From an optimization exercise on the open Yosys and OpenROAD flow, aimed at small area; shortcuts taken in it are not production practice. RTL that was checked went through simulation tests only; none was proved equivalent to the original. Not every run is shown, and edits may drop behaviour that the tests do not exercise. No functional check of the RTL was part of runs 4 to 8, 10 and 11. Power figures rest on the tool's default switching activity, not on a simulated workload.

==> run_1/clock_wires.png <==
The bar under the picture is 100 um long.
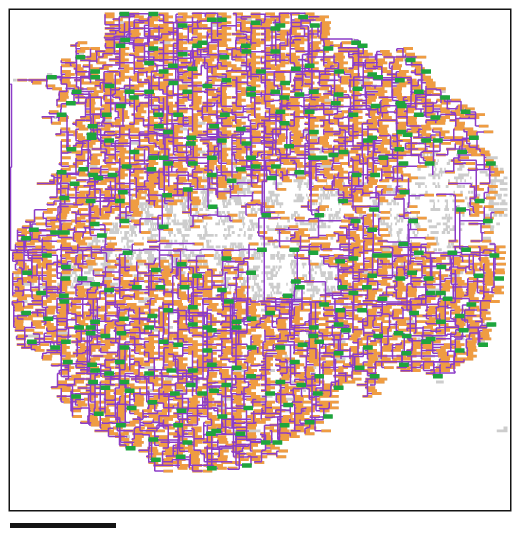
==> run_1/port_trees.png <==
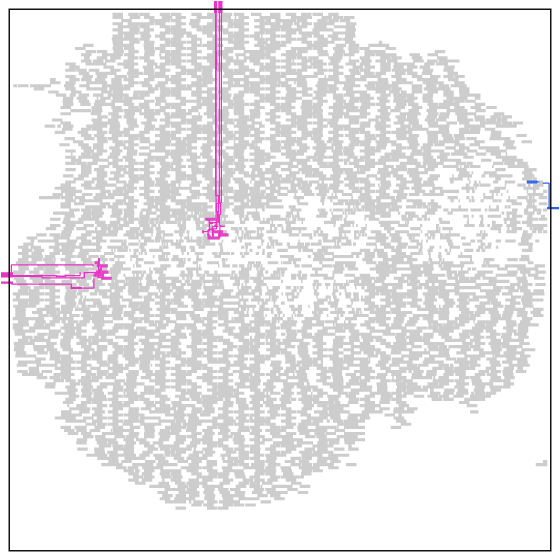
==> run_1/routed.png <==
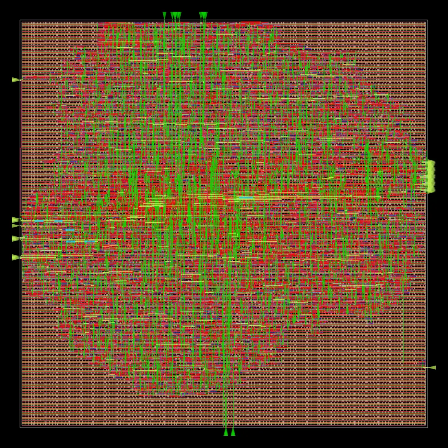
==> run_1/m1.png <==
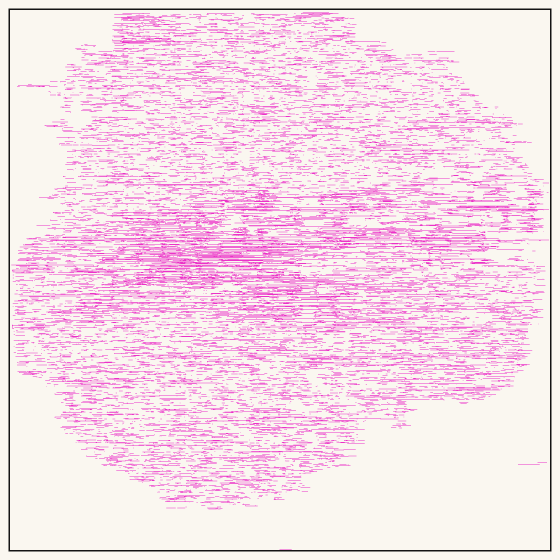
==> design.v <==
`timescale 1ns / 1ps
module compare(
	clk, rst,
	valid_dog,
    data_dog1, data_dog2, data_dog3,
	cpr_end,
	cnt_seed,
	valid_max,
	addr_max
    );
parameter  WIDE = 64,
					  HIGN = 64,
					  DW = 8,
					  CNT_DW = 16;   
  input clk, rst;	
  input valid_dog;
  input signed [DW-1:0] data_dog1, data_dog2, data_dog3;	
  output reg valid_max;
  output reg cpr_end;
  output reg [8:0] cnt_seed;
  output reg [CNT_DW-1:0] addr_max;
  wire valid_row2;
  wire signed [DW-1:0] data_row[0:2][0:5];
  wire valid_cal0;
  wire signed [DW-1:0] data_cal[0:2][0:1];
  reg [CNT_DW-1:0] cnt_w, cnt_h;
 compare_one
 #(WIDE,  HIGN, DW, CNT_DW )
one1 (
	.clk(clk), .rst(rst),
	.valid_dog(valid_dog),
	.data_dog(data_dog1),
	.valid_cal0(valid_cal0),
	.valid_row2(valid_row2),
	.data_row0(data_row[0][0]),. data_row1(data_row[0][1]), .data_row2(data_row[0][2]), .data_row3(data_row[0][3]), .data_row4(data_row[0][4]), .data_row5(data_row[0][5]),
	.data_cal0(data_cal[0][0]), .data_cal1(data_cal[0][1])
	);
	 compare_one
	 #(WIDE,  HIGN, DW, CNT_DW )
	one2 (
		.clk(clk), .rst(rst),
		.valid_dog(valid_dog),
		.data_dog(data_dog2),
		.valid_cal0(),
		.valid_row2(),
		.data_row0(data_row[1][0]),. data_row1(data_row[1][1]), .data_row2(data_row[1][2]), .data_row3(data_row[1][3]), .data_row4(data_row[1][4]), .data_row5(data_row[1][5]),
		.data_cal0(data_cal[1][0]), .data_cal1(data_cal[1][1])
		);		
	 compare_one
	 #(WIDE,  HIGN, DW, CNT_DW )
	one3 (
		.clk(clk), .rst(rst),
		.valid_dog(valid_dog),
		.data_dog(data_dog3),
		.valid_cal0(),
		.valid_row2(),
		.data_row0(data_row[2][0]),. data_row1(data_row[2][1]), .data_row2(data_row[2][2]), .data_row3(data_row[2][3]), .data_row4(data_row[2][4]), .data_row5(data_row[2][5]),
		.data_cal0(data_cal[2][0]), .data_cal1(data_cal[2][1])
		);	
	always @(posedge clk or negedge rst)
		if(!rst)
			begin
			cnt_h<=0;
			cnt_w<=0;
			end
		else if(!valid_row2)
			begin
			cnt_h<=0;
			cnt_w<=0;
			end
		else if(cnt_h==(HIGN-1)&&cnt_w==(WIDE-1))
			begin
			cnt_h<=0;
			cnt_w<=0;
			end
		else if(cnt_w==(WIDE-1))
			begin
			cnt_h<=cnt_h+1;
			cnt_w<=0;
			end
		else 
			begin
			cnt_h<=cnt_h;
			cnt_w<=cnt_w+1;
			end
	always@(posedge clk or negedge rst)
		if(!rst)
			begin
			valid_max<=0;
			addr_max<=0;
			end
		else if((data_row[1][2]>1)&&(cnt_w>17&&cnt_w<WIDE-18)&&(cnt_h>17&&cnt_h<HIGN-18)
					&&(data_row[1][2]>data_dog2&&data_row[1][2]>data_row[1][0]&&data_row[1][2]>data_row[1][1]&&data_row[1][2]>data_cal[1][0]&&data_row[1][2]>data_row[1][3]&&data_row[1][2]>data_cal[1][1]&&data_row[1][2]>data_row[1][4]&&data_row[1][2]>data_row[1][5])	
							&&(data_row[1][2]>data_dog1&&data_row[1][2]>data_row[0][0]&&data_row[1][2]>data_row[0][1]&&data_row[1][2]>data_cal[0][0]&&data_row[1][2]>data_row[0][2]&&data_row[1][2]>data_row[0][3]&&data_row[1][2]>data_cal[0][1]&&data_row[1][2]>data_row[0][4]&&data_row[1][2]>data_row[0][5])	
								&&(data_row[1][2]>data_dog3&&data_row[1][2]>data_row[2][0]&&data_row[1][2]>data_row[2][1]&&data_row[1][2]>data_cal[2][0]&&data_row[1][2]>data_row[2][2]&&data_row[1][2]>data_row[2][3]&&data_row[1][2]>data_cal[2][1]&&data_row[1][2]>data_row[2][4]&&data_row[1][2]>data_row[2][5])	)
											begin
											valid_max<=1;
											addr_max<=cnt_h*WIDE+cnt_w;																		
											end
	 else
		 begin
		 valid_max<=0;
		 addr_max<=0;
		 end
	always @(posedge clk or negedge rst)
		if(!rst)
			cnt_seed<=9'b0;
		else if(valid_max)
			cnt_seed<=cnt_seed+9'd1;
		else
			cnt_seed<=cnt_seed;	
	always @(posedge clk or negedge rst)
		if(!rst)
			cpr_end<=1'b0;
		else if((~valid_cal0)&valid_row2)
			cpr_end<=1'b1;
		else 
			cpr_end<=1'b0;
endmodule
`timescale 1ns / 1ps
module compare_one(
	clk, rst,
	valid_dog,
    data_dog,
	valid_cal0,
	valid_row2,
	data_row0, data_row1, data_row2, data_row3, data_row4, data_row5,
	data_cal0, data_cal1
    );
parameter   WIDE = 256,
					  HIGN = 256,
					  DW = 8,
					  CNT_DW = 16;   
  input clk, rst;	
  input valid_dog;
  input signed [DW-1:0] data_dog;	
  output valid_cal0;
  output valid_row2;
  output signed [DW-1:0] data_row0, data_row1, data_row2, data_row3, data_row4, data_row5;
  output signed [DW-1:0] data_cal0, data_cal1;
  reg valid_row[0:5];
  reg signed [DW-1:0] data_row[0:5];
  wire valid_cal[0:1];
  wire signed [DW-1:0] data_cal[0:1];
  assign data_row0 = data_row[0];
  assign data_row1 = data_row[1];
  assign data_row2 = data_row[2];
  assign data_row3 = data_row[3];
  assign data_row4 = data_row[4];
  assign data_row5 = data_row[5];
  assign data_cal0 = data_cal[0];
  assign data_cal1 = data_cal[1];
  assign valid_cal0 = valid_cal[0];
  assign valid_row2 = valid_row[2];
   Line_buff #(.NUM(WIDE), .DW(DW)) buff1(
	 .clk(clk) ,
	 .rst(rst),
	 .valid_in(valid_dog),
	 .data_in(data_dog),
	 .valid_out(valid_cal[0]),
	 .data_out(data_cal[0])
				 );
  Line_buff #(.NUM(WIDE), .DW(DW)) buff2(
	 .clk(clk) ,
	 .rst(rst),
	 .valid_in(valid_cal[0]),
	 .data_in(data_cal[0]),
	 .valid_out(valid_cal[1]),
	 .data_out(data_cal[1])
				 );
generate
genvar j;
for(j=0;j<6;j=j+1)
	begin
	  always@(posedge clk or negedge rst)
		if(!rst)
			begin
			data_row[j]<=0;
			valid_row[j]<=0;
			end
		else if(j==0)
			begin
			data_row[j]<=data_dog;
			valid_row[j]<=valid_dog;
			end		
		else if(j==2)
			begin
			data_row[j]<=data_cal[0];
			valid_row[j]<=valid_cal[0];
			end	
		else if(j==4)
			begin
			data_row[j]<=data_cal[1];
			valid_row[j]<=valid_cal[1];
			end			
		else 
			begin
			data_row[j]<=data_row[j-1];
			valid_row[j]<=valid_row[j-1];
			end									
	end
endgenerate
endmodule
`timescale 1ns / 1ps
module Line_buff(
	clk ,rst,
	valid_in,
	data_in,
	valid_out,
	data_out
    );
    parameter NUM = 160,
                        DW = 16;
    input clk, rst;
    input valid_in;
    input [DW-1:0] data_in;
    output reg valid_out;
    output reg [DW-1:0] data_out;    
    reg [DW-1:0] data_tem[0:NUM-1];       
    reg valid_tem[0:NUM-1]; 
    generate
    genvar i;
    for(i=0;i<NUM-1;i=i+1)
    	begin
    	always@(posedge clk or negedge rst)
    		if(!rst)
    			begin
    			valid_tem[i]<=1'b0;
    			data_tem[i]<= {DW{1'b0}};
    			end
		   else if(i==0)
    			begin
				valid_tem[i]<=valid_in;
				data_tem[i]<=data_in;
			    end	
		   else 
    			begin
				valid_tem[i]<=valid_tem[i-1];
				data_tem[i]<=data_tem[i-1];
			    end	
		end
   endgenerate
   always@(posedge clk or negedge rst)
		if(!rst)
			begin
			valid_out<=1'b0;
			data_out<={DW{1'b0}};
			end
	   else 
			begin
			valid_out<=valid_tem[NUM-2];
			data_out<=data_tem[NUM-2];
			end	
endmodule
==> run.sh <==
#!/bin/bash
# synth_recipe.tcl (not shown) runs the flow's synth.tcl, then flattens the netlist and writes it again
# the make line also repeats each setting of config.mk as NAME=value (left out here)
make -C /OpenROAD-flow-scripts/flow DESIGN_CONFIG=/design/flow/config.mk WORK_HOME=/design/flow/orfs CLKGATE_MAP_FILE= SYNTH_SCRIPT=/design/flow/synth_recipe.tcl finish
==> config.mk <==
export PLATFORM = sky130hd
export DESIGN_NAME = compare
export DESIGN_NICKNAME = compare
export VERILOG_FILES = /design/flow/design.v
export SDC_FILE = /design/flow/constraint.sdc
export NUM_CORES = 4
export LEC_CHECK = 0
export CAP_MARGIN = 20
export CORE_MARGIN = 2
export CORE_UTILIZATION = 40
export SLEW_MARGIN = 20
==> constraint.sdc <==
create_clock -name core_clock -period 4.0 [get_ports {clk}]
set_input_delay 0.8000 -clock core_clock [delete_from_list [all_inputs] [get_ports {clk}]]
set_output_delay 0.8000 -clock core_clock [all_outputs]
set_load 0.01 [all_outputs]
==> reports/metrics.yaml, run 1 <==
reg2reg_to: "addr_max[0]"
hold_path_depth: 0
cts_made_buffers: 320
final_common_cell: "dfrtp_1"
fin_ws_ns: 0.505
synth-async-reset-ratio: 1.00
dr_wl_met2_um: 65800
coreArea_mm2: 0.219
path_cells: "buf_4 > ha_1 > nand4_1 > nor2_1 > nor4_1 > o2111ai_1 > nor4_1 > buf_4 > nand4_1 > buf_4 > nor4_1"
clk_path_buf_depth: 4
post_cts_buffers: 0
grt_pass1_wl_um: 234000
ys_seq_elements: 3244
grt_antenna_before_repair: 27
ant_nets: 0
fill_cells: 17600
ctsResizeCount: 0
drc_errors: 0
seq_area_mm2: 0.0812
num_rows: 172
grt_start_max_net_pins: 161
end_kind: "flop"
grt_pass1_vias: 39000
synthCells: 4213
p_switching_mw: 13.0
power_mw: 64.9
p_per_area_mw_per_mm2: 625
setup_tns_ns: 0
drtIter0Drc: 2436
cp.required_ns: 4.76
multi_input_area_mm2: 0.00591
rsz0062_at_grt: "no"
reg2reg_slack_ns: 0.50
initial_core_util: 0.402
cp_top_family: "simple AND/OR/NAND/NOR gates"
met2_usage: 0.199
reg2reg_from: "one2.buff2.data_tem[0][4]"
p_leak_nw: 51.9
critical_path_buf_inv_count: 3
die-area_mm2: 0.224
clk_latency_ns: 0.94
synth_edf_count: 0
place_inst: 7203
start_kind: "flop"
fin_crit_ns: 3.50
grt.busiest_layer: "met1"
hold_buffers: 1
drv_slew: 0
drv_cap: 0
sw_frac_of_total: 0.201
met3_usage: 0.0306
grt-ovfl-total: 0
path_clk_slew_ns: 0.07
fin_util: 0.474
slowest_delay_ns: 0.67
seqPwrFrac: 0.519
holdCritPathClass: "flop to flop"
dr.pass1.iters: 5
skew_ns: 0.0744
critPathSlowestCell: "dfrtp_1"
whs_ns: 0.284
fin_area_mm2: 0.104
run_status: "no timing/DRC/antenna violations"
period_share: 0.874
crit_fanout: 17
synth_flop_cell: "dfrtp_1"
setup_viol: 0
avgSynthCellArea_um2: 20.9
worst_pin_slew_ns: 1.04
final_cell_mix: "3244 x dfrtp_1, 326 x clkbuf_16, 230 x inv_1, 224 x ha_1, 67 x clkbuf_8"
power.share.clock: 0.468
grt_use_total: 0.136
max_freq_mhz: 286
root_buffer: "clkbuf_16"
p_comb_frac: 0.012
critical_path_arrival_ns: 4.26
wl_per_cell_um: 18.5
die_h_um: 473
ir_worst_vdd_mv: 0.405
place_hpwl_um: 73100
crit_type: "flop to flop"
final_cells: 7762
top_layer: "met5"
place_ws_ns: -0.0594
path_depth: 11
layout-drive-gt1-share: 0.121
ys_seq_area_frac: 0.923
ys_warn_count: 9
cts.sinks: 3244
hold_viol: 0
reg2reg_depth: 11
dieWidth_um: 473
max-slew-margin-rel: 0.302
gp_congestion: 0.850
cts.htree.levels: 5
synth_cell_types: 58
nets: 4907
via_per_inst: 4.34
endpoint: "addr_max[0]"
syn2layout_area_growth_pct: 18.0
min_from: "one3.buff1.data_tem[48][2]"
min_to: "one3.buff1.data_tem[49][2]"
cts_tree: "built"
p_int_mw: 51.9
synth_area_mm2: 0.0880
dpl_cell_area_mm2: 0.0930
startpoint: "one2.buff2.data_tem[0][4]"
About clock_wires.png:
[green] clock-net drivers | count: 320
[purple] clock wires | length: 36.3 mm
[orange] flip-flops | count: 3244
routed clock nets	321

About port_trees.png:
colour	port	bits	direction	end cells	buffers	wire
magenta	data_dog3	8	input	16	8	1200 um
blue	cpr_end	1	output	1	1	29.9 um
# IOs: 54
IO Port Bufs: 53

About routed.png:
WL met3: 6530 um
DRT met1 WL: 67700 um
Routed WL: 144000 um

About m1.png:
share of all routed wire	47%
nets with wire on the layer	4752
met1 usage: 0.203
vias: 33700

[run 1: final cells by class]
cell class | instances | area share
Clock buffer | 446 | 0.0894
Clock inverter | 107 | 0.0145
Tap cell | 2871 | 0.0346
Inverter | 230 | 0.00832
Antenna cell | 5 | 0.000121
Sequential cell | 3244 | 0.782
Timing Repair Buffer | 130 | 0.0142
Multi-Input combinational cell | 729 | 0.0570
[run 1: power by group through the flow]
stage / Clock [mW] / Sequential, mW / Combinational (mW)
2_1_floorplan: 0 / 34.2 / 0.0542
3_3_place_gp: 0 / 34.3 / 0.818
3_5_place_dp: 0 / 34.3 / 0.837
4_1_cts: 31.4 / 33.7 / 0.851
5_1_grt: 32.9 / 33.7 / 0.968
6_report: 30.4 / 33.7 / 0.796
[run 1: sequential cells by signal, indices dropped and copies added, names as in the netlist]
| signal | cells |
|---|---|
| one1.buff2.data_out | 8 |
| one1.data_row | 40 |
| cnt_w | 16 |
| one1.buff1.data_out | 8 |
| one3.buff2.data_out | 8 |
| one1.buff2.data_tem | 488 |
| one2.buff2.data_tem | 496 |
| one2.buff1.data_tem | 496 |
| one2.data_row | 32 |
| one2.buff1.data_out | 8 |
| one3.buff2.data_tem | 496 |
| one1.buff1.valid_out | 1 |
| one3.buff1.data_tem | 504 |
| valid_max | 1 |
| cnt_seed | 9 |
| one3.buff1.data_out | 8 |
| one3.data_row | 24 |
| addr_max | 16 |
| one1.buff1.data_tem | 496 |
| one1.buff1.valid_tem | 63 |
| one1.valid_row | 1 |
| cnt_h | 16 |
| one2.buff2.data_out | 8 |
| cpr_end | 1 |
[run 1: synth_stat cells (all sizes together), types with 13 or more instances]
cell	count	area (um^2)
a21o	27	203
a21oi	58	290
dfrtp	3244	81200
ha	224	2800
inv	230	863
nand2	44	165
nand2b	13	81.3
nand3	34	170
nand4	46	288
nor2	52	198
nor2b	19	119
nor4	31	209
o21ai	24	120
xnor2	16	140
xor2	22	193
[run 1: cells by family (layout without fill, tap and decap cells)]
group | after synthesis | in the layout | share of synthesized area
AO/OA/AOI/OAI | 181 | 181 | 0.0136
XOR/XNOR | 38 | 38 | 0.00378
AND/OR/NAND/NOR | 283 | 283 | 0.0174
buffers and inverters | 240 | 913 | 0.0104
flip-flops | 3244 | 3244 | 0.923
adder cells (fa/ha/maj) | 225 | 225 | 0.0321
multiplexers | 2 | 2 | 0.000242
other | 0 | 5 | 0
==> run_1/layers.png <==
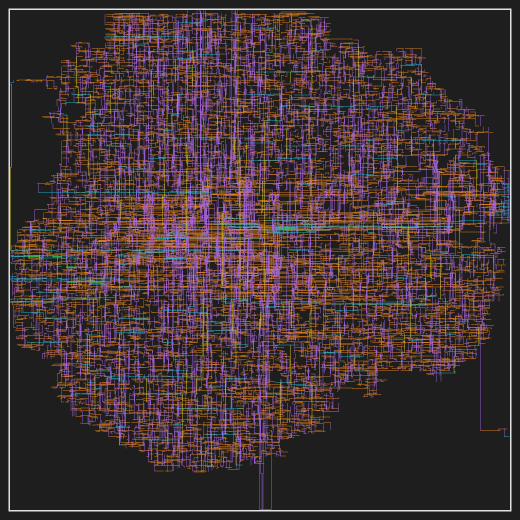

--- run 2 (diff from run 1) ---
==> design.v (replaced) <==
`timescale 1ns / 1ps
module compare(
	clk, rst,
	valid_dog,
    data_dog1, data_dog2, data_dog3,
	cpr_end,
	cnt_seed,
	valid_max,
	addr_max
    );
  input clk, rst;
  input valid_dog;
  input signed [7:0] data_dog1, data_dog2, data_dog3;
  output reg valid_max;
  output reg cpr_end;
  output reg [8:0] cnt_seed;
  output [15:0] addr_max;
  reg [11:0] pos;
  wire [5:0] col = pos[5:0];    
  wire [5:0] row = pos[11:6];   
  wire win = (col >= 6'd17) && (col <= 6'd44);
  wire row_ok = (row >= 6'd18) && (row <= 6'd45);
  wire [6:0] x1, x2, x3;
  compare_one c1 (.data_dog(data_dog1), .data_clip(x1));
  compare_one c2 (.data_dog(data_dog2), .data_clip(x2));
  compare_one c3 (.data_dog(data_dog3), .data_clip(x3));
  wire [6:0] x13 = (x1 > x3) ? x1 : x3;
  wire [6:0] a_in = (x13 > x2) ? x13 : x2;
  reg [6:0] a1;    
  reg [6:0] m;     
  reg ok1;         
  wire [7:0] head;
  wire hflag = head[7];
  wire [6:0] hx = head[6:0];
  wire [6:0] h_new = (m > a_in) ? m : a_in;
  wire flag_new = ok1 && (a1 > a_in) && (a1 > hx);
  Line_buff #(.NUM(32), .DW(8)) store (
	.clk(clk),
	.load(win),
	.data_in({flag_new, h_new}),
	.data_out(head)
	);
  always @(posedge clk) begin
    a1 <= a_in;
    m <= (a1 > a_in) ? a1 : a_in;
    ok1 <= (x2 > x1) && (x2 > x3) && (x2 > a1);
  end
  wire hit = win && row_ok && hflag && (hx > m) && (hx > a_in);
  always @(posedge clk or negedge rst)
    if (!rst) begin
      pos <= 12'd4030;
      valid_max <= 1'b0;
      cnt_seed <= 9'd0;
    end else begin
      if (valid_dog)
        pos <= pos + 12'd1;
      valid_max <= hit;
      if (valid_max)
        cnt_seed <= cnt_seed + 9'd1;
    end
  assign addr_max = {4'd0, pos & {12{valid_max}}};
  reg prev_valid, run;
  reg [5:0] q;
  wire start = prev_valid && !valid_dog;
  always @(posedge clk)
    q <= start ? 6'd0 : q + 6'd1;
  always @(posedge clk or negedge rst)
    if (!rst) begin
      prev_valid <= 1'b0;
      run <= 1'b0;
      cpr_end <= 1'b0;
    end else begin
      prev_valid <= valid_dog;
      run <= start || (run && q != 6'd63);
      cpr_end <= run && q == 6'd63;
    end
endmodule
`timescale 1ns / 1ps
module compare_one(
	data_dog,
	data_clip
    );
  input signed [7:0] data_dog;
  output [6:0] data_clip;
  assign data_clip = (data_dog[7] || data_dog[6:1] == 6'd0) ? 7'd1 : data_dog[6:0];
endmodule
`timescale 1ns / 1ps
module Line_buff(
	clk,
	load,
	data_in,
	data_out
    );
    parameter NUM = 32,
              DW = 8;
    input clk;
    input load;
    input [DW-1:0] data_in;
    output [DW-1:0] data_out;
    reg [DW-1:0] data_tem[0:NUM-1];
    assign data_out = data_tem[NUM-1];
    generate
    genvar i;
    for(i=0;i<NUM;i=i+1)
    	begin : stage
    	always@(posedge clk)
    		if(i==0)
    			data_tem[i] <= load ? data_in : data_tem[NUM-1];
    		else
    			data_tem[i] <= data_tem[i-1];
    	end
    endgenerate
endmodule
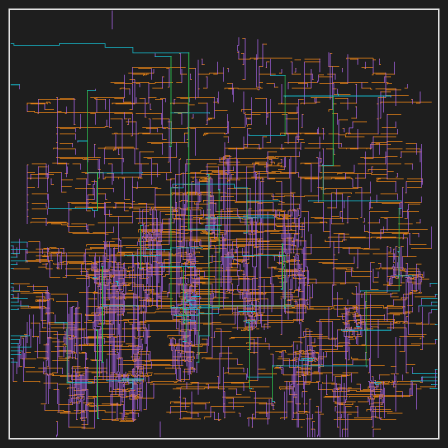
(run_2/layers.png)
colour	layer	wire length
orange	M1	7930 um
purple	M2	8160 um
green	M4	644 um
cyan	M3	785 um
GRT Total Usage: 0.146
Routed WL: 17500 um
Avg WL per Cell: 14.9 um
vias: 5591

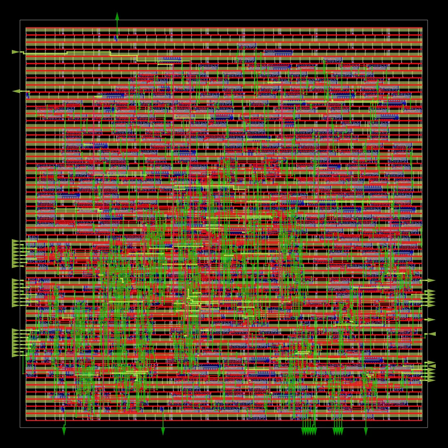
(run_2/routed.png)
WL met3: 784 um
DRT met1 WL: 7930 um
Highest Signal Layer: met4
DR WL met2: 8160 um

==> reports/metrics.yaml, run 2 <==
clk_latency_ns: 0.53  # -0.41 ns
multi_input_area_mm2: 0.00328  # -45%
synth-async-reset-ratio: 0.0828  # -0.917
hold_buffers: 0  # -1
skew_ns: 0.00721  # -0.0672 ns
max-slew-margin-rel: 0.589  # +0.287
synth_cell_types: 58  # unchanged
grt_start_max_net_pins: 26  # -84%
period_share: 1.23  # +0.360
synthTopCellsByCount: "277 x dfxtp_1, 71 x ha_1, 44 x inv_1, 33 x nor2_1, 24 x o21ai_0"
die_h_um: 155  # -67%
fill_cells: 1859  # -89%
startpoint: "data_dog3[4]"
violations: "setup timing"
ir_worst_vdd_mv: 0.370  # -8.6%
reg2reg_from: "pos[1]"
p_per_area_mw_per_mm2: 721  # +15%
final_cell_mix: "277 x dfxtp_1, 75 x buf_4, 57 x ha_1, 41 x inv_1, 35 x clkdlybuf4s50_1"
synthCells: 712  # -83%
drv_cap: 0  # unchanged
final_common_cell: "dfxtp_1"
end_kind: "flop"
final_cells: 1173  # -85%
syn2layout_area_growth_pct: 32.4
place_inst: 1107  # -85%
path_clk_slew_ns: 0.06  # about the same
cp.required_ns: 4.42  # -0.34 ns
max_freq_mhz: 203  # -29%
synth_area_leaders: "dfxtp_1 61%, ha_1 9.7%, dfrtp_1 4.1%"
drtIter0Drc: 227  # -91%
synth_edf_count: 0  # unchanged
worst_pin_slew_ns: 0.610  # -0.428 ns
yosysTopAreaCellShare: 0.605  # -0.317
whs_ns: 0.249  # -0.0348 ns
setup_viol: 16  # +16
via_per_inst: 4.77  # +9.9%
cts_tree: "built"
largest_reg_flops: 256  # -49%
cts.htree.levels: 1  # -4
initial_core_util: 0.406  # +0.00411
fin_area_mm2: 0.0121  # -88%
run_status: "complete, but fails checks"
synth_most_common_cell: "dfxtp_1"
layout-drive-gt1-share: 0.265  # +0.144
ys_warn_count: 3  # -6
synth_flop_cell: "dfxtp_1"
dieWidth_um: 155  # -67%
power_mw: 8.74  # -87%
yosys.area.top_type: "dfxtp_1"
fin_ws_ns: -0.933  # -1.44 ns
crit_type: "primary input to flop"
p_leak_nw: 5.11  # -90%
grt_antenna_before_repair: 0  # -100%
die-area_mm2: 0.0241  # -89%
diodes: 0  # -5
top_level_ports: 54  # unchanged
dpl_cell_area_mm2: 0.0106  # -89%
gp_congestion: 0.847  # -0.36%
coreArea_mm2: 0.0226  # -90%
avgSynthCellArea_um2: 12.9  # -38%
root_buffer: "clkbuf_16"
cts_made_buffers: 28  # -91%
drc_errors: 0  # unchanged
place_hpwl_um: 12100  # -83%
place_ws_ns: -2.06  # -2.00 ns
ant_nets: 0  # unchanged
drv_slew: 0  # unchanged
nets: 966  # -80%
max_flop_register: "store.data_tem"
crit_fanout: 5  # -12
top_regs: "store.data_tem x256, pos x12, cnt_seed x9"
dr.pass1.iters: 4  # -1
ys_seq_area_frac: 0.675  # -0.247
clk_path_buf_depth: 3  # -1
ys_seq_elements: 302  # -91%
seq_area_mm2: 0.00618  # -92%
grt_pass1_vias: 5878  # -85%
fin_util: 0.537  # +0.0633
cts.sinks: 302  # -91%
holdCritPathClass: "primary input to asynchronous set/reset pin"
setup_tns_ns: -13.42  # -13.42 ns
grt-ovfl-total: 0  # unchanged
fin_crit_ns: 4.93  # +1.44 ns
-- run 2: kinds of logic (layout without fill, tap and decap cells) --
kind of cell    Yosys count  in the layout  synth area share
xor+xnor                 25             25            0.0239
fa+ha+maj                73             73            0.0993
other cells               1              4          0.000409
mux                      10             10            0.0128
compound gates           98             98            0.0761
buf+inv                  54            227            0.0238
simple gates            149            149            0.0885
flops                   302            302             0.675
-- run 2: what timing repair did --
item | 4_1_cts | 5_1_grt
setup buffers | 12 | 4
pin swaps | 47 | 19
endpoints found under the setup margin | 20 | 17
resized for setup | 84 | 44
gates cloned | 1 | 0
-- run 2: layer usage --
layer	vias to the layer above	GRT usage	routed length (um)
met1	2626	0.185	7930
met4	0	0.0585	643
met5	-	0	0
met2	153	0.247	8160
li1	2755	-	-
met3	57	0.0284	784
-- run 2: cell type report --
type / count / area share
Sequential cell: 302 / 0.510
Multi-Input combinational cell: 359 / 0.271
Timing Repair Buffer: 133 / 0.0961
Clock buffer: 38 / 0.0650
Tap cell: 285 / 0.0294
Clock inverter: 12 / 0.0152
Inverter: 44 / 0.0138
-- run 2: path summary, 6_finish.rpt --
| path | slack, ns | depth (start not counted) | endpoint |
|---|---|---|---|
| max in group asynchronous | 3.37 | 1 | pos[1] |
| min in group core_clock | 0.32 | 0 | store.data_tem[11][7] |
| worst max register to register | 1.62 | 8 | store.data_tem[0][5] |
| worst max-delay path | -0.93 | 24 | store.data_tem[0][5] |
| worst min register to register | 0.32 | 0 | store.data_tem[11][7] |
| worst min-delay path | 0.25 | 1 | cnt_seed[8] |
-- run 2: report_power, final --
group          leakage, nW  total, mW  switching (mW)  internal [mW]
sequential            2.57       4.23           0.330           3.90
clock                0.471       2.71            1.07           1.64
combinational         2.07       1.81           0.905          0.903
total                 5.11       8.74            2.30           6.44
-- run 2: critical path: stages --
cell and delay, ns:
buf_6 0.09, or4_4 0.53, o31ai_4 0.25, ha_2 0.21, nor2b_2 0.04, o22ai_2 0.15, a211oi_4 0.12, o2bb2ai_4 0.27
mux2i_4 0.31, ha_4 0.23, o21ai_2 0.14, o21bai_2 0.09, or2_4 0.26, o31a_1 0.13, a21oi_2 0.19, inv_2 0.08
ha_4 0.26, nand4_1 0.19, buf_4 0.21, nor2_4 0.11, buf_6 0.12, nor3_4 0.04, a22o_1 0.23, a221o_1 0.27
==> run_2/clock_wires.png <==
The bar under the picture is 50 um long.
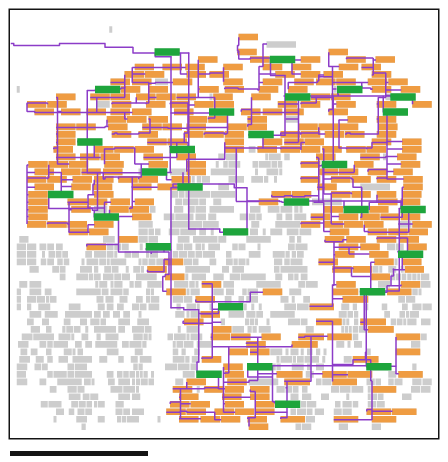

--- run 3 (diff from run 2) ---
--- a/design.v
+++ b/design.v
@@ -15,37 +15,57 @@
   output reg cpr_end;
   output reg [8:0] cnt_seed;
   output [15:0] addr_max;
+  function gt7;
+    input [6:0] a, b;
+    integer i;
+    reg g;
+    begin
+      g = 1'b0;
+      for (i = 0; i < 7; i = i + 1)
+        g = (a[i] & ~b[i]) | (a[i] & g) | (~b[i] & g);
+      gt7 = g;
+    end
+  endfunction
   reg [11:0] pos;
   wire [5:0] col = pos[5:0];    
   wire [5:0] row = pos[11:6];   
-  wire win = (col >= 6'd17) && (col <= 6'd44);
+  wire win_hit = (col >= 6'd17) && (col <= 6'd44);
+  wire win_wr = (col >= 6'd18) && (col <= 6'd45);
   wire row_ok = (row >= 6'd18) && (row <= 6'd45);
   wire [6:0] x1, x2, x3;
   compare_one c1 (.data_dog(data_dog1), .data_clip(x1));
   compare_one c2 (.data_dog(data_dog2), .data_clip(x2));
   compare_one c3 (.data_dog(data_dog3), .data_clip(x3));
-  wire [6:0] x13 = (x1 > x3) ? x1 : x3;
-  wire [6:0] a_in = (x13 > x2) ? x13 : x2;
-  reg [6:0] a1;    
-  reg [6:0] m;     
-  reg ok1;         
-  wire [7:0] head;
-  wire hflag = head[7];
+  wire g21 = gt7(x2, x1);
+  wire g23 = gt7(x2, x3);
+  wire g31 = gt7(x3, x1);
+  wire [6:0] a_in = (g21 & g23) ? x2 : (g31 ? x3 : x1);
+  reg [6:0] a1, a2;    
+  reg [6:0] m;         
+  reg ok1, ok2;        
+  wire ge12 = ~gt7(a2, a1);
+  wire [6:0] mx12 = ge12 ? a1 : a2;
+  wire [6:0] h_new = gt7(m, a1) ? m : a1;
+  wire [7:0] head, head1;
   wire [6:0] hx = head[6:0];
-  wire [6:0] h_new = (m > a_in) ? m : a_in;
-  wire flag_new = ok1 && (a1 > a_in) && (a1 > hx);
+  wire flag_new = ok2 && !ge12 && gt7(a2, hx);
   Line_buff #(.NUM(32), .DW(8)) store (
 	.clk(clk),
-	.load(win),
+	.load(win_wr),
 	.data_in({flag_new, h_new}),
-	.data_out(head)
+	.data_out(head),
+	.data_next(head1)
 	);
   always @(posedge clk) begin
     a1 <= a_in;
-    m <= (a1 > a_in) ? a1 : a_in;
-    ok1 <= (x2 > x1) && (x2 > x3) && (x2 > a1);
+    a2 <= a1;
+    m <= mx12;
+    ok1 <= g21 && g23 && gt7(x2, a1) && (x2[6:1] != 6'd0);
+    ok2 <= ok1;
   end
-  wire hit = win && row_ok && hflag && (hx > m) && (hx > a_in);
+  wire [6:0] hx1 = head1[6:0];
+  wire hit = win_hit && row_ok && head1[7] && gt7(hx1, mx12)
+             && gt7(hx1, x1) && gt7(hx1, x2) && gt7(hx1, x3);
   always @(posedge clk or negedge rst)
     if (!rst) begin
       pos <= 12'd4030;
@@ -82,14 +102,15 @@
     );
   input signed [7:0] data_dog;
   output [6:0] data_clip;
-  assign data_clip = (data_dog[7] || data_dog[6:1] == 6'd0) ? 7'd1 : data_dog[6:0];
+  assign data_clip = data_dog[6:0] & {7{~data_dog[7]}};
 endmodule
 `timescale 1ns / 1ps
 module Line_buff(
 	clk,
 	load,
 	data_in,
-	data_out
+	data_out,
+	data_next
     );
     parameter NUM = 32,
               DW = 8;
@@ -97,8 +118,10 @@
     input load;
     input [DW-1:0] data_in;
     output [DW-1:0] data_out;
+    output [DW-1:0] data_next;    
     reg [DW-1:0] data_tem[0:NUM-1];
     assign data_out = data_tem[NUM-1];
+    assign data_next = data_tem[NUM-2];
     generate
     genvar i;
     for(i=0;i<NUM;i=i+1)
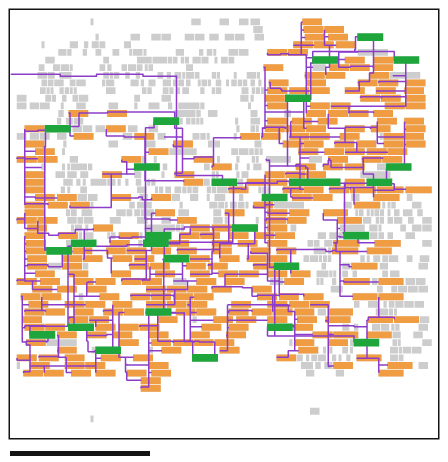
(run_3/clock_wires.png)
The bar under the picture is 50 um long.
[purple] clock wires | length: 3040 um
[orange] flip-flops | count: 310
[green] clock-net drivers | count: 28
routed clock nets	29

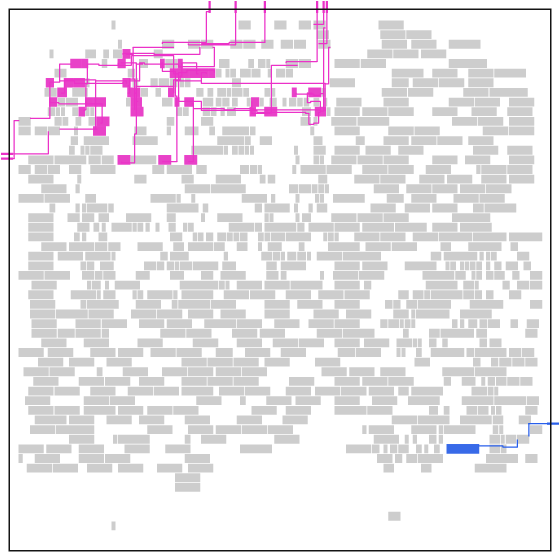
(run_3/port_trees.png)
colour	port	bits	direction	end cells	buffers	wire
blue	cpr_end	1	output	1	1	22.7 um
magenta	data_dog3	8	input	38	10	778 um
IO Port Bufs: 49

==> reports/metrics.yaml, run 3 <==
run_status: "no timing/DRC/antenna violations"
gp_congestion: 0.927  # +9.5%
grt_pass1_vias: 4879  # -17%
max-slew-margin-rel: 0.396  # -0.194
synth_flop_cell: "dfxtp_1"
synth_edf_count: 0  # unchanged
p_int_mw: 6.15  # -4.5%
cts_made_buffers: 28  # unchanged
max_flop_register: "store.data_tem"
place_ws_ns: 0.546  # +2.60 ns
fin_ws_ns: 1.11  # +2.04 ns
synth_area_mm2: 0.00882
seqPwrFrac: 0.548  # +0.064
top_regs: "store.data_tem x256, pos x12, cnt_seed x9"
met2_usage: 0.192  # -0.0554
cp.required_ns: 4.39  # -0.03 ns
end_kind: "flop"
num_vias: 4993  # -11%
layout-drive-gt1-share: 0.104  # -0.161
reg2reg_from: "store.data_tem[30][2]"
whs_ns: 0.324  # +0.0747 ns
final_common_cell: "dfxtp_1"
cts.htree.levels: 1  # unchanged
clk_path_buf_depth: 3  # unchanged
met3_usage: 0.0310  # +0.00259
fill_cells: 1886  # +1.5%
coreArea_mm2: 0.0218  # -3.6%
drc_errors: 0  # unchanged
grt-ovfl-total: 0  # unchanged
ys_warn_count: 3  # unchanged
synth_cell_types: 63  # +8.6%
setup_tns_ns: 0  # +13.42 ns
power.share.clock: 0.370  # +0.061
min_from: "store.data_tem[7][0]"
dieWidth_um: 152  # -1.8%
initial_core_util: 0.405  # -0.000485
sw_frac_of_total: 0.225  # -0.0379
p_per_area_mw_per_mm2: 743  # +3.1%
via_per_inst: 4.68  # -1.9%
synth_area_leaders: "dfxtp_1 65%, dfrtp_1 4.3%, dfstp_2 3.0%"
die-area_mm2: 0.0232  # -3.6%
met1_usage: 0.198  # +0.0124
grt_antenna_before_repair: 0  # unchanged
place_hpwl_um: 10300  # -15%
largest_reg_flops: 256  # unchanged
seq_area_mm2: 0.00634  # +2.6%
root_buffer: "clkbuf_16"
wl_per_cell_um: 14.4  # -3.7%
critical_path_arrival_ns: 3.28
max_freq_mhz: 346  # +70%
yosysTopAreaCellShare: 0.647  # +0.0416
synth_most_common_cell: "dfxtp_1"
clk_latency_ns: 0.53  # about the same
dr.pass1.iters: 5  # +1
path_clk_slew_ns: 0.07  # about the same
p_comb_frac: 0.082  # -0.125
crit_type: "primary input to flop"
cts.sinks: 310  # +2.6%
grt_use_total: 0.132  # -0.0148
ir_worst_vdd_mv: 0.587  # +59%
synthTopCellsByCount: "285 x dfxtp_1, 41 x nand2_1, 34 x inv_1, 30 x nor2_1, 25 x o21ai_0"
multi_input_area_mm2: 0.00227  # -31%
startpoint: "data_dog2[7]"
p_leak_nw: 4.35  # -15%
place_inst: 1016  # -8.2%
hold_viol: 0
synthCells: 694  # -2.5%
ys_seq_elements: 310  # +2.6%
avgSynthCellArea_um2: 12.7  # -1.2%
yosys.area.top_type: "dfxtp_1"
skew_ns: 0.0142  # +0.00696 ns
drv_slew: 0  # unchanged
post_cts_buffers: 0  # -12
grt.busiest_layer: "met1"
fin_crit_ns: 2.89  # -2.04 ns
hold_buffers: 0  # unchanged
postRouteWirelength_um: 15400  # -12%
drv_cap: 0  # unchanged
start_kind: "primary input"
power_mw: 7.94  # -9.2%
nets: 798  # -17%
holdCritPathClass: "flop to flop"
die_h_um: 152  # -1.8%
ctsResizeCount: 0  # -100%
setup_viol: 0  # -16
crit_fanout: 9  # +4
grt_start_max_net_pins: 22  # -15%
final_cells: 1068  # -9.0%
synth-async-reset-ratio: 0.0806  # -0.00214
diodes: 0  # unchanged
rsz0062_at_grt: "no"
worst_pin_slew_ns: 0.904  # +0.294 ns
final_cell_mix: "285 x dfxtp_1, 49 x clkdlybuf4s50_1, 41 x nand2_1, 34 x inv_1"
grt_pass1_wl_um: 25300
num_rows: 54
p_switching_mw: 1.79  # -22%
cts_tree: "built"
syn2layout_area_growth_pct: 21.2
top_level_ports: 54  # unchanged
ys_seq_area_frac: 0.719  # +0.0443
period_share: 0.723  # -0.510
drtIter0Drc: 303  # +33%
ant_nets: 0  # unchanged
## run 3: cell types whose count changed after synthesis, moves of 6 or more
cell	delta
maj3_2	+6
mux2i_1	+17
nand2_1	+25
nor2b_1	+6
o21ai_1	+11
xnor2_1	-7
o21a_1	-7
maj3_1	+15
inv_1	-10
a221o_1	-6
dfxtp_1	+8
ha_1	-66
nand4_1	-11
## run 3: per-layer routing
| metal | part of all wire | up-vias | wire, um |
|---|---|---|---|
| met4 | 0.022 | 0 | 342 |
| met3 | 0.056 | 30 | 856 |
| met1 | 0.50 | 2368 | 7740 |
| met2 | 0.42 | 118 | 6420 |
| met5 | 0 | - | 0 |
| li1 | - | 2477 | - |
## run 3: per-stage QoR
stage	cell area, um^2	util
finish	10700	0.491
global route	10700	0.491
CTS	10700	0.491
detailed placement	9620	0.442
global placement	9620	0.442
floorplan	8830	-
## run 3: final cells by class
class / count / share of cell area
Inverter: 37 / 0.0130
Tap cell: 280 / 0.0328
Clock buffer: 37 / 0.0774
Timing Repair Buffer: 52 / 0.0480
Multi-Input combinational cell: 337 / 0.213
Clock inverter: 15 / 0.0221
Sequential cell: 310 / 0.594
## run 3: power groups by stage
stage	clock, mW	sequential (mW)	combinational (mW)
floorplan	0	4.26	0.507
global placement	0	4.41	0.643
detailed placement	0	4.41	0.653
CTS	3.01	4.37	0.657
global route	3.13	4.46	0.731
finish	2.94	4.35	0.655
## run 3: critical path, stage by stage
cell and delay, ns:
clkdlybuf4s50_1 0.64, inv_2 0.17, a22oi_1 0.18, a221oi_1 0.07, a22oi_1 0.27, maj3_1 0.23
a21oi_1 0.04, or4_1 0.51, a311oi_1 0.36
## run 3: cells by family (layout without fill, tap and decap cells)
logic type,Yosys count,count (layout),synth area share
AOI/OAI and AO/OA,104,104,0.0850
xor gates and xnor gates,23,23,0.0228
adders and majority gates,28,28,0.0342
buffers and inverters,50,141,0.0240
DFF,310,310,0.719
muxes,20,20,0.0228
other,1,4,0.000425
and+or+nand+nor,158,158,0.0912
## run 3: path summary, 6_finish.rpt
kind | to | slack, ns | cells after the start
worst max-delay path | valid_max | 1.11 | 9
worst min-delay path | store.data_tem[8][0] | 0.32 | 0
worst max register to register | valid_max | 1.25 | 8
worst min register to register | store.data_tem[8][0] | 0.32 | 0
max in group asynchronous | pos[5] | 2.51 | 2
min in group asynchronous | cnt_seed[1] | 0.79 | 1
==> run_3/layers.png <==
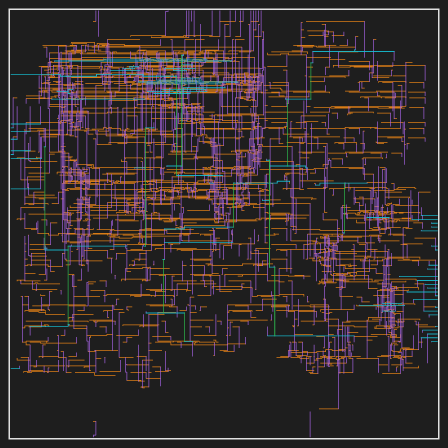

--- run 4 (diff from run 3) ---
--- a/design.v
+++ b/design.v
@@ -11,7 +11,7 @@
   input clk, rst;
   input valid_dog;
   input signed [7:0] data_dog1, data_dog2, data_dog3;
-  output reg valid_max;
+  output reg valid_max;    
   output reg cpr_end;
   output reg [8:0] cnt_seed;
   output [15:0] addr_max;
@@ -30,54 +30,48 @@
   wire [5:0] col = pos[5:0];    
   wire [5:0] row = pos[11:6];   
   wire win_hit = (col >= 6'd17) && (col <= 6'd44);
-  wire win_wr = (col >= 6'd18) && (col <= 6'd45);
+  wire win_wr = (col >= 6'd17) && (col <= 6'd46);
   wire row_ok = (row >= 6'd18) && (row <= 6'd45);
   wire [6:0] x1, x2, x3;
   compare_one c1 (.data_dog(data_dog1), .data_clip(x1));
   compare_one c2 (.data_dog(data_dog2), .data_clip(x2));
   compare_one c3 (.data_dog(data_dog3), .data_clip(x3));
-  wire g21 = gt7(x2, x1);
-  wire g23 = gt7(x2, x3);
   wire g31 = gt7(x3, x1);
-  wire [6:0] a_in = (g21 & g23) ? x2 : (g31 ? x3 : x1);
+  wire [6:0] x13 = g31 ? x3 : x1;
+  wire g2 = gt7(x2, x13);
+  wire [6:0] a_in = g2 ? x2 : x13;
   reg [6:0] a1, a2;    
-  reg [6:0] m;         
-  reg ok1, ok2;        
-  wire ge12 = ~gt7(a2, a1);
-  wire [6:0] mx12 = ge12 ? a1 : a2;
-  wire [6:0] h_new = gt7(m, a1) ? m : a1;
-  wire [7:0] head, head1;
-  wire [6:0] hx = head[6:0];
-  wire flag_new = ok2 && !ge12 && gt7(a2, hx);
+  reg ok1;             
+  reg ok2;             
+  wire [7:0] r0, r1, r2;    
   Line_buff #(.NUM(32), .DW(8)) store (
 	.clk(clk),
 	.load(win_wr),
-	.data_in({flag_new, h_new}),
-	.data_out(head),
-	.data_next(head1)
+	.data_in({ok2 && gt7(a2, a1), a2}),
+	.data_out(r0),
+	.tap1(r1),
+	.tap2(r2)
 	);
   always @(posedge clk) begin
     a1 <= a_in;
     a2 <= a1;
-    m <= mx12;
-    ok1 <= g21 && g23 && gt7(x2, a1) && (x2[6:1] != 6'd0);
-    ok2 <= ok1;
+    ok1 <= g2 && gt7(x2, a1) && (x2[6:1] != 6'd0);
+    ok2 <= ok1 && gt7(a1, r0[6:0]) && gt7(a1, r1[6:0]) && gt7(a1, r2[6:0]);
   end
-  wire [6:0] hx1 = head1[6:0];
-  wire hit = win_hit && row_ok && head1[7] && gt7(hx1, mx12)
-             && gt7(hx1, x1) && gt7(hx1, x2) && gt7(hx1, x3);
+  reg hp;
   always @(posedge clk or negedge rst)
     if (!rst) begin
       pos <= 12'd4030;
-      valid_max <= 1'b0;
+      hp <= 1'b0;
       cnt_seed <= 9'd0;
     end else begin
       if (valid_dog)
         pos <= pos + 12'd1;
-      valid_max <= hit;
+      hp <= win_hit && row_ok && r1[7] && gt7(r1[6:0], a1) && gt7(r1[6:0], a2);
       if (valid_max)
         cnt_seed <= cnt_seed + 9'd1;
     end
+  always @(*) valid_max = hp && gt7(r0[6:0], a1);
   assign addr_max = {4'd0, pos & {12{valid_max}}};
   reg prev_valid, run;
   reg [5:0] q;
@@ -110,7 +104,8 @@
 	load,
 	data_in,
 	data_out,
-	data_next
+	tap1,
+	tap2
     );
     parameter NUM = 32,
               DW = 8;
@@ -118,10 +113,12 @@
     input load;
     input [DW-1:0] data_in;
     output [DW-1:0] data_out;
-    output [DW-1:0] data_next;    
+    output [DW-1:0] tap1;
+    output [DW-1:0] tap2;
     reg [DW-1:0] data_tem[0:NUM-1];
     assign data_out = data_tem[NUM-1];
-    assign data_next = data_tem[NUM-2];
+    assign tap1 = data_tem[NUM-2];
+    assign tap2 = data_tem[NUM-3];
     generate
     genvar i;
     for(i=0;i<NUM;i=i+1)
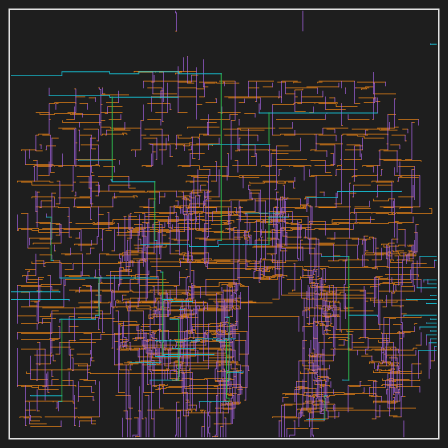
(run_4/layers.png)
colour	layer	wire length
purple	M2	5830 um
orange	M1	6580 um
green	M4	328 um
cyan	M3	635 um

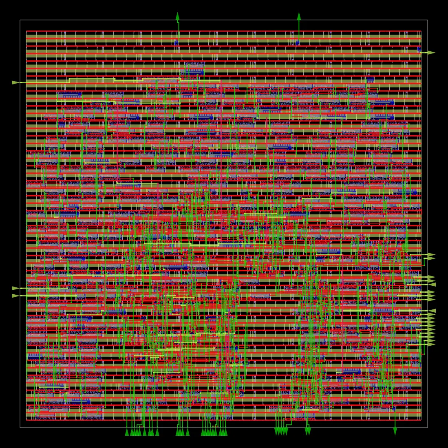
(run_4/routed.png)
GRT Total Usage: 0.126
Avg WL per Cell: 13.4 um
vias: 4559
Routed WL: 13400 um
DRT met1 WL: 6580 um

==> reports/metrics.yaml, run 4 <==
fin_area_mm2: 0.0100  # -6.0%
cts.sinks: 303  # -2.3%
grt_pass1_vias: 4675  # -4.2%
grt-ovfl-total: 0  # unchanged
dr.pass1.iters: 6  # +1
path_cells: "nand2b_1 > maj3_1 > a221oi_1 > o22ai_1 > nand2_2 > and2_1 > clkdlybuf4s50_1"
setup_viol: 0  # unchanged
crit_fanout: 12  # +3
multi_input_area_mm2: 0.00191  # -16%
critical_path_arrival_ns: 2.93  # -0.35 ns
p_leak_nw: 4.07  # -6.3%
reg2reg_slack_ns: 1.41  # +0.16 ns
dpl_cell_area_mm2: 0.00910  # -5.4%
die-area_mm2: 0.0220  # -5.5%
ys_warn_count: 3  # unchanged
rsz0062_at_grt: "no"
ir_worst_vdd_mv: 0.434  # -26%
synthCells: 637  # -8.2%
end_kind: "output port"
ctsResizeCount: 0  # unchanged
syn2layout_area_growth_pct: 20.7
skew_ns: 0.0253  # +0.0111 ns
max_freq_mhz: 268  # -22%
drtIter0Drc: 147  # -51%
synth_most_common_cell: "dfxtp_1"
drc_errors: 0  # unchanged
grt_antenna_before_repair: 0  # unchanged
reg2reg_to: "ok2"
grt_pass1_wl_um: 22900  # -9.5%
setup_tns_ns: 0  # unchanged
coreArea_mm2: 0.0203  # -6.7%
slowest_delay_ns: 0.53  # -0.11 ns
max_flop_register: "store.data_tem"
worst_pin_slew_ns: 0.596  # -0.308 ns
layout-drive-gt1-share: 0.107  # +0.00308
ys_seq_elements: 303  # -2.3%
final_cells: 998  # -6.6%
cp.required_ns: 3.20  # -1.19 ns
cts_tree: "built"
synth_area_leaders: "dfxtp_1 67%, dfrtp_1 4.5%, dfstp_2 3.2%"
num_rows: 52  # -3.7%
holdCritPathClass: "primary input to asynchronous set/reset pin"
reg2reg_from: "a1[0]"
avgSynthCellArea_um2: 13.1  # +2.8%
drv_cap: 0  # unchanged
max-slew-margin-rel: 0.603  # +0.207
nets: 738  # -7.5%
post_cts_buffers: 0  # unchanged
crit_type: "flop to output port"
dieWidth_um: 148  # -2.8%
place_inst: 946  # -6.9%
seq_area_mm2: 0.00620  # -2.2%
path_clk_slew_ns: 0.07  # about the same
cp_top_family: "simple AND/OR/NAND/NOR gates"
gp_congestion: 0.816  # -12%
run_status: "no timing/DRC/antenna violations"
synth-async-reset-ratio: 0.0825  # +0.00186
whs_ns: 0.235  # -0.0894 ns
start_kind: "flop"
clk_latency_ns: 0.54  # about the same
hold_buffers: 0  # unchanged
[run 4: cell types whose count changed after synthesis, moves of 6 or more]
cell,delta
mux2i_1,-19
nand2_1,-17
nor2_1,-15
o21ai_1,-11
nor2b_1,-8
dfxtp_1,-7
o22ai_1,+7
nand2b_1,-6
[run 4: layout make-up]
class / count / area share
timing repair buffer: 51 / 0.0499
clock buffer: 36 / 0.0778
inverter: 40 / 0.0150
tap: 270 / 0.0337
clock inverter: 16 / 0.0158
sequential: 303 / 0.618
multi-input combinational: 282 / 0.190
[run 4: worst register-to-register path: stages, from the launching register on]
cell	delay (ns)
dfxtp_1	0.44
nand2b_1	0.11
maj3_2	0.32
maj3_2	0.31
maj3_2	0.31
maj3_2	0.31
maj3_2	0.31
a2111oi_2	0.35
[run 4: stage by stage]
stage / setup WS, ns / power (mW)
3_3_place_gp: 0.718 / 4.81
3_5_place_dp: 0.663 / 4.81
6_report: 0.271 / 7.35
2_1_floorplan: 1.37 / 4.57
5_1_grt: 0.0139 / 7.72
4_1_cts: 0.0804 / 7.45
[run 4: kinds of logic (layout without fill, tap and decap cells)]
kind of cell,after synthesis,after routing,share of synthesized area
compound gates,91,91,0.0746
flops,303,303,0.746
xor+xnor,22,22,0.0232
fa+ha+maj,29,29,0.0372
buf+inv,55,143,0.0266
other cells,1,4,0.000451
mux,6,6,0.00812
simple gates,130,130,0.0841
[run 4: how the worst max path moves through the flow]
stage / from / endpoint / slack [ns]
finish: a1[0] / addr_max[9] / 0.27
global route: a1[0] / addr_max[4] / 0.01
CTS: a1[0] / addr_max[9] / 0.08
detailed placement: data_dog1[7] / a1[4] / 0.66
global placement: a1[0] / addr_max[8] / 0.72
floorplan: data_dog1[7] / a1[0] / 1.37
[run 4: power by group]
part | internal, mW | leakage, nW | total (mW) | switching (mW)
registers | 3.93 | 2.60 | 4.23 | 0.299
clock network | 1.47 | 0.464 | 2.59 | 1.12
logic | 0.249 | 1.01 | 0.526 | 0.278
[run 4: routing by layer]
metal  up-vias  GRT usage  routed length (um)
met3        32     0.0322                 635
met5         -          0                   0
met1      2140      0.174                6580
met2        87      0.193                5830
li1       2300          -                   -
met4         0     0.0410                 328
==> run_4/m1.png <==
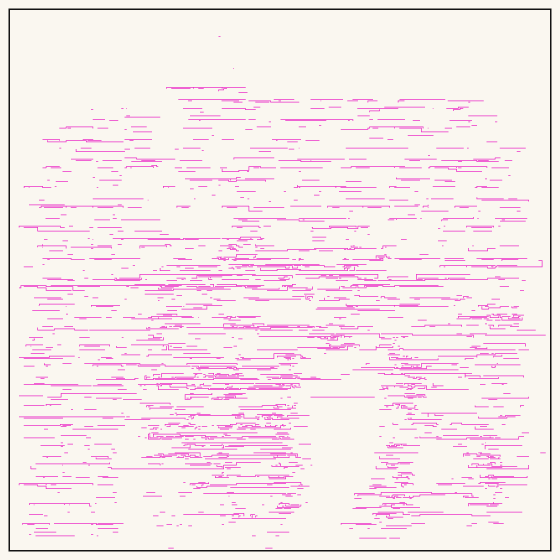

--- run 5 (diff from run 4) ---
--- a/config.mk
+++ b/config.mk
@@ -7,5 +7,8 @@
 export LEC_CHECK = 0
 export CAP_MARGIN = 20
 export CORE_MARGIN = 2
-export CORE_UTILIZATION = 40
+export CORE_UTILIZATION = 60
+export CTS_BUF_LIST = sky130_fd_sc_hd__clkbuf_8
+export CTS_CLUSTER_DIAMETER = 60
+export CTS_CLUSTER_SIZE = 20
 export SLEW_MARGIN = 20
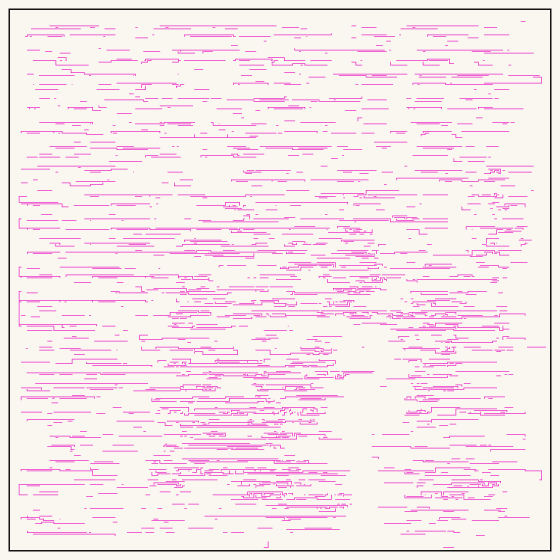
(run_5/m1.png)
share of all routed wire	51%
wire length on this layer	6320 um

==> reports/metrics.yaml, run 5 <==
place_ws_ns: 0.536  # -0.127 ns
synth_most_common_cell: "dfxtp_1"
setup_tns_ns: 0  # unchanged
grt-ovfl-total: 0  # unchanged
reg2reg_slack_ns: 1.47  # +0.06 ns
synth_mux_area_frac: 0.00812  # unchanged
max_flop_register: "store.data_tem"
max_freq_mhz: 267  # -0.27%
grt_antenna_before_repair: 0  # unchanged
grt_use_total: 0.175  # +0.0491
synth-async-reset-ratio: 0.0825  # unchanged
synthCells: 637  # unchanged
crit_fanout: 20  # +8
power_mw: 6.06  # -17%
fin_ws_ns: 0.261  # -0.0102 ns
run_status: "no timing/DRC/antenna violations"
drtIter0Drc: 193  # +31%
postRouteWirelength_um: 12500  # -6.4%
nets: 727  # -1.5%
gp_congestion: 0.848  # +3.9%
cp.required_ns: 3.20  # about the same
worst_pin_slew_ns: 0.657  # +0.0609 ns
p_leak_nw: 3.76  # -7.6%
cts.sinks: 303  # unchanged
die-area_mm2: 0.0148  # -33%
wl_met1_um: 6320  # -3.9%
grt_pass1_wl_um: 20900  # -8.9%
synth_area_leaders: "dfxtp_1 67%, dfrtp_1 4.5%, dfstp_2 3.2%"
clk_latency_ns: 0.52  # -0.02 ns
ctsResizeCount: 0  # unchanged
hold_buffers: 0  # unchanged
top_layer: "met4"
startpoint: "a1[0]"
synth_flop_cell: "dfxtp_1"
reg2reg_from: "a1[0]"
synthAdderAreaFrac: 0.0372  # unchanged
holdCritPathClass: "primary input to asynchronous set/reset pin"
end_kind: "output port"
avgSynthCellArea_um2: 13.1  # unchanged
synth-xor-area-share: 0.0232  # unchanged
drv_cap: 0  # unchanged
final_cells: 879  # -12%
start_kind: "flop"
critical_path_arrival_ns: 2.94  # about the same
dieWidth_um: 122  # -18%
syn2layout_area_growth_pct: 11.6
period_share: 0.935
post_cts_buffers: 0  # unchanged
met3_length_um: 425  # -33%
coreArea_mm2: 0.0137  # -32%
crit_type: "flop to output port"
ys_warn_count: 3  # unchanged
ys_seq_elements: 303  # unchanged
skew_ns: 0.0161  # -0.00919 ns
drc_errors: 0  # unchanged
wl_per_cell_um: 14.2  # +6.2%
cts_tree: "built"
synth_compound_area_frac: 0.0746  # unchanged
dr.pass1.iters: 4  # -2
whs_ns: 0.245  # +0.0106 ns
fin_area_mm2: 0.00928  # -7.5%
num_vias: 4419  # -3.1%
endpoint: "addr_max[2]"
grt_pass1_vias: 4331  # -7.4%
synth_top_family_by_area: "simple AND/OR/NAND/NOR gates"
path_clk_slew_ns: 0.12  # +0.05 ns
setup_viol: 0  # unchanged
rsz0062_at_grt: "no"
synth_simple_gate_area_share: 0.0841  # unchanged
place_inst: 854  # -9.7%
reg2reg_to: "ok2"
layout-drive-gt1-share: 0.0715  # -0.0356
dr_wl_met2_um: 5570  # -4.6%
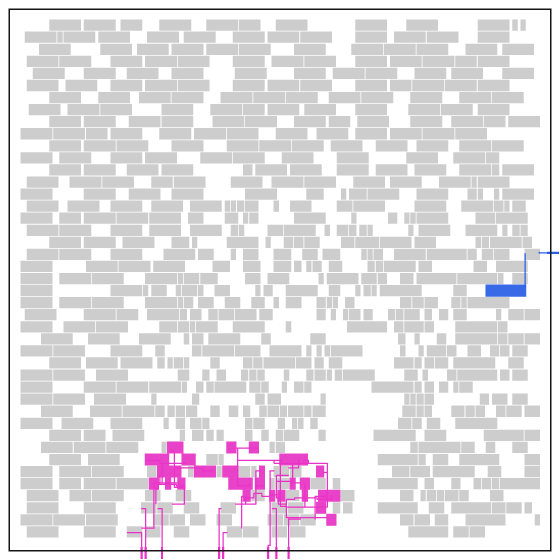
(run_5/port_trees.png)

==> run 5: power breakdown <==
part	switching, mW	internal [mW]	leakage [nW]	total, mW
clock network	0.845	0.468	0.165	1.31
registers	0.308	3.93	2.60	4.24
logic	0.268	0.247	1.00	0.515
==> run 5: how the worst min path moves through the flow <==
stage                                startpoint                     to  slack, ns  cells past startpoint
final                                       rst                cpr_end       0.25                      1
after CTS                  store.data_tem[1][7]   store.data_tem[2][7]       0.33                      0
after global routing                        rst            cnt_seed[8]       0.25                      1
after floorplan            store.data_tem[9][0]  store.data_tem[10][0]       0.31                      0
after detailed placement  store.data_tem[16][5]  store.data_tem[17][5]       0.31                      0
after global placement    store.data_tem[15][5]  store.data_tem[16][5]       0.31                      0
==> run 5: worst max-delay path, stage by stage, from the launching register on <==
cell,delay (ns)
dfxtp_1,0.38
nand2b_1,0.17
maj3_1,0.35
a221oi_1,0.29
o22ai_1,0.20
nand2_2,0.31
and2_1,0.19
clkdlybuf4s50_1,0.54
==> run 5: cell families after synthesis <==
| group | count (synthesis) |
|---|---|
| adder cells (fa/ha/maj) | 29 |
| AND/OR/NAND/NOR | 130 |
| flip-flops | 303 |
| multiplexers | 6 |
| buffers and inverters | 55 |
| other | 1 |
| XOR/XNOR | 22 |
| AO/OA/AOI/OAI | 91 |
==> run 5: layout make-up <==
cell class | count | area [um^2] | share of cell area
timing repair buffer | 49 | 485 | 0.0523
clock buffer | 20 | 275 | 0.0297
clock inverter | 5 | 36.3 | 0.00391
inverter | 40 | 150 | 0.0162
tap | 180 | 225 | 0.0243
multi-input combinational | 282 | 1910 | 0.205
sequential | 303 | 6200 | 0.668
==> run 5: routing by layer <==
metal | up-vias | track usage
met5 | - | 0
met4 | 0 | 0.0467
met3 | 19 | 0.0309
met2 | 63 | 0.280
met1 | 2086 | 0.248
li1 | 2251 | -
==> run_5/clock_wires.png <==
The bar under the picture is 20 um long.
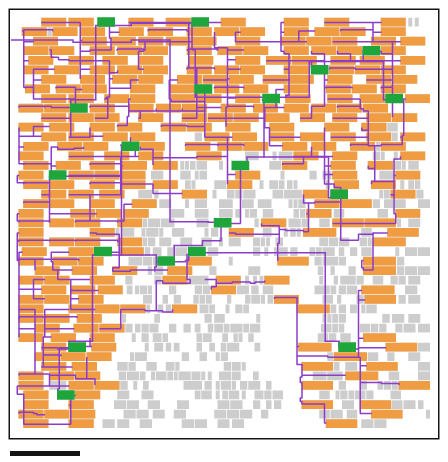

--- run 6 (diff from run 5) ---
--- a/config.mk
+++ b/config.mk
@@ -8,7 +8,7 @@
 export CAP_MARGIN = 20
 export CORE_MARGIN = 2
 export CORE_UTILIZATION = 60
-export CTS_BUF_LIST = sky130_fd_sc_hd__clkbuf_8
-export CTS_CLUSTER_DIAMETER = 60
-export CTS_CLUSTER_SIZE = 20
+export CTS_BUF_LIST = sky130_fd_sc_hd__clkbuf_4
+export CTS_CLUSTER_DIAMETER = 40
+export CTS_CLUSTER_SIZE = 12
 export SLEW_MARGIN = 20
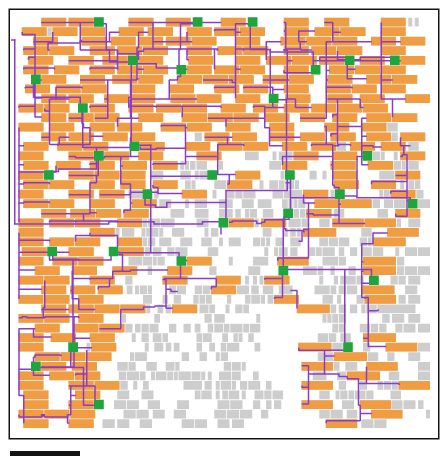
(run_6/clock_wires.png)
The bar under the picture is 20 um long.
[orange] flip-flops | count: 303
[purple] clock wires | length: 2640 um
[green] clock-net drivers | count: 31
routed clock nets	32
flops lie	widely spread
clock power share: 0.218
clk latency of the worst-skew pair: 0.66 ns
skew final: 0.0377 ns
Clk. pwr: 1.33 mW

==> reports/metrics.yaml, run 6 <==
run_status: "no timing/DRC/antenna violations"
synthTopCellsByCount: "278 x dfxtp_1, 38 x inv_1, 24 x nand2_1, 22 x o21ai_0"
critPathSlowestCell: "clkdlybuf4s50_1"
grt_antenna_before_repair: 1  # +1
dieWidth_um: 122  # unchanged
yosysTopAreaCellShare: 0.669
final_common_cell: "dfxtp_1"
cp.required_ns: 3.20  # about the same
max_freq_mhz: 262  # -2.0%
die-area_mm2: 0.0148  # unchanged
top_level_ports: 54
crit_type: "flop to output port"
fin_area_mm2: 0.00932  # +0.36%
die_h_um: 122
dpl_cell_area_mm2: 0.00897
synth-async-reset-ratio: 0.0825  # unchanged
crit_fanout: 10  # -50%
fin_util: 0.679
drtIter0Drc: 179  # -7.3%
top_regs: "store.data_tem x256, pos x12, cnt_seed x9"
drv_cap: 0  # unchanged
grt_use_total: 0.176  # +0.00128
slowest_delay_ns: 0.54  # about the same
num_rows: 43
via_per_inst: 5.08
setup_viol: 0  # unchanged
final_cell_mix: "278 x dfxtp_1, 48 x clkdlybuf4s50_1, 38 x inv_1, 33 x clkbuf_4, 23 x nand2_1"
whs_ns: 0.114  # -0.132 ns
p_per_area_mw_per_mm2: 653
fin_ws_ns: 0.186  # -0.0751 ns
synth_most_common_cell: "dfxtp_1"
syn2layout_area_growth_pct: 12.0
power_mw: 6.08  # +0.27%
port_buffers: 49
synth_area_leaders: "dfxtp_1 67%, dfrtp_1 4.5%, dfstp_2 3.2%"
avgSynthCellArea_um2: 13.1  # unchanged
root_buffer: "clkbuf_4"
critical_path_buf_inv_count: 1  # unchanged
synthCells: 637  # unchanged
cts_tree: "built"
ir_worst_vdd_mv: 0.419
yosys.area.top_type: "dfxtp_1"
critical_path_arrival_ns: 3.01  # +0.07 ns
rsz0062_at_grt: "no"
drc_errors: 0  # unchanged
start_kind: "flop"
grt_pass1_vias: 4464  # +3.1%
largest_reg_flops: 256
initial_core_util: 0.606
final_cells: 896  # +1.9%
path_clk_slew_ns: 0.12  # about the same
nets: 740  # +1.8%
grt_start_max_net_pins: 26
cts_made_buffers: 31
setup_tns_ns: 0  # unchanged
ys_warn_count: 3  # unchanged
max_flop_register: "store.data_tem"
cts.htree.levels: 1
period_share: 0.954  # +0.0188
wl_per_cell_um: 14.0  # -1.4%
gp_congestion: 0.848  # unchanged
synth_edf_count: 0
place_inst: 854  # unchanged
ant_nets: 0
ys_seq_elements: 303  # unchanged
place_ws_ns: 0.536  # unchanged
grt-ovfl-total: 0  # unchanged
num_vias: 4549  # +2.9%
max-slew-margin-rel: 0.559
synth_flop_cell: "dfxtp_1"
ys_seq_area_frac: 0.746
cp_top_family: "compound AO/OA/AOI/OAI gates"
worst_pin_slew_ns: 0.655  # -0.00135 ns
dr.pass1.iters: 4  # unchanged
grt_pass1_wl_um: 21200  # +1.3%
path_cells: "nand2b_1 > maj3_1 > a221oi_1 > o22ai_2 > nand2_4 > and2_1 > clkdlybuf4s50_1"
synth_cell_types: 57
clk_path_buf_depth: 3
holdCritPathClass: "primary input to asynchronous set/reset pin"
synth_area_mm2: 0.00832
hold_viol: 0
drv_slew: 0
place_hpwl_um: 8300
postRouteWirelength_um: 12600  # +0.54%
fin_crit_ns: 3.81
p_leak_nw: 3.79  # +0.81%
end_kind: "output port"
cts.sinks: 303  # unchanged
layout-drive-gt1-share: 0.0951  # +0.0236
coreArea_mm2: 0.0137  # unchanged
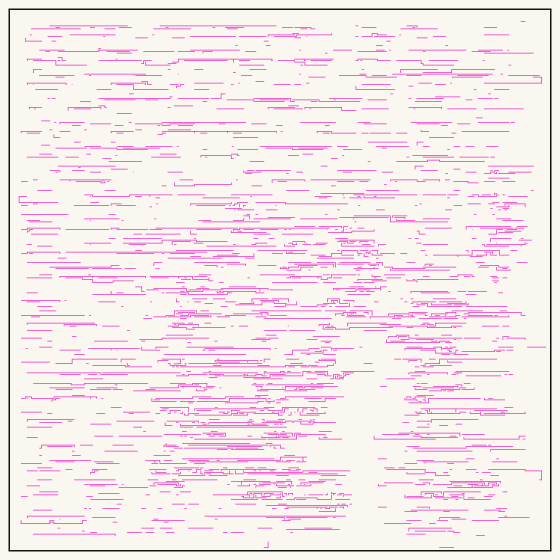
(run_6/m1.png)
nets with wire on the layer	694
longest straight run	31.8 um
share of all routed wire	49%
main direction	horizontal

==> run 6: cell counts after synthesis <==
Identical to the previous run, type by type.
==> run 6: area by class of cell <==
class                   instances  area [um^2]
inverters                      40          150
clock buffers                  33          248
flip-flops and latches        303         6200
fillers                      1027         4400
clock inverters                 7         77.6
multi-input cells             283         1920
diodes                          1         2.50
repair buffers                 49          485
well taps                     180          225
==> run 6: power breakdown <==
part	internal [mW]	leakage, nW	total (mW)	switching, mW
clock network	0.466	0.182	1.33	0.861
registers	3.93	2.60	4.23	0.307
logic	0.247	1.02	0.518	0.271
total	4.64	3.79	6.08	1.44
==> run 6: cell families (layout without fill, tap and decap cells) <==
logic type	after synthesis	after routing	share of synthesized area
flip-flops	303	303	0.746
AND/OR/NAND/NOR	130	131	0.0841
adder cells (fa/ha/maj)	29	29	0.0372
AO/OA/AOI/OAI	91	91	0.0746
buffers and inverters	55	129	0.0266
other	1	5	0.000451
XOR/XNOR	22	22	0.0232
multiplexers	6	6	0.00812
==> run 6: routing by layer <==
| layer | vias to the layer above | global-route usage | wire, um |
|---|---|---|---|
| li1 | 2287 | - | - |
| met1 | 2161 | 0.244 | 6230 |
| met2 | 81 | 0.284 | 5680 |
| met3 | 20 | 0.0370 | 462 |
| met4 | 0 | 0.0467 | 212 |
| met5 | - | 0 | 0 |
==> run 6: repair_timing <==
action	in CTS	in global routing
cloned	0	1
buffers inserted	0	0
hold buffers	0	0
resized for setup	1	2
pin swaps	0	1
endpoints found under the setup margin	11	10
==> run 6: worst paths after layout <==
| kind | from | end | slack [ns] | cells past startpoint |
|---|---|---|---|---|
| min reg2reg | store.data_tem[17][5] | store.data_tem[18][5] | 0.32 | 0 |
| min in group core_clock | store.data_tem[17][5] | store.data_tem[18][5] | 0.32 | 0 |
| max in group asynchronous | rst | pos[10] | 3.48 | 1 |
| max reg2reg | a1[0] | ok2 | 1.42 | 7 |
| max | a1[0] | addr_max[2] | 0.19 | 7 |
| min | rst | cnt_seed[8] | 0.11 | 1 |
==> run_6/layers.png <==
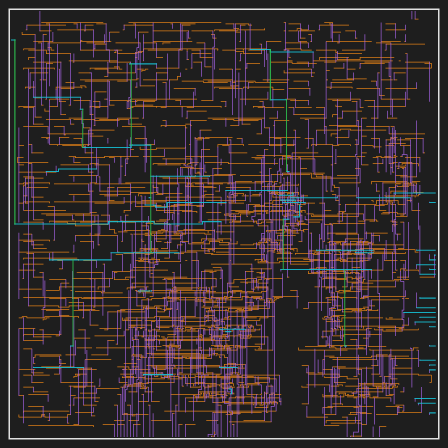

--- run 7 (diff from run 6) ---
==> flow/run.sh (new file) <==
#!/bin/bash
# The standard layout (standard.sh: ORFS synthesis to finish), with
# every input and output port buffered by the smallest buffer cell.
set -euo pipefail
export BUFFER_PORTS_ARGS="-buffer_cell sky130_fd_sc_hd__buf_1"
bash standard.sh > standard.log 2>&1
==> standard.sh (new file) <==
#!/bin/bash
# synth_recipe.tcl (not shown) runs the flow's synth.tcl, then flattens the netlist and writes it again
# the make line also repeats each setting of config.mk as NAME=value (left out here)
make -C /OpenROAD-flow-scripts/flow DESIGN_CONFIG=/design/flow/config.mk WORK_HOME=/design/flow/orfs CLKGATE_MAP_FILE= SYNTH_SCRIPT=/design/flow/synth_recipe.tcl "${@:-finish}"
--- a/config.mk
+++ b/config.mk
@@ -8,7 +8,7 @@
 export CAP_MARGIN = 20
 export CORE_MARGIN = 2
 export CORE_UTILIZATION = 60
-export CTS_BUF_LIST = sky130_fd_sc_hd__clkbuf_4
-export CTS_CLUSTER_DIAMETER = 40
-export CTS_CLUSTER_SIZE = 12
+export CTS_BUF_LIST = sky130_fd_sc_hd__clkbuf_8
+export CTS_CLUSTER_DIAMETER = 60
+export CTS_CLUSTER_SIZE = 20
 export SLEW_MARGIN = 20
removed: run.sh
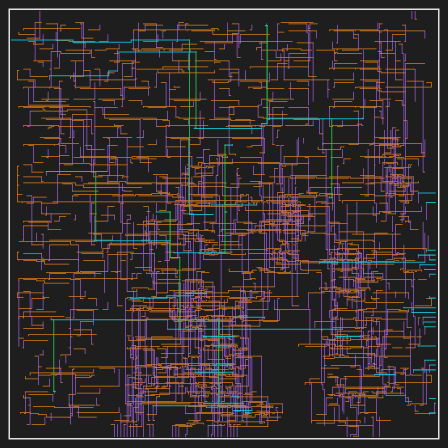
(run_7/layers.png)
colour	layer	wire length
purple	M2	5190 um
cyan	M3	552 um
green	M4	249 um
orange	M1	6060 um
Routed WL: 12100 um
Avg WL per Cell: 13.7 um
vias: 4413

==> reports/metrics.yaml, run 7 <==
layout-drive-gt1-share: 0.0686  # -0.0265
critical_path_arrival_ns: 2.73  # -0.28 ns
place_ws_ns: 0.963  # +0.426 ns
power.share.clock: 0.221  # +0.003
reg2reg_to: "ok2"
crit_fanout: 20  # +10
p_switching_mw: 1.41  # -2.4%
ys_seq_area_frac: 0.746  # unchanged
cts_made_buffers: 19  # -39%
via_per_inst: 5.01  # -1.2%
dieWidth_um: 122  # unchanged
fin_ws_ns: 0.468  # +0.282 ns
seq_area_mm2: 0.00620  # unchanged
yosysTopAreaCellShare: 0.669  # unchanged
hold_viol: 0  # unchanged
dr.pass1.iters: 4  # unchanged
reg2reg_slack_ns: 1.46  # +0.04 ns
cts.htree.levels: 1  # unchanged
nets: 728  # -1.6%
ys_warn_count: 3  # unchanged
hold_buffers: 0  # unchanged
synth_flop_cell: "dfxtp_1"
reg2reg_from: "a1[1]"
setup_viol: 0  # unchanged
max_freq_mhz: 283  # +8.0%
synth_area_leaders: "dfxtp_1 67%, dfrtp_1 4.5%, dfstp_2 3.2%"
cp.required_ns: 3.20  # about the same
worst_pin_slew_ns: 0.644  # -0.0112 ns
synth_area_mm2: 0.00832  # unchanged
die-area_mm2: 0.0148  # unchanged
ir_worst_vdd_mv: 0.464  # +11%
final_cell_mix: "278 x dfxtp_1, 49 x buf_1, 41 x inv_1, 24 x nand2_1, 22 x o21ai_0"
ctsResizeCount: 0  # -1
grt_pass1_vias: 4219  # -5.5%
coreArea_mm2: 0.0137  # unchanged
die_h_um: 122  # unchanged
port_buffers: 49  # unchanged
path_clk_slew_ns: 0.12  # about the same
cts.sinks: 303  # unchanged
seqPwrFrac: 0.696  # about the same
max_flop_register: "store.data_tem"
grt_start_max_net_pins: 26  # unchanged
post_cts_buffers: 0  # unchanged
end_kind: "output port"
p_leak_nw: 3.66  # -3.6%
skew_ns: 0.0243  # -0.0134 ns
final_common_cell: "dfxtp_1"
setup_tns_ns: 0  # unchanged
synth_cell_types: 57  # unchanged
rsz0062_at_grt: "no"
drv_slew: 0  # unchanged
drtIter0Drc: 208  # +16%
run_status: "no timing/DRC/antenna violations"
root_buffer: "clkbuf_8"
top_regs: "store.data_tem x256, pos x12, cnt_seed x9"
grt_antenna_before_repair: 0  # -1
top_level_ports: 54  # unchanged
reg2reg_depth: 7  # unchanged
largest_reg_flops: 256  # unchanged
holdCritPathClass: "primary input to asynchronous set/reset pin"
fill_cells: 1030  # +0.29%
synthTopCellsByCount: "278 x dfxtp_1, 38 x inv_1, 24 x nand2_1, 22 x o21ai_0"
synthCells: 637  # unchanged
p_comb_frac: 0.083  # -0.002
initial_core_util: 0.606  # unchanged
p_int_mw: 4.67  # +0.65%
period_share: 0.883  # -0.0706
avgSynthCellArea_um2: 13.1  # unchanged
max-slew-margin-rel: 0.567  # +0.00753
ant_nets: 0  # unchanged
fin_crit_ns: 3.53  # -0.282 ns
synth-async-reset-ratio: 0.0825  # unchanged
cts_tree: "built"
syn2layout_area_growth_pct: 8.21
synth_edf_count: 0  # unchanged
grt-ovfl-total: 0  # unchanged
sw_frac_of_total: 0.231  # -0.00545
clk_path_buf_depth: 3  # unchanged
gp_congestion: 0.831  # -2.1%
start_kind: "flop"
num_rows: 43  # unchanged
drc_errors: 0  # unchanged
multi_input_area_mm2: 0.00190  # -1.0%
diodes: 0  # -1
grt_use_total: 0.170  # -0.00613
crit_type: "flop to output port"
clk_latency_ns: 0.52  # -0.14 ns
drv_cap: 0  # unchanged
yosys.area.top_type: "dfxtp_1"
place_hpwl_um: 8070  # -2.7%
grt_pass1_wl_um: 20300  # -3.8%
p_per_area_mw_per_mm2: 675  # +3.4%
ys_seq_elements: 303  # unchanged
synth_most_common_cell: "dfxtp_1"
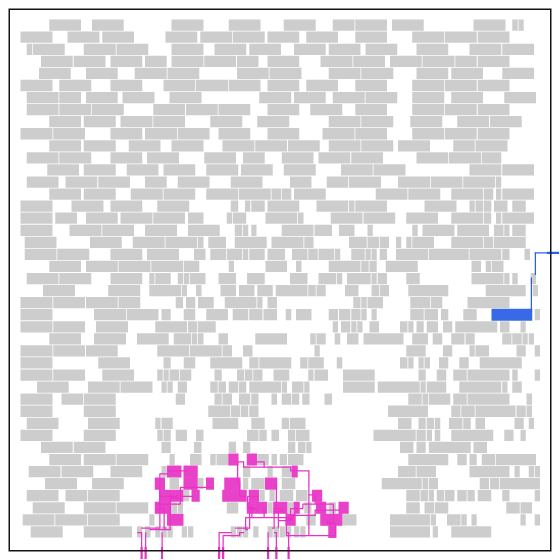
(run_7/port_trees.png)

==> run 7: cell counts after synthesis <==
No cell type changed its count.
==> run 7: logic make-up (layout without fill, tap and decap cells) <==
family / count (synthesis) / in the layout / synth area share
other: 1 / 4 / 0.000451
AND/OR/NAND/NOR: 130 / 130 / 0.0841
multiplexers: 6 / 6 / 0.00812
AO/OA/AOI/OAI: 91 / 91 / 0.0746
adder cells (fa/ha/maj): 29 / 29 / 0.0372
XOR/XNOR: 22 / 22 / 0.0232
flip-flops: 303 / 303 / 0.746
buffers and inverters: 55 / 115 / 0.0266
==> run 7: final cells by class <==
type                    instances  area share
well taps                     180      0.0250
repair buffers                 50      0.0213
multi-input cells             282       0.212
flip-flops and latches        303       0.689
inverters                      40      0.0167
clock inverters                 6     0.00723
clock buffers                  19      0.0291
==> run 7: per-layer routing <==
metal,global-route usage,vias to the layer above,routed length (um)
li1,-,2265,-
met1,0.252,2040,6060
met2,0.258,86,5190
met3,0.0318,22,552
met4,0.0453,0,248
met5,0,-,0
==> run 7: stage by stage <==
step           std cells  hold slack (ns)  utilization  total power, mW  area, um^2
2_1_floorplan        640            0.310            -             4.57        8330
3_3_place_gp         855            0.313        0.632             4.78        8670
3_5_place_dp         855            0.312        0.632             4.79        8670
4_1_cts              880            0.216        0.656             6.15        9000
5_1_grt              880            0.229        0.656             6.40        9000
6_report             880            0.227        0.656             6.08        9000
==> run 7: power groups by stage <==
| stage | registers (mW) | logic [mW] | clock network (mW) |
|---|---|---|---|
| 2_1_floorplan | 4.17 | 0.398 | 0 |
| 3_3_place_gp | 4.29 | 0.491 | 0 |
| 3_5_place_dp | 4.29 | 0.500 | 0 |
| 4_1_cts | 4.25 | 0.503 | 1.40 |
| 5_1_grt | 4.32 | 0.566 | 1.51 |
| 6_report | 4.23 | 0.503 | 1.35 |
==> run 7: how the worst max path moves through the flow <==
stage,slack [ns],to,cells after the start,startpoint
final,0.47,addr_max[11],7,a1[0]
after global routing,0.17,addr_max[11],7,a1[0]
after CTS,0.38,addr_max[11],7,a1[0]
after detailed placement,0.96,addr_max[11],7,a1[0]
after global placement,1.06,addr_max[6],7,a1[0]
after floorplan,1.37,a1[0],8,data_dog1[7]
==> run 7: critical path, cell delays in order (launching register included) <==
cell and delay (ns):
dfxtp_1 0.37, nand2b_1 0.17, maj3_1 0.35, a221oi_1 0.32, o22ai_1 0.19, nand2_1 0.45
and2_1 0.21, buf_1 0.16
==> run_7/routed.png <==
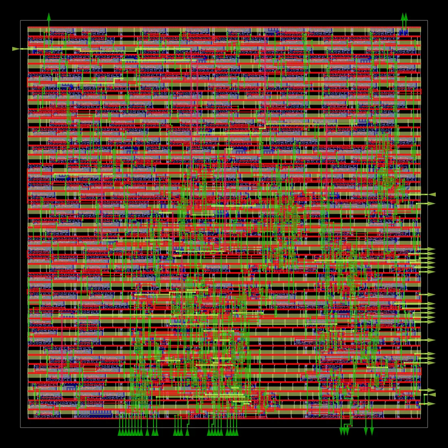

--- run 8 (diff from run 7) ---
--- a/config.mk
+++ b/config.mk
@@ -7,8 +7,8 @@
 export LEC_CHECK = 0
 export CAP_MARGIN = 20
 export CORE_MARGIN = 2
-export CORE_UTILIZATION = 60
+export CORE_UTILIZATION = 75
 export CTS_BUF_LIST = sky130_fd_sc_hd__clkbuf_8
 export CTS_CLUSTER_DIAMETER = 60
-export CTS_CLUSTER_SIZE = 20
+export CTS_CLUSTER_SIZE = 16
 export SLEW_MARGIN = 20
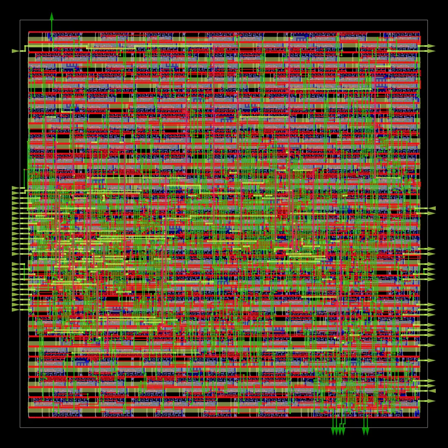
(run_8/routed.png)
DRT met1 WL: 5920 um
Routed WL: 14500 um

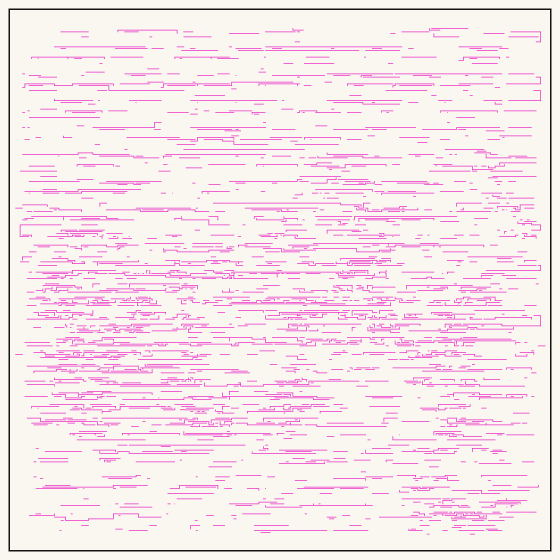
(run_8/m1.png)
wire length on this layer	5920 um
share of all routed wire	41%

==> reports/metrics.yaml, run 8 <==
whs_ns: 0.0406  # -0.186 ns
top_level_ports: 54  # unchanged
synth_flop_cell: "dfxtp_1"
drc_errors: 0  # unchanged
grt_pass1_wl_um: 23100  # +13%
nets: 731  # +0.41%
fin_crit_ns: 3.53  # -0.00247 ns
p_switching_mw: 1.49  # +6.1%
skew_ns: 0.0159  # -0.00846 ns
num_rows: 38  # -12%
cts_made_buffers: 22  # +3
synth_edf_count: 0  # unchanged
path_clk_slew_ns: 0.10  # -0.02 ns
setup_viol: 0  # unchanged
holdCritPathClass: "primary input to asynchronous set/reset pin"
ir_worst_vdd_mv: 0.660  # +42%
place_ws_ns: 0.969  # +0.00636 ns
ys_warn_count: 3  # unchanged
grt_use_total: 0.251  # +0.0815
wl_per_cell_um: 17.1  # +25%
final_common_cell: "dfxtp_1"
max-slew-margin-rel: 0.593  # +0.0258
avgSynthCellArea_um2: 13.1  # unchanged
layout-drive-gt1-share: 0.0696  # +0.00103
ys_seq_area_frac: 0.746  # unchanged
syn2layout_area_growth_pct: 7.76
max_flop_register: "store.data_tem"
sw_frac_of_total: 0.241  # +0.0101
grt_start_max_net_pins: 25  # -3.8%
hold_buffers: 0  # unchanged
end_kind: "output port"
post_cts_buffers: 0  # unchanged
seqPwrFrac: 0.693  # -0.003
dpl_cell_area_mm2: 0.00862  # -0.58%
final_cell_mix: "278 x dfxtp_1, 49 x buf_1, 44 x inv_1, 24 x nand2_1, 23 x clkbuf_8"
cts.htree.levels: 1  # unchanged
clk_path_buf_depth: 3  # unchanged
run_status: "no timing/DRC/antenna violations"
initial_core_util: 0.767  # +0.161
drtIter0Drc: 360  # +73%
clk_latency_ns: 0.52  # about the same
die_h_um: 109  # -10%
fin_area_mm2: 0.00896  # -0.42%
root_buffer: "clkbuf_8"
p_leak_nw: 3.68  # +0.64%
synth_most_common_cell: "dfxtp_1"
rsz0062_at_grt: "no"
synthTopCellsByCount: "278 x dfxtp_1, 38 x inv_1, 24 x nand2_1, 22 x o21ai_0"
dr.pass1.iters: 5  # +1
top_regs: "store.data_tem x256, pos x12, cnt_seed x9"
port_buffers: 49  # unchanged
ctsResizeCount: 0  # unchanged
crit_fanout: 20  # unchanged
synth_area_leaders: "dfxtp_1 67%, dfrtp_1 4.5%, dfstp_2 3.2%"
ant_nets: 0  # unchanged
power_mw: 6.18  # +1.7%
power.share.clock: 0.221  # about the same
drv_slew: 0  # unchanged
place_hpwl_um: 9890  # +23%
p_per_area_mw_per_mm2: 689  # +2.1%
final_cells: 844  # -4.1%
hold_viol: 0  # unchanged
synthCells: 637  # unchanged
synth_area_mm2: 0.00832  # unchanged
gp_congestion: 0.912  # +9.8%
fin_ws_ns: 0.470  # +0.00247 ns
place_inst: 815  # -4.7%
cp.required_ns: 3.20  # about the same
synth-async-reset-ratio: 0.0825  # unchanged
period_share: 0.882  # about the same
die-area_mm2: 0.0119  # -19%
max_freq_mhz: 283  # about the same
critical_path_arrival_ns: 2.73  # about the same
dieWidth_um: 109  # -10%
coreArea_mm2: 0.0108  # -21%
grt_pass1_vias: 4770  # +13%
crit_type: "flop to output port"
fin_util: 0.827  # +0.171
yosysTopAreaCellShare: 0.669  # unchanged
diodes: 0  # unchanged
cts_tree: "built"
grt_antenna_before_repair: 0  # unchanged
p_int_mw: 4.69  # +0.36%
via_per_inst: 5.68  # +13%
num_vias: 4792  # +8.6%
largest_reg_flops: 256  # unchanged
worst_pin_slew_ns: 0.606  # -0.0384 ns
synth_cell_types: 57  # unchanged
ys_seq_elements: 303  # unchanged
cts.sinks: 303  # unchanged
p_comb_frac: 0.086  # +0.003
start_kind: "flop"
grt-ovfl-total: 0  # unchanged
setup_tns_ns: 0  # unchanged
drv_cap: 0  # unchanged
yosys.area.top_type: "dfxtp_1"
## run 8: area by class of cell
class / count / area (um^2)
inverter: 40 / 150
timing repair buffer: 50 / 191
fill: 585 / 1880
multi-input combinational: 282 / 1900
tap: 140 / 175
sequential: 303 / 6200
clock buffer: 23 / 317
clock inverter: 6 / 22.5
## run 8: final timing paths
| path | start | end | slack, ns | depth (start not counted) |
|---|---|---|---|---|
| hold / removal | rst | cnt_seed[8] | 0.04 | 1 |
| min in group core_clock | store.data_tem[15][0] | store.data_tem[16][0] | 0.33 | 0 |
| setup / recovery | a1[0] | addr_max[9] | 0.47 | 7 |
| setup reg to reg | a1[0] | ok2 | 1.35 | 7 |
| hold reg to reg | store.data_tem[15][0] | store.data_tem[16][0] | 0.33 | 0 |
| max in group asynchronous | rst | pos[2] | 3.42 | 2 |
## run 8: critical path: stages (launching register included)
cell	delay, ns
dfxtp_1	0.38
nand2b_1	0.17
maj3_1	0.36
a221oi_1	0.29
o22ai_1	0.18
nand2_1	0.46
and2_1	0.20
buf_1	0.15
## run 8: power by group through the flow
stage | clock (mW) | sequential, mW | combinational [mW]
floorplan | 0 | 4.17 | 0.398
global placement | 0 | 4.28 | 0.488
detailed placement | 0 | 4.34 | 0.516
CTS | 1.39 | 4.30 | 0.524
global route | 1.49 | 4.37 | 0.582
finish | 1.37 | 4.28 | 0.529
## run 8: cell families (layout without fill, tap and decap cells)
| kind of cell | count (synthesis) | count (layout) | share of synthesized area |
|---|---|---|---|
| adder cells (fa/ha/maj) | 29 | 29 | 0.0372 |
| AO/OA/AOI/OAI | 91 | 91 | 0.0746 |
| multiplexers | 6 | 6 | 0.00812 |
| other | 1 | 4 | 0.000451 |
| AND/OR/NAND/NOR | 130 | 130 | 0.0841 |
| flip-flops | 303 | 303 | 0.746 |
| XOR/XNOR | 22 | 22 | 0.0232 |
| buffers and inverters | 55 | 119 | 0.0266 |
## run 8: routing by layer
layer | global-route usage | part of all wire
met5 | 0 | 0
met4 | 0.117 | 0.042
met3 | 0.0439 | 0.063
met2 | 0.433 | 0.49
met1 | 0.310 | 0.41
==> run_8/port_trees.png <==
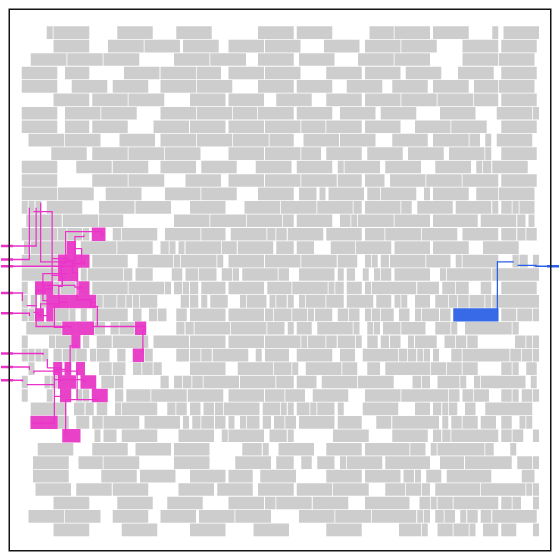

--- run 9 (diff from run 8) ---
--- a/design.v
+++ b/design.v
@@ -26,7 +26,8 @@
       gt7 = g;
     end
   endfunction
-  reg [11:0] pos;
+  reg [11:0] pos_n;             
+  wire [11:0] pos = ~pos_n;
   wire [5:0] col = pos[5:0];    
   wire [5:0] row = pos[11:6];   
   wire win_hit = (col >= 6'd17) && (col <= 6'd44);
@@ -61,18 +62,18 @@
   reg hp;
   always @(posedge clk or negedge rst)
     if (!rst) begin
-      pos <= 12'd4030;
+      pos_n <= 12'd65;
       hp <= 1'b0;
       cnt_seed <= 9'd0;
     end else begin
       if (valid_dog)
-        pos <= pos + 12'd1;
+        pos_n <= pos_n - 12'd1;
       hp <= win_hit && row_ok && r1[7] && gt7(r1[6:0], a1) && gt7(r1[6:0], a2);
       if (valid_max)
         cnt_seed <= cnt_seed + 9'd1;
     end
   always @(*) valid_max = hp && gt7(r0[6:0], a1);
-  assign addr_max = {4'd0, pos & {12{valid_max}}};
+  assign addr_max = {4'd0, ~(pos_n | {12{~valid_max}})};
   reg prev_valid, run;
   reg [5:0] q;
   wire start = prev_valid && !valid_dog;
--- a/config.mk
+++ b/config.mk
@@ -7,7 +7,7 @@
 export LEC_CHECK = 0
 export CAP_MARGIN = 20
 export CORE_MARGIN = 2
-export CORE_UTILIZATION = 75
+export CORE_UTILIZATION = 60
 export CTS_BUF_LIST = sky130_fd_sc_hd__clkbuf_8
 export CTS_CLUSTER_DIAMETER = 60
 export CTS_CLUSTER_SIZE = 16
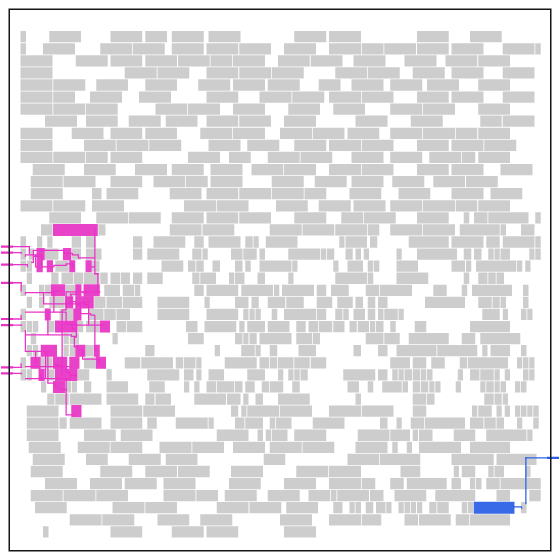
(run_9/port_trees.png)
colour	port	bits	direction	end cells	buffers	wire
magenta	data_dog3	8	input	33	8	286 um
blue	cpr_end	1	output	1	1	17.4 um

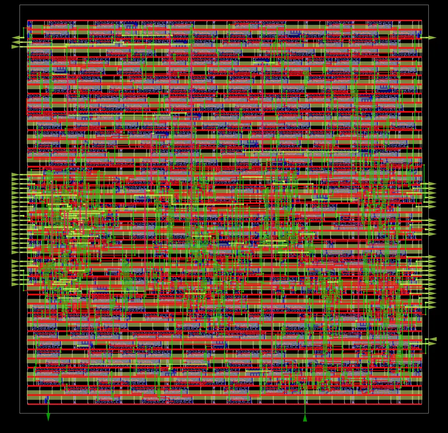
(run_9/routed.png)
Avg WL per Cell: 13.8 um
WL met3: 633 um
Routed WL: 12200 um
DRT met1 WL: 6100 um

==> reports/metrics.yaml, run 9 <==
diodes: 0  # unchanged
synth_most_common_cell: "dfxtp_1"
reg2reg_slack_ns: 1.65  # +0.30 ns
synthTopCellsByCount: "278 x dfxtp_1, 45 x nor2_1, 33 x inv_1, 30 x nand2_1, 27 x o21ai_0"
die-area_mm2: 0.0148  # +24%
synth_top_family_by_area: "simple AND/OR/NAND/NOR gates"
end_kind: "output port"
num_vias: 4533  # -5.4%
critPathSlowestCell: "dfxtp_1"
coreArea_mm2: 0.0134  # +24%
avgSynthCellArea_um2: 12.8  # -1.8%
nets: 742  # +1.5%
syn2layout_area_growth_pct: 8.23
p_per_area_mw_per_mm2: 719  # +4.3%
cp.required_ns: 3.20  # about the same
synth_edf_count: 0  # unchanged
slowest_delay_ns: 0.37  # -0.09 ns
synth-xor-area-share: 0.0243  # +0.00111
synthAdderAreaFrac: 0.0318  # -0.00534
drtIter0Drc: 285  # -21%
run_status: "no timing/DRC/antenna violations"
grt_pass1_vias: 4338  # -9.1%
largest_reg_flops: 256  # unchanged
cp_top_family: "compound AO/OA/AOI/OAI gates"
setup_tns_ns: 0  # unchanged
grt_pass1_wl_um: 20800  # -9.8%
drv_cap: 0  # unchanged
dieWidth_um: 122  # +11%
port_buffers: 49  # unchanged
fin_crit_ns: 3.24  # -0.293 ns
holdCritPathClass: "primary input to asynchronous set/reset pin"
fin_area_mm2: 0.00898  # +0.21%
hold_buffers: 0  # unchanged
final_cell_mix: "278 x dfxtp_1, 49 x buf_1, 45 x nor2_1, 37 x inv_1, 30 x nand2_1"
synth_compound_area_frac: 0.0755  # +0.000923
crit_fanout: 20  # unchanged
drv_slew: 0  # unchanged
critical_path_arrival_ns: 2.44  # -0.29 ns
initial_core_util: 0.619  # -0.148
cts.sinks: 303  # unchanged
grt_use_total: 0.173  # -0.0784
cts.htree.levels: 1  # unchanged
cts_made_buffers: 22  # unchanged
synth_flop_cell: "dfxtp_1"
dpl_cell_area_mm2: 0.00865  # +0.30%
seq_area_mm2: 0.00619  # -0.16%
worst_pin_slew_ns: 0.689  # +0.0837 ns
post_cts_buffers: 0  # unchanged
ys_warn_count: 3  # unchanged
dr.pass1.iters: 7  # +2
yosysTopAreaCellShare: 0.671  # +0.00151
grt-ovfl-total: 0  # unchanged
skew_ns: 0.0143  # -0.00156 ns
max-slew-margin-rel: 0.534  # -0.0586
synth-async-reset-ratio: 0.0825  # unchanged
ctsResizeCount: 0  # unchanged
period_share: 0.809  # -0.0732
ant_nets: 0  # unchanged
layout-drive-gt1-share: 0.0548  # -0.0148
ys_seq_elements: 303  # unchanged
synth_cell_types: 56  # -1.8%
rsz0062_at_grt: "no"
start_kind: "flop"
reg2reg_depth: 8  # +1
yosys.area.top_type: "dfxtp_1"
multi_input_area_mm2: 0.00191  # +0.33%
ys_seq_area_frac: 0.746  # about the same
p_leak_nw: 3.72  # +1.2%
synth_simple_gate_area_share: 0.0820  # -0.00207
fill_cells: 1016  # +74%
reg2reg_from: "store.data_tem[30][0]"
grt_start_max_net_pins: 26  # +4.0%
top_regs: "store.data_tem x256, pos_n x12, cnt_seed x9"
synth_area_mm2: 0.00830  # -0.23%
root_buffer: "clkbuf_8"
via_per_inst: 5.10  # -10%
synthCells: 647  # +1.6%
max_flop_register: "store.data_tem"
grt_antenna_before_repair: 0  # unchanged
max_freq_mhz: 309  # +9.0%
die_h_um: 122  # +11%
path_clk_slew_ns: 0.10  # about the same
power_mw: 6.46  # +4.5%
hold_viol: 0  # unchanged
top_level_ports: 54  # unchanged
clk_path_buf_depth: 3  # unchanged
drc_errors: 0  # unchanged
crit_type: "flop to output port"
synth_area_leaders: "dfxtp_1 67%, dfrtp_1 6.9%, nor2_1 2.0%"
path_cells: "inv_1 > nor2_1 > o32ai_1 > o311a_1 > o2111a_1 > nor2_1 > buf_4 > nor2_1 > buf_1"
gp_congestion: 0.888  # -2.6%
final_common_cell: "dfxtp_1"
cts_tree: "built"
reg2reg_to: "hp"
synth_mux_area_frac: 0.0148  # +0.00665
ir_worst_vdd_mv: 0.496  # -25%
fin_util: 0.670  # -0.157
setup_viol: 0  # unchanged
place_hpwl_um: 7940  # -20%
crit_path_frequent_cell: "nor2_1"
num_rows: 42  # +11%
critical_path_buf_inv_count: 3  # +2
clk_latency_ns: 0.53  # about the same
==> run 9: changes by cell type after synthesis, sizes merged, moves of 10 or more <==
cell / previous run / this run
a21oi: 12 / 22
nand3: 19 / 8
and2: 13 / 0
mux2i: 0 / 10
o22ai: 15 / 1
nor2: 15 / 45
==> run 9: final cells by class <==
cell class              instances  area share
clock buffers                  23      0.0352
clock inverters                 4     0.00167
inverters                      34      0.0142
multi-input cells             297       0.213
flip-flops and latches        303       0.690
well taps                     176      0.0245
repair buffers                 51      0.0221
==> run 9: worst max path at each step <==
| stage | start | endpoint | slack [ns] | cells after the start |
|---|---|---|---|---|
| after global routing | a1[2] | addr_max[5] | 0.59 | 9 |
| after detailed placement | data_dog1[7] | a1[4] | 0.54 | 9 |
| after floorplan | a1[3] | addr_max[10] | 1.47 | 9 |
| after CTS | a1[2] | addr_max[0] | 0.72 | 9 |
| final | a1[2] | addr_max[0] | 0.76 | 9 |
| after global placement | data_dog1[7] | a1[5] | 0.77 | 9 |
==> run 9: routing by layer <==
| layer | GRT usage | up-vias | routed length (um) |
|---|---|---|---|
| li1 | - | 2258 | - |
| met1 | 0.255 | 2095 | 6100 |
| met2 | 0.260 | 149 | 5180 |
| met3 | 0.0332 | 31 | 633 |
| met4 | 0.0568 | 0 | 329 |
| met5 | 0 | - | 0 |
==> run 9: kinds of logic (layout without fill, tap and decap cells) <==
family	after synthesis	in the layout
muxes	12	12
and+or+nand+nor	140	140
AOI/OAI and AO/OA	94	94
buffers and inverters	50	112
DFF	303	303
other	1	4
xor gates and xnor gates	23	23
adders and majority gates	24	24
==> run 9: where the power goes <==
group / internal [mW] / total, mW / switching [mW]
sequential: 4.07 / 4.48 / 0.413
combinational: 0.291 / 0.630 / 0.339
clock: 0.521 / 1.35 / 0.826
==> run 9: worst reg2reg max path, cell delays in order, from the launching register on <==
cell and delay [ns]:
dfxtp_1 0.35, nor2b_1 0.14, maj3_2 0.32, maj3_2 0.31, maj3_2 0.31, maj3_2 0.31, maj3_2 0.32, a21oi_2 0.12
nor4_1 0.07
==> run 9: per-stage QoR <==
stage          instances  worst slack (ns)  hold slack, ns
3_5_place_dp         861             0.539           0.312
3_3_place_gp         861             0.772           0.312
6_report             888             0.763           0.236
2_1_floorplan        650              1.47           0.310
5_1_grt              888             0.588           0.241
4_1_cts              888             0.723           0.217
==> run_9/clock_wires.png <==
The bar under the picture is 20 um long.
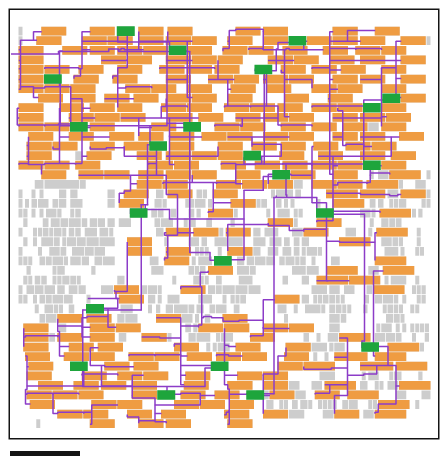

--- run 10 (diff from run 9) ---
--- a/design.v
+++ b/design.v
@@ -26,6 +26,17 @@
       gt7 = g;
     end
   endfunction
+  function gt8;
+    input [7:0] a, b;
+    integer i;
+    reg g;
+    begin
+      g = 1'b0;
+      for (i = 0; i < 8; i = i + 1)
+        g = (a[i] & ~b[i]) | (a[i] & g) | (~b[i] & g);
+      gt8 = g;
+    end
+  endfunction
   reg [11:0] pos_n;             
   wire [11:0] pos = ~pos_n;
   wire [5:0] col = pos[5:0];    
@@ -33,14 +44,15 @@
   wire win_hit = (col >= 6'd17) && (col <= 6'd44);
   wire win_wr = (col >= 6'd17) && (col <= 6'd46);
   wire row_ok = (row >= 6'd18) && (row <= 6'd45);
-  wire [6:0] x1, x2, x3;
-  compare_one c1 (.data_dog(data_dog1), .data_clip(x1));
-  compare_one c2 (.data_dog(data_dog2), .data_clip(x2));
-  compare_one c3 (.data_dog(data_dog3), .data_clip(x3));
-  wire g31 = gt7(x3, x1);
-  wire [6:0] x13 = g31 ? x3 : x1;
-  wire g2 = gt7(x2, x13);
-  wire [6:0] a_in = g2 ? x2 : x13;
+  function sgt8;
+    input [7:0] a, b;
+    sgt8 = gt8({~a[7], a[6:0]}, {~b[7], b[6:0]});
+  endfunction
+  wire [7:0] d13 = sgt8(data_dog3, data_dog1) ? data_dog3 : data_dog1;
+  wire g2 = sgt8(data_dog2, d13);
+  wire [7:0] dmax = g2 ? data_dog2 : d13;
+  wire [6:0] a_in = dmax[6:0] & {7{~dmax[7]}};
+  wire [6:0] x2 = data_dog2[6:0] & {7{~data_dog2[7]}};
   reg [6:0] a1, a2;    
   reg ok1;             
   reg ok2;             
@@ -75,10 +87,11 @@
   always @(*) valid_max = hp && gt7(r0[6:0], a1);
   assign addr_max = {4'd0, ~(pos_n | {12{~valid_max}})};
   reg prev_valid, run;
-  reg [5:0] q;
+  reg [6:0] q;
   wire start = prev_valid && !valid_dog;
+  wire q_end = (q == 7'd120);
   always @(posedge clk)
-    q <= start ? 6'd0 : q + 6'd1;
+    q <= start ? 7'd0 : {q[5:0], ~(q[6] ^ q[5])};
   always @(posedge clk or negedge rst)
     if (!rst) begin
       prev_valid <= 1'b0;
@@ -86,8 +99,8 @@
       cpr_end <= 1'b0;
     end else begin
       prev_valid <= valid_dog;
-      run <= start || (run && q != 6'd63);
-      cpr_end <= run && q == 6'd63;
+      run <= start || (run && !q_end);
+      cpr_end <= run && q_end;
     end
 endmodule
 `timescale 1ns / 1ps
--- a/config.mk
+++ b/config.mk
@@ -7,7 +7,7 @@
 export LEC_CHECK = 0
 export CAP_MARGIN = 20
 export CORE_MARGIN = 2
-export CORE_UTILIZATION = 60
+export CORE_UTILIZATION = 75
 export CTS_BUF_LIST = sky130_fd_sc_hd__clkbuf_8
 export CTS_CLUSTER_DIAMETER = 60
 export CTS_CLUSTER_SIZE = 16
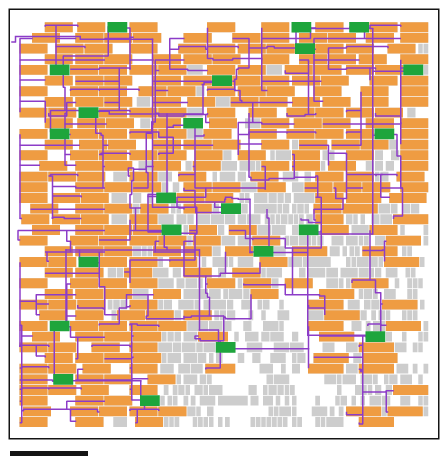
(run_10/clock_wires.png)
The bar under the picture is 20 um long.
[green] clock-net drivers | count: 22
[purple] clock wires | length: 2670 um
[orange] flip-flops | count: 304
flops lie	widely spread
routed clock nets	23

==> reports/metrics.yaml, run 10 <==
fin_ws_ns: 0.167  # -0.597 ns
fin_crit_ns: 3.83  # +0.597 ns
skew_ns: 0.0506  # +0.0363 ns
ys_warn_count: 3  # unchanged
end_kind: "output port"
cts_tree: "built"
cts.sinks: 304  # +0.33%
worst_pin_slew_ns: 0.996  # +0.307 ns
clk_latency_ns: 0.57  # +0.04 ns
grt_pass1_wl_um: 24400  # +17%
place_hpwl_um: 9820  # +24%
synthCells: 618  # -4.5%
max_freq_mhz: 261  # -16%
num_vias: 4606  # +1.6%
synth_area_mm2: 0.00829  # -0.15%
max-slew-margin-rel: 0.335  # -0.199
multi_input_area_mm2: 0.00190  # -0.52%
drtIter0Drc: 434  # +52%
period_share: 0.958  # +0.149
postRouteWirelength_um: 15200  # +24%
run_status: "no timing/DRC/antenna violations"
p_per_area_mw_per_mm2: 779  # +8.4%
cp_top_family: "simple AND/OR/NAND/NOR gates"
cts_made_buffers: 22  # unchanged
dieWidth_um: 109  # -10%
ant_nets: 0  # unchanged
nets: 715  # -3.6%
ir_worst_vdd_mv: 0.590  # +19%
yosys.area.top_type: "dfxtp_1"
post_cts_buffers: 0  # unchanged
path_clk_slew_ns: 0.12  # +0.02 ns
crit_type: "flop to output port"
setup_viol: 0  # unchanged
cts.htree.levels: 1  # unchanged
synthTopCellsByCount: "279 x dfxtp_1, 40 x nor2_1, 27 x inv_1, 25 x nand2_1, 23 x dfrtp_1"
setup_tns_ns: 0  # unchanged
yosysTopAreaCellShare: 0.674  # +0.00343
fill_cells: 528  # -48%
synth_flop_cell: "dfxtp_1"
grt-ovfl-total: 0  # unchanged
ys_seq_area_frac: 0.750  # +0.00354
drv_slew: 0  # unchanged
via_per_inst: 5.57  # +9.1%
grt_start_max_net_pins: 26  # unchanged
synth_area_leaders: "dfxtp_1 67%, dfrtp_1 6.9%, maj3_2 2.4%"
synth_edf_count: 0  # unchanged
synth_cell_types: 63  # +13%
port_buffers: 49  # unchanged
hold_viol: 0  # unchanged
num_rows: 38  # -9.5%
drc_errors: 0  # unchanged
slowest_delay_ns: 0.52  # +0.15 ns
p_leak_nw: 3.73  # +0.11%
grt_pass1_vias: 4742  # +9.3%
wl_per_cell_um: 18.4  # +33%
max_flop_register: "store.data_tem"
cp.required_ns: 3.20  # about the same
critical_path_buf_inv_count: 1  # -2
ys_seq_elements: 304  # +0.33%
synth_most_common_cell: "dfxtp_1"
coreArea_mm2: 0.0108  # -19%
start_kind: "flop"
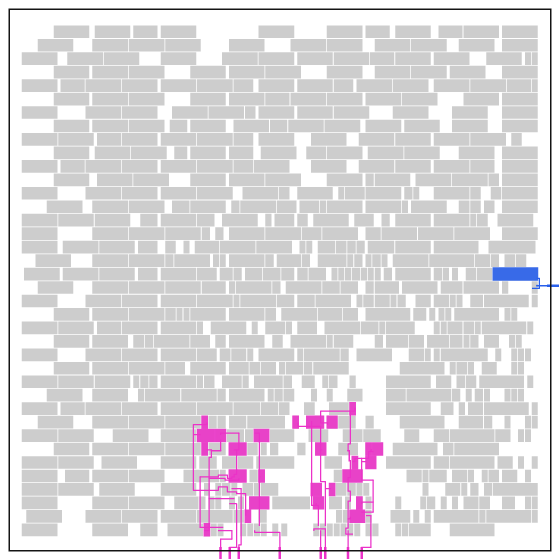
(run_10/port_trees.png)
colour	port	bits	direction	end cells	buffers	wire
blue	cpr_end	1	output	1	1	6.30 um
magenta	data_dog3	8	input	26	8	310 um

-- run 10: cell count changes in the layout (fill, tap and decap cells not counted), moves of 7 or more --
cell      delta
maj3_2      +11
o21ai_0     -11
and2_1       +8
nand2b_1     -8
a21oi_1      -7
nor2_1       -7
nor2b_1      -7
o221ai_1     -7
-- run 10: layout make-up --
class / instances / share of cell area
well taps: 140 / 0.0196
inverters: 34 / 0.0143
clock inverters: 5 / 0.00350
repair buffers: 50 / 0.0214
flip-flops and latches: 304 / 0.695
clock buffers: 22 / 0.0339
multi-input cells: 272 / 0.212
-- run 10: cell families after synthesis --
kind of cell,Yosys count,share of synthesized area
and+or+nand+nor,122,0.0740
xor gates and xnor gates,19,0.0201
buffers and inverters,45,0.0242
adders and majority gates,36,0.0474
AOI/OAI and AO/OA,77,0.0658
muxes,14,0.0183
DFF,304,0.750
other,1,0.000453
-- run 10: report_power, final --
part | switching, mW | internal, mW | total [mW]
Clock | 0.874 | 0.508 | 1.38
Combinational | 0.453 | 0.370 | 0.823
Sequential | 0.565 | 4.20 | 4.76
-- run 10: per-layer routing --
layer	global-route usage	vias to the layer above	routed length, um
li1	-	2173	-
met2	0.479	152	7830
met5	0	-	0
met4	0.122	0	576
met3	0.0472	56	665
met1	0.315	2225	6150
-- run 10: repair_timing --
action | 4_1_cts | 5_1_grt
resized for setup | 1 | 5
hold endpoints to repair | 0 | 0
cloned | 0 | 0
setup endpoints to repair | 1 | 13
-- run 10: through the flow --
step           power, mW  hold WS (ns)  utilization
2_1_floorplan       5.13         0.310            -
3_3_place_gp        5.39         0.312        0.796
3_5_place_dp        5.56         0.312        0.796
4_1_cts             6.96         0.212        0.828
5_1_grt             7.24         0.233        0.829
6_report            6.97         0.203        0.829
-- run 10: worst paths after layout --
path	slack, ns	to	cells after the start	startpoint
worst max register to register	1.16	cnt_seed[7]	10	a1[1]
min in group core_clock	0.31	store.data_tem[20][5]	0	store.data_tem[19][5]
worst max-delay path	0.17	addr_max[1]	9	a1[1]
max in group asynchronous	3.46	pos_n[0]	2	rst
worst min register to register	0.31	store.data_tem[20][5]	0	store.data_tem[19][5]
worst min-delay path	0.20	pos_n[10]	2	rst
==> run_10/m1.png <==
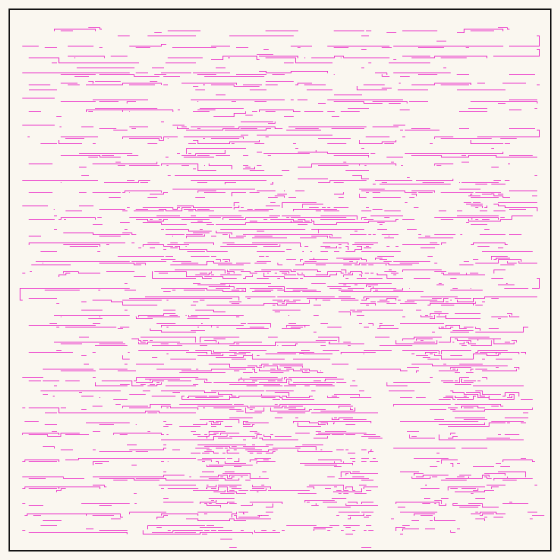

--- run 11 (diff from run 10) ---
--- a/config.mk
+++ b/config.mk
@@ -5,6 +5,7 @@
 export SDC_FILE = /design/flow/constraint.sdc
 export NUM_CORES = 4
 export LEC_CHECK = 0
+export ABC_AREA = 1
 export CAP_MARGIN = 20
 export CORE_MARGIN = 2
 export CORE_UTILIZATION = 75
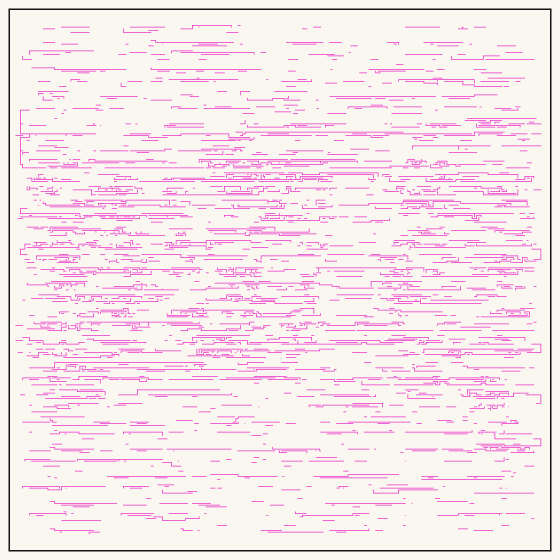
(run_11/m1.png)
share of all routed wire	42%
nets with wire on the layer	740
Routed WL: 13900 um
vias: 4748
met1 usage: 0.305

==> reports/metrics.yaml, run 11 <==
initial_core_util: 0.760
ctsResizeCount: 0  # -1
seq_area_mm2: 0.00621
p_switching_mw: 1.81  # -4.6%
cts_tree: "built"
cts.htree.levels: 1  # unchanged
clk_path_buf_depth: 3
dieWidth_um: 108  # -0.71%
setup_tns_ns: 0  # unchanged
ys_warn_count: 3  # unchanged
grt_start_max_net_pins: 26  # unchanged
fin_util: 0.819  # -0.00972
grt_antenna_before_repair: 0
p_per_area_mw_per_mm2: 781  # +0.24%
port_buffers: 49  # unchanged
num_rows: 38  # unchanged
cts_made_buffers: 22  # unchanged
synth_area_mm2: 0.00816  # -1.5%
fill_cells: 598  # +13%
end_kind: "output port"
synth_flop_cell: "dfxtp_1"
drtIter0Drc: 362  # -17%
nets: 802  # +12%
ant_nets: 0  # unchanged
synthCells: 704  # +14%
fin_area_mm2: 0.00880
final_cell_mix: "279 x dfxtp_1, 108 x nand2_1, 79 x inv_1, 59 x nor2_1, 49 x buf_1"
via_per_inst: 5.19  # -6.7%
place_hpwl_um: 9670  # -1.5%
clk_latency_ns: 0.52  # -0.05 ns
die-area_mm2: 0.0117
whs_ns: 0.244  # +0.0411 ns
grt_pass1_wl_um: 22900  # -6.3%
cp.required_ns: 3.20  # about the same
setup_viol: 0  # unchanged
synth-async-reset-ratio: 0.0822
synth_cell_types: 39  # -38%
grt-ovfl-total: 0  # unchanged
p_leak_nw: 4.02  # +8.0%
synth_edf_count: 0  # unchanged
root_buffer: "clkbuf_8"
dr.pass1.iters: 5
skew_ns: 0.0302  # -0.0205 ns
hold_buffers: 0
synth_area_leaders: "dfxtp_1 68%, dfrtp_1 7.0%, nand2_1 5.0%"
top_level_ports: 54
power.share.clock: 0.196  # -0.002
path_clk_slew_ns: 0.10  # -0.02 ns
ys_seq_area_frac: 0.761  # +0.0113
largest_reg_flops: 256
multi_input_area_mm2: 0.00158  # -17%
sw_frac_of_total: 0.263  # -0.00891
yosys.area.top_type: "dfxtp_1"
crit_type: "flop to output port"
max_freq_mhz: 302  # +16%
ir_worst_vdd_mv: 0.565  # -4.2%
synth_most_common_cell: "dfxtp_1"
hold_viol: 0  # unchanged
holdCritPathClass: "primary input to asynchronous set/reset pin"
startpoint: "a1[1]"
rsz0062_at_grt: "no"
avgSynthCellArea_um2: 11.6
fin_crit_ns: 3.31  # -0.521 ns
seqPwrFrac: 0.700  # +0.016
dpl_cell_area_mm2: 0.00847
crit_fanout: 18
start_kind: "flop"
period_share: 0.828  # -0.130
grt_pass1_vias: 4928  # +3.9%
coreArea_mm2: 0.0107  # -0.44%
max_flop_register: "store.data_tem"
syn2layout_area_growth_pct: 7.80
ys_seq_elements: 304  # unchanged
post_cts_buffers: 0  # unchanged
drv_slew: 0  # unchanged
reg2reg_from: "a1[1]"
run_status: "no timing/DRC/antenna violations"
top_regs: "store.data_tem x256, pos_n x12, cnt_seed x9"
gp_congestion: 0.912
drc_errors: 0  # unchanged
worst_pin_slew_ns: 0.742  # -0.254 ns
synthTopCellsByCount: "279 x dfxtp_1, 108 x nand2_1, 75 x inv_1, 59 x nor2_1, 29 x o21ai_0"
drv_cap: 0
die_h_um: 108
critical_path_arrival_ns: 2.51
power_mw: 6.87  # -1.4%
p_comb_frac: 0.105  # -0.013
final_common_cell: "dfxtp_1"
yosysTopAreaCellShare: 0.684  # +0.0101
layout-drive-gt1-share: 0.0581
p_int_mw: 5.07  # -0.17%
max-slew-margin-rel: 0.503  # +0.169
cts.sinks: 304  # unchanged
diodes: 0
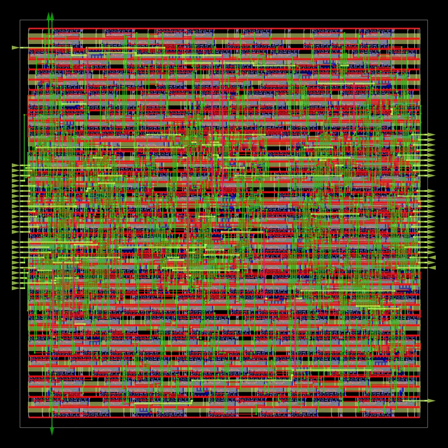
(run_11/routed.png)
Avg WL per Cell: 15.2 um
GRT Total Usage: 0.248
DRT met1 WL: 5840 um
DR WL met2: 7050 um

[run 11: through the flow]
| stage | cells | setup WS, ns |
|---|---|---|
| 2_1_floorplan | 707 | 1.52 |
| 3_3_place_gp | 887 | 1.35 |
| 3_5_place_dp | 887 | 1.13 |
| 4_1_cts | 914 | 0.669 |
| 5_1_grt | 914 | 0.431 |
| 6_report | 914 | 0.688 |
[run 11: path summary, 6_finish.rpt]
check	end	cells past startpoint	slack, ns
min in group core_clock	store.data_tem[7][5]	0	0.32
min reg2reg	store.data_tem[7][5]	0	0.32
max reg2reg	cnt_seed[8]	14	1.40
max	addr_max[3]	11	0.69
min	pos_n[2]	2	0.24
max in group asynchronous	pos_n[6]	2	3.47
[run 11: layer usage]
layer	global-route usage	part of all wire
met5	0	0
met1	0.305	0.42
met2	0.454	0.51
met3	0.0458	0.055
met4	0.0623	0.016
[run 11: kinds of logic (layout without fill, tap and decap cells)]
kind of cell,after synthesis,in the layout,synth area share
adder cells (fa/ha/maj),4,4,0.00613
AND/OR/NAND/NOR,206,206,0.105
AO/OA/AOI/OAI,78,78,0.0612
flip-flops,304,304,0.761
other,1,4,0.000459
XOR/XNOR,18,18,0.0193
buffers and inverters,93,160,0.0464
[run 11: area by class of cell]
class / instances / share of cell area
clock buffer: 22 / 0.0344
clock inverter: 5 / 0.00270
inverter: 83 / 0.0354
multi-input combinational: 310 / 0.180
sequential: 304 / 0.706
tap: 140 / 0.0199
timing repair buffer: 50 / 0.0218
[run 11: power by group through the flow]
stage / sequential (mW) / clock (mW) / combinational (mW)
2_1_floorplan: 4.63 / 0 / 0.538
3_3_place_gp: 4.78 / 0 / 0.674
3_5_place_dp: 4.87 / 0 / 0.705
4_1_cts: 4.83 / 1.38 / 0.713
5_1_grt: 4.93 / 1.49 / 0.820
6_report: 4.81 / 1.34 / 0.720
[run 11: critical path: stages, from the launching register on]
cell and delay (ns):
dfxtp_1 0.34, inv_2 0.15, nand2_1 0.09, o21ai_1 0.08, nor3b_1 0.21, o21ai_1 0.09
nand2_1 0.06, o221ai_1 0.10, o211ai_1 0.15, nand3_2 0.34, nor2_1 0.21, buf_1 0.17

==> gallery <==
Wires after detailed routing.
Plate I
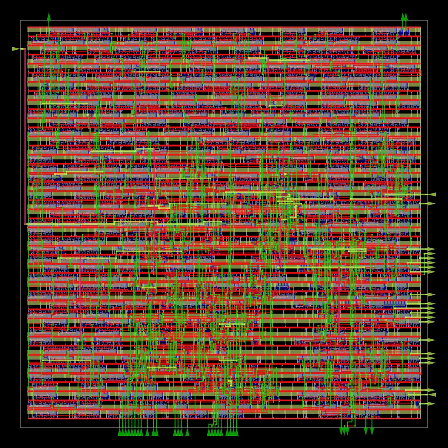
Plate II
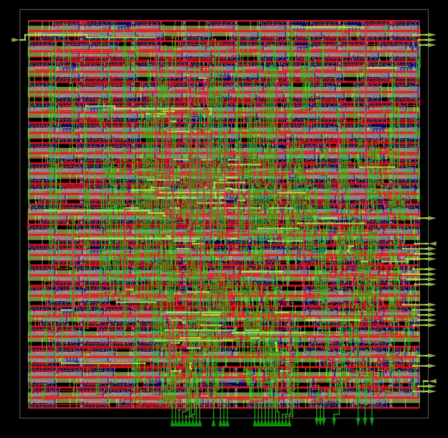
Plate III
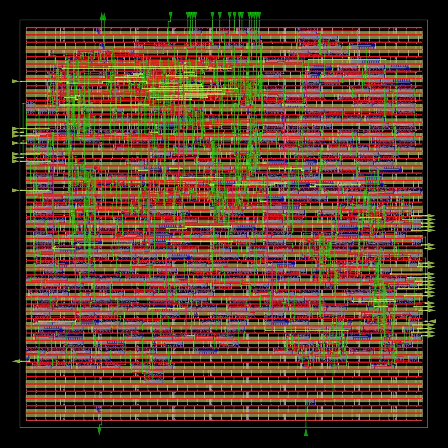
| picture | from |
|---|---|
| Plate II | run 10 |
| Plate III | run 3 |
| Plate I | run 6 |


==> gallery <==
Metal layers overlaid.
(a)
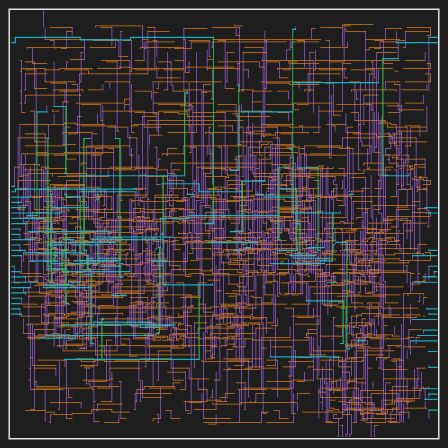
(b)
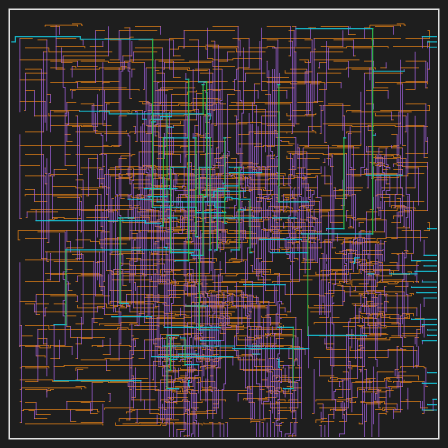
(c)
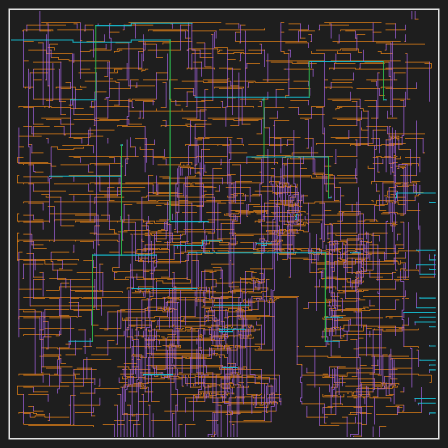
(d)
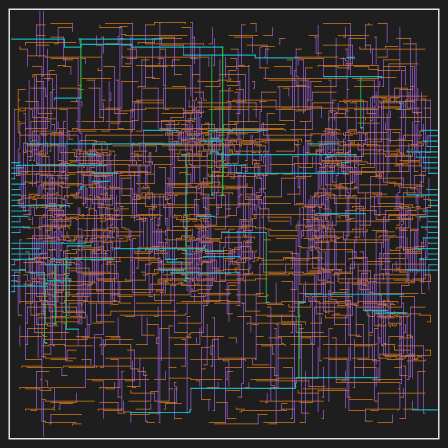
(e)
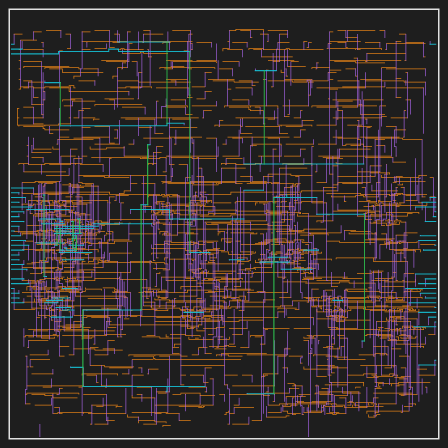
(a) is run 8.
(c) is run 5.
(d) is run 11.
(e) is run 9.
(b) is run 10.

-- re-timing with driven ports --
How much do the figures lean on ideal ports? The routed layouts below were timed once more, with nothing changed but the port constraints.
Step 1, drivers: a clkbuf_16 drives clk and a buf_2 each remaining input, both assumed.
Step 2 times the ports against the registers' clock, not the clock port: input delays grow and output delays shrink by t, the midpoint of the rising clock arrivals with the driver on.
Three values: ideal, step 1, step 2; two values: the first two.
run	t, ns	setup WS [ns]	worst setup path at the end	worst register clock-pin slew, ns
run 1	0.976	0.505 / 0.505 / -0.258	input to register	0.07 / 0.07
run 2	0.572	-0.933 / -0.923 / -1.495	input to register	0.07 / 0.07
run 3	0.565	1.106 / 1.113 / 0.548	input to register	0.07 / 0.07
run 4	0.569	0.271 / 0.228 / 0.642	input to register	0.07 / 0.07
run 5	0.546	0.261 / 0.226 / 0.548	input to register	0.12 / 0.12
run 6	0.674	0.186 / 0.152 / 0.564	input to register	0.12 / 0.12
run 7	0.546	0.468 / 0.433 / 0.911	input to register	0.12 / 0.12
run 8	0.548	0.470 / 0.436 / 0.881	input to register	0.10 / 0.10
run 9	0.557	0.763 / 0.725 / 0.450	input to register	0.10 / 0.10
run 10	0.576	0.167 / 0.129 / 0.571	input to register	0.12 / 0.12
run 11	0.538	0.688 / 0.654 / 1.099	input to register	0.10 / 0.10
With both steps, setup timing fails in run 1, where it was met with ideal ports. For run 1, which loses most, drivers alone change the setup slack by 0.000 ns; drivers and shift together by -0.763 ns.
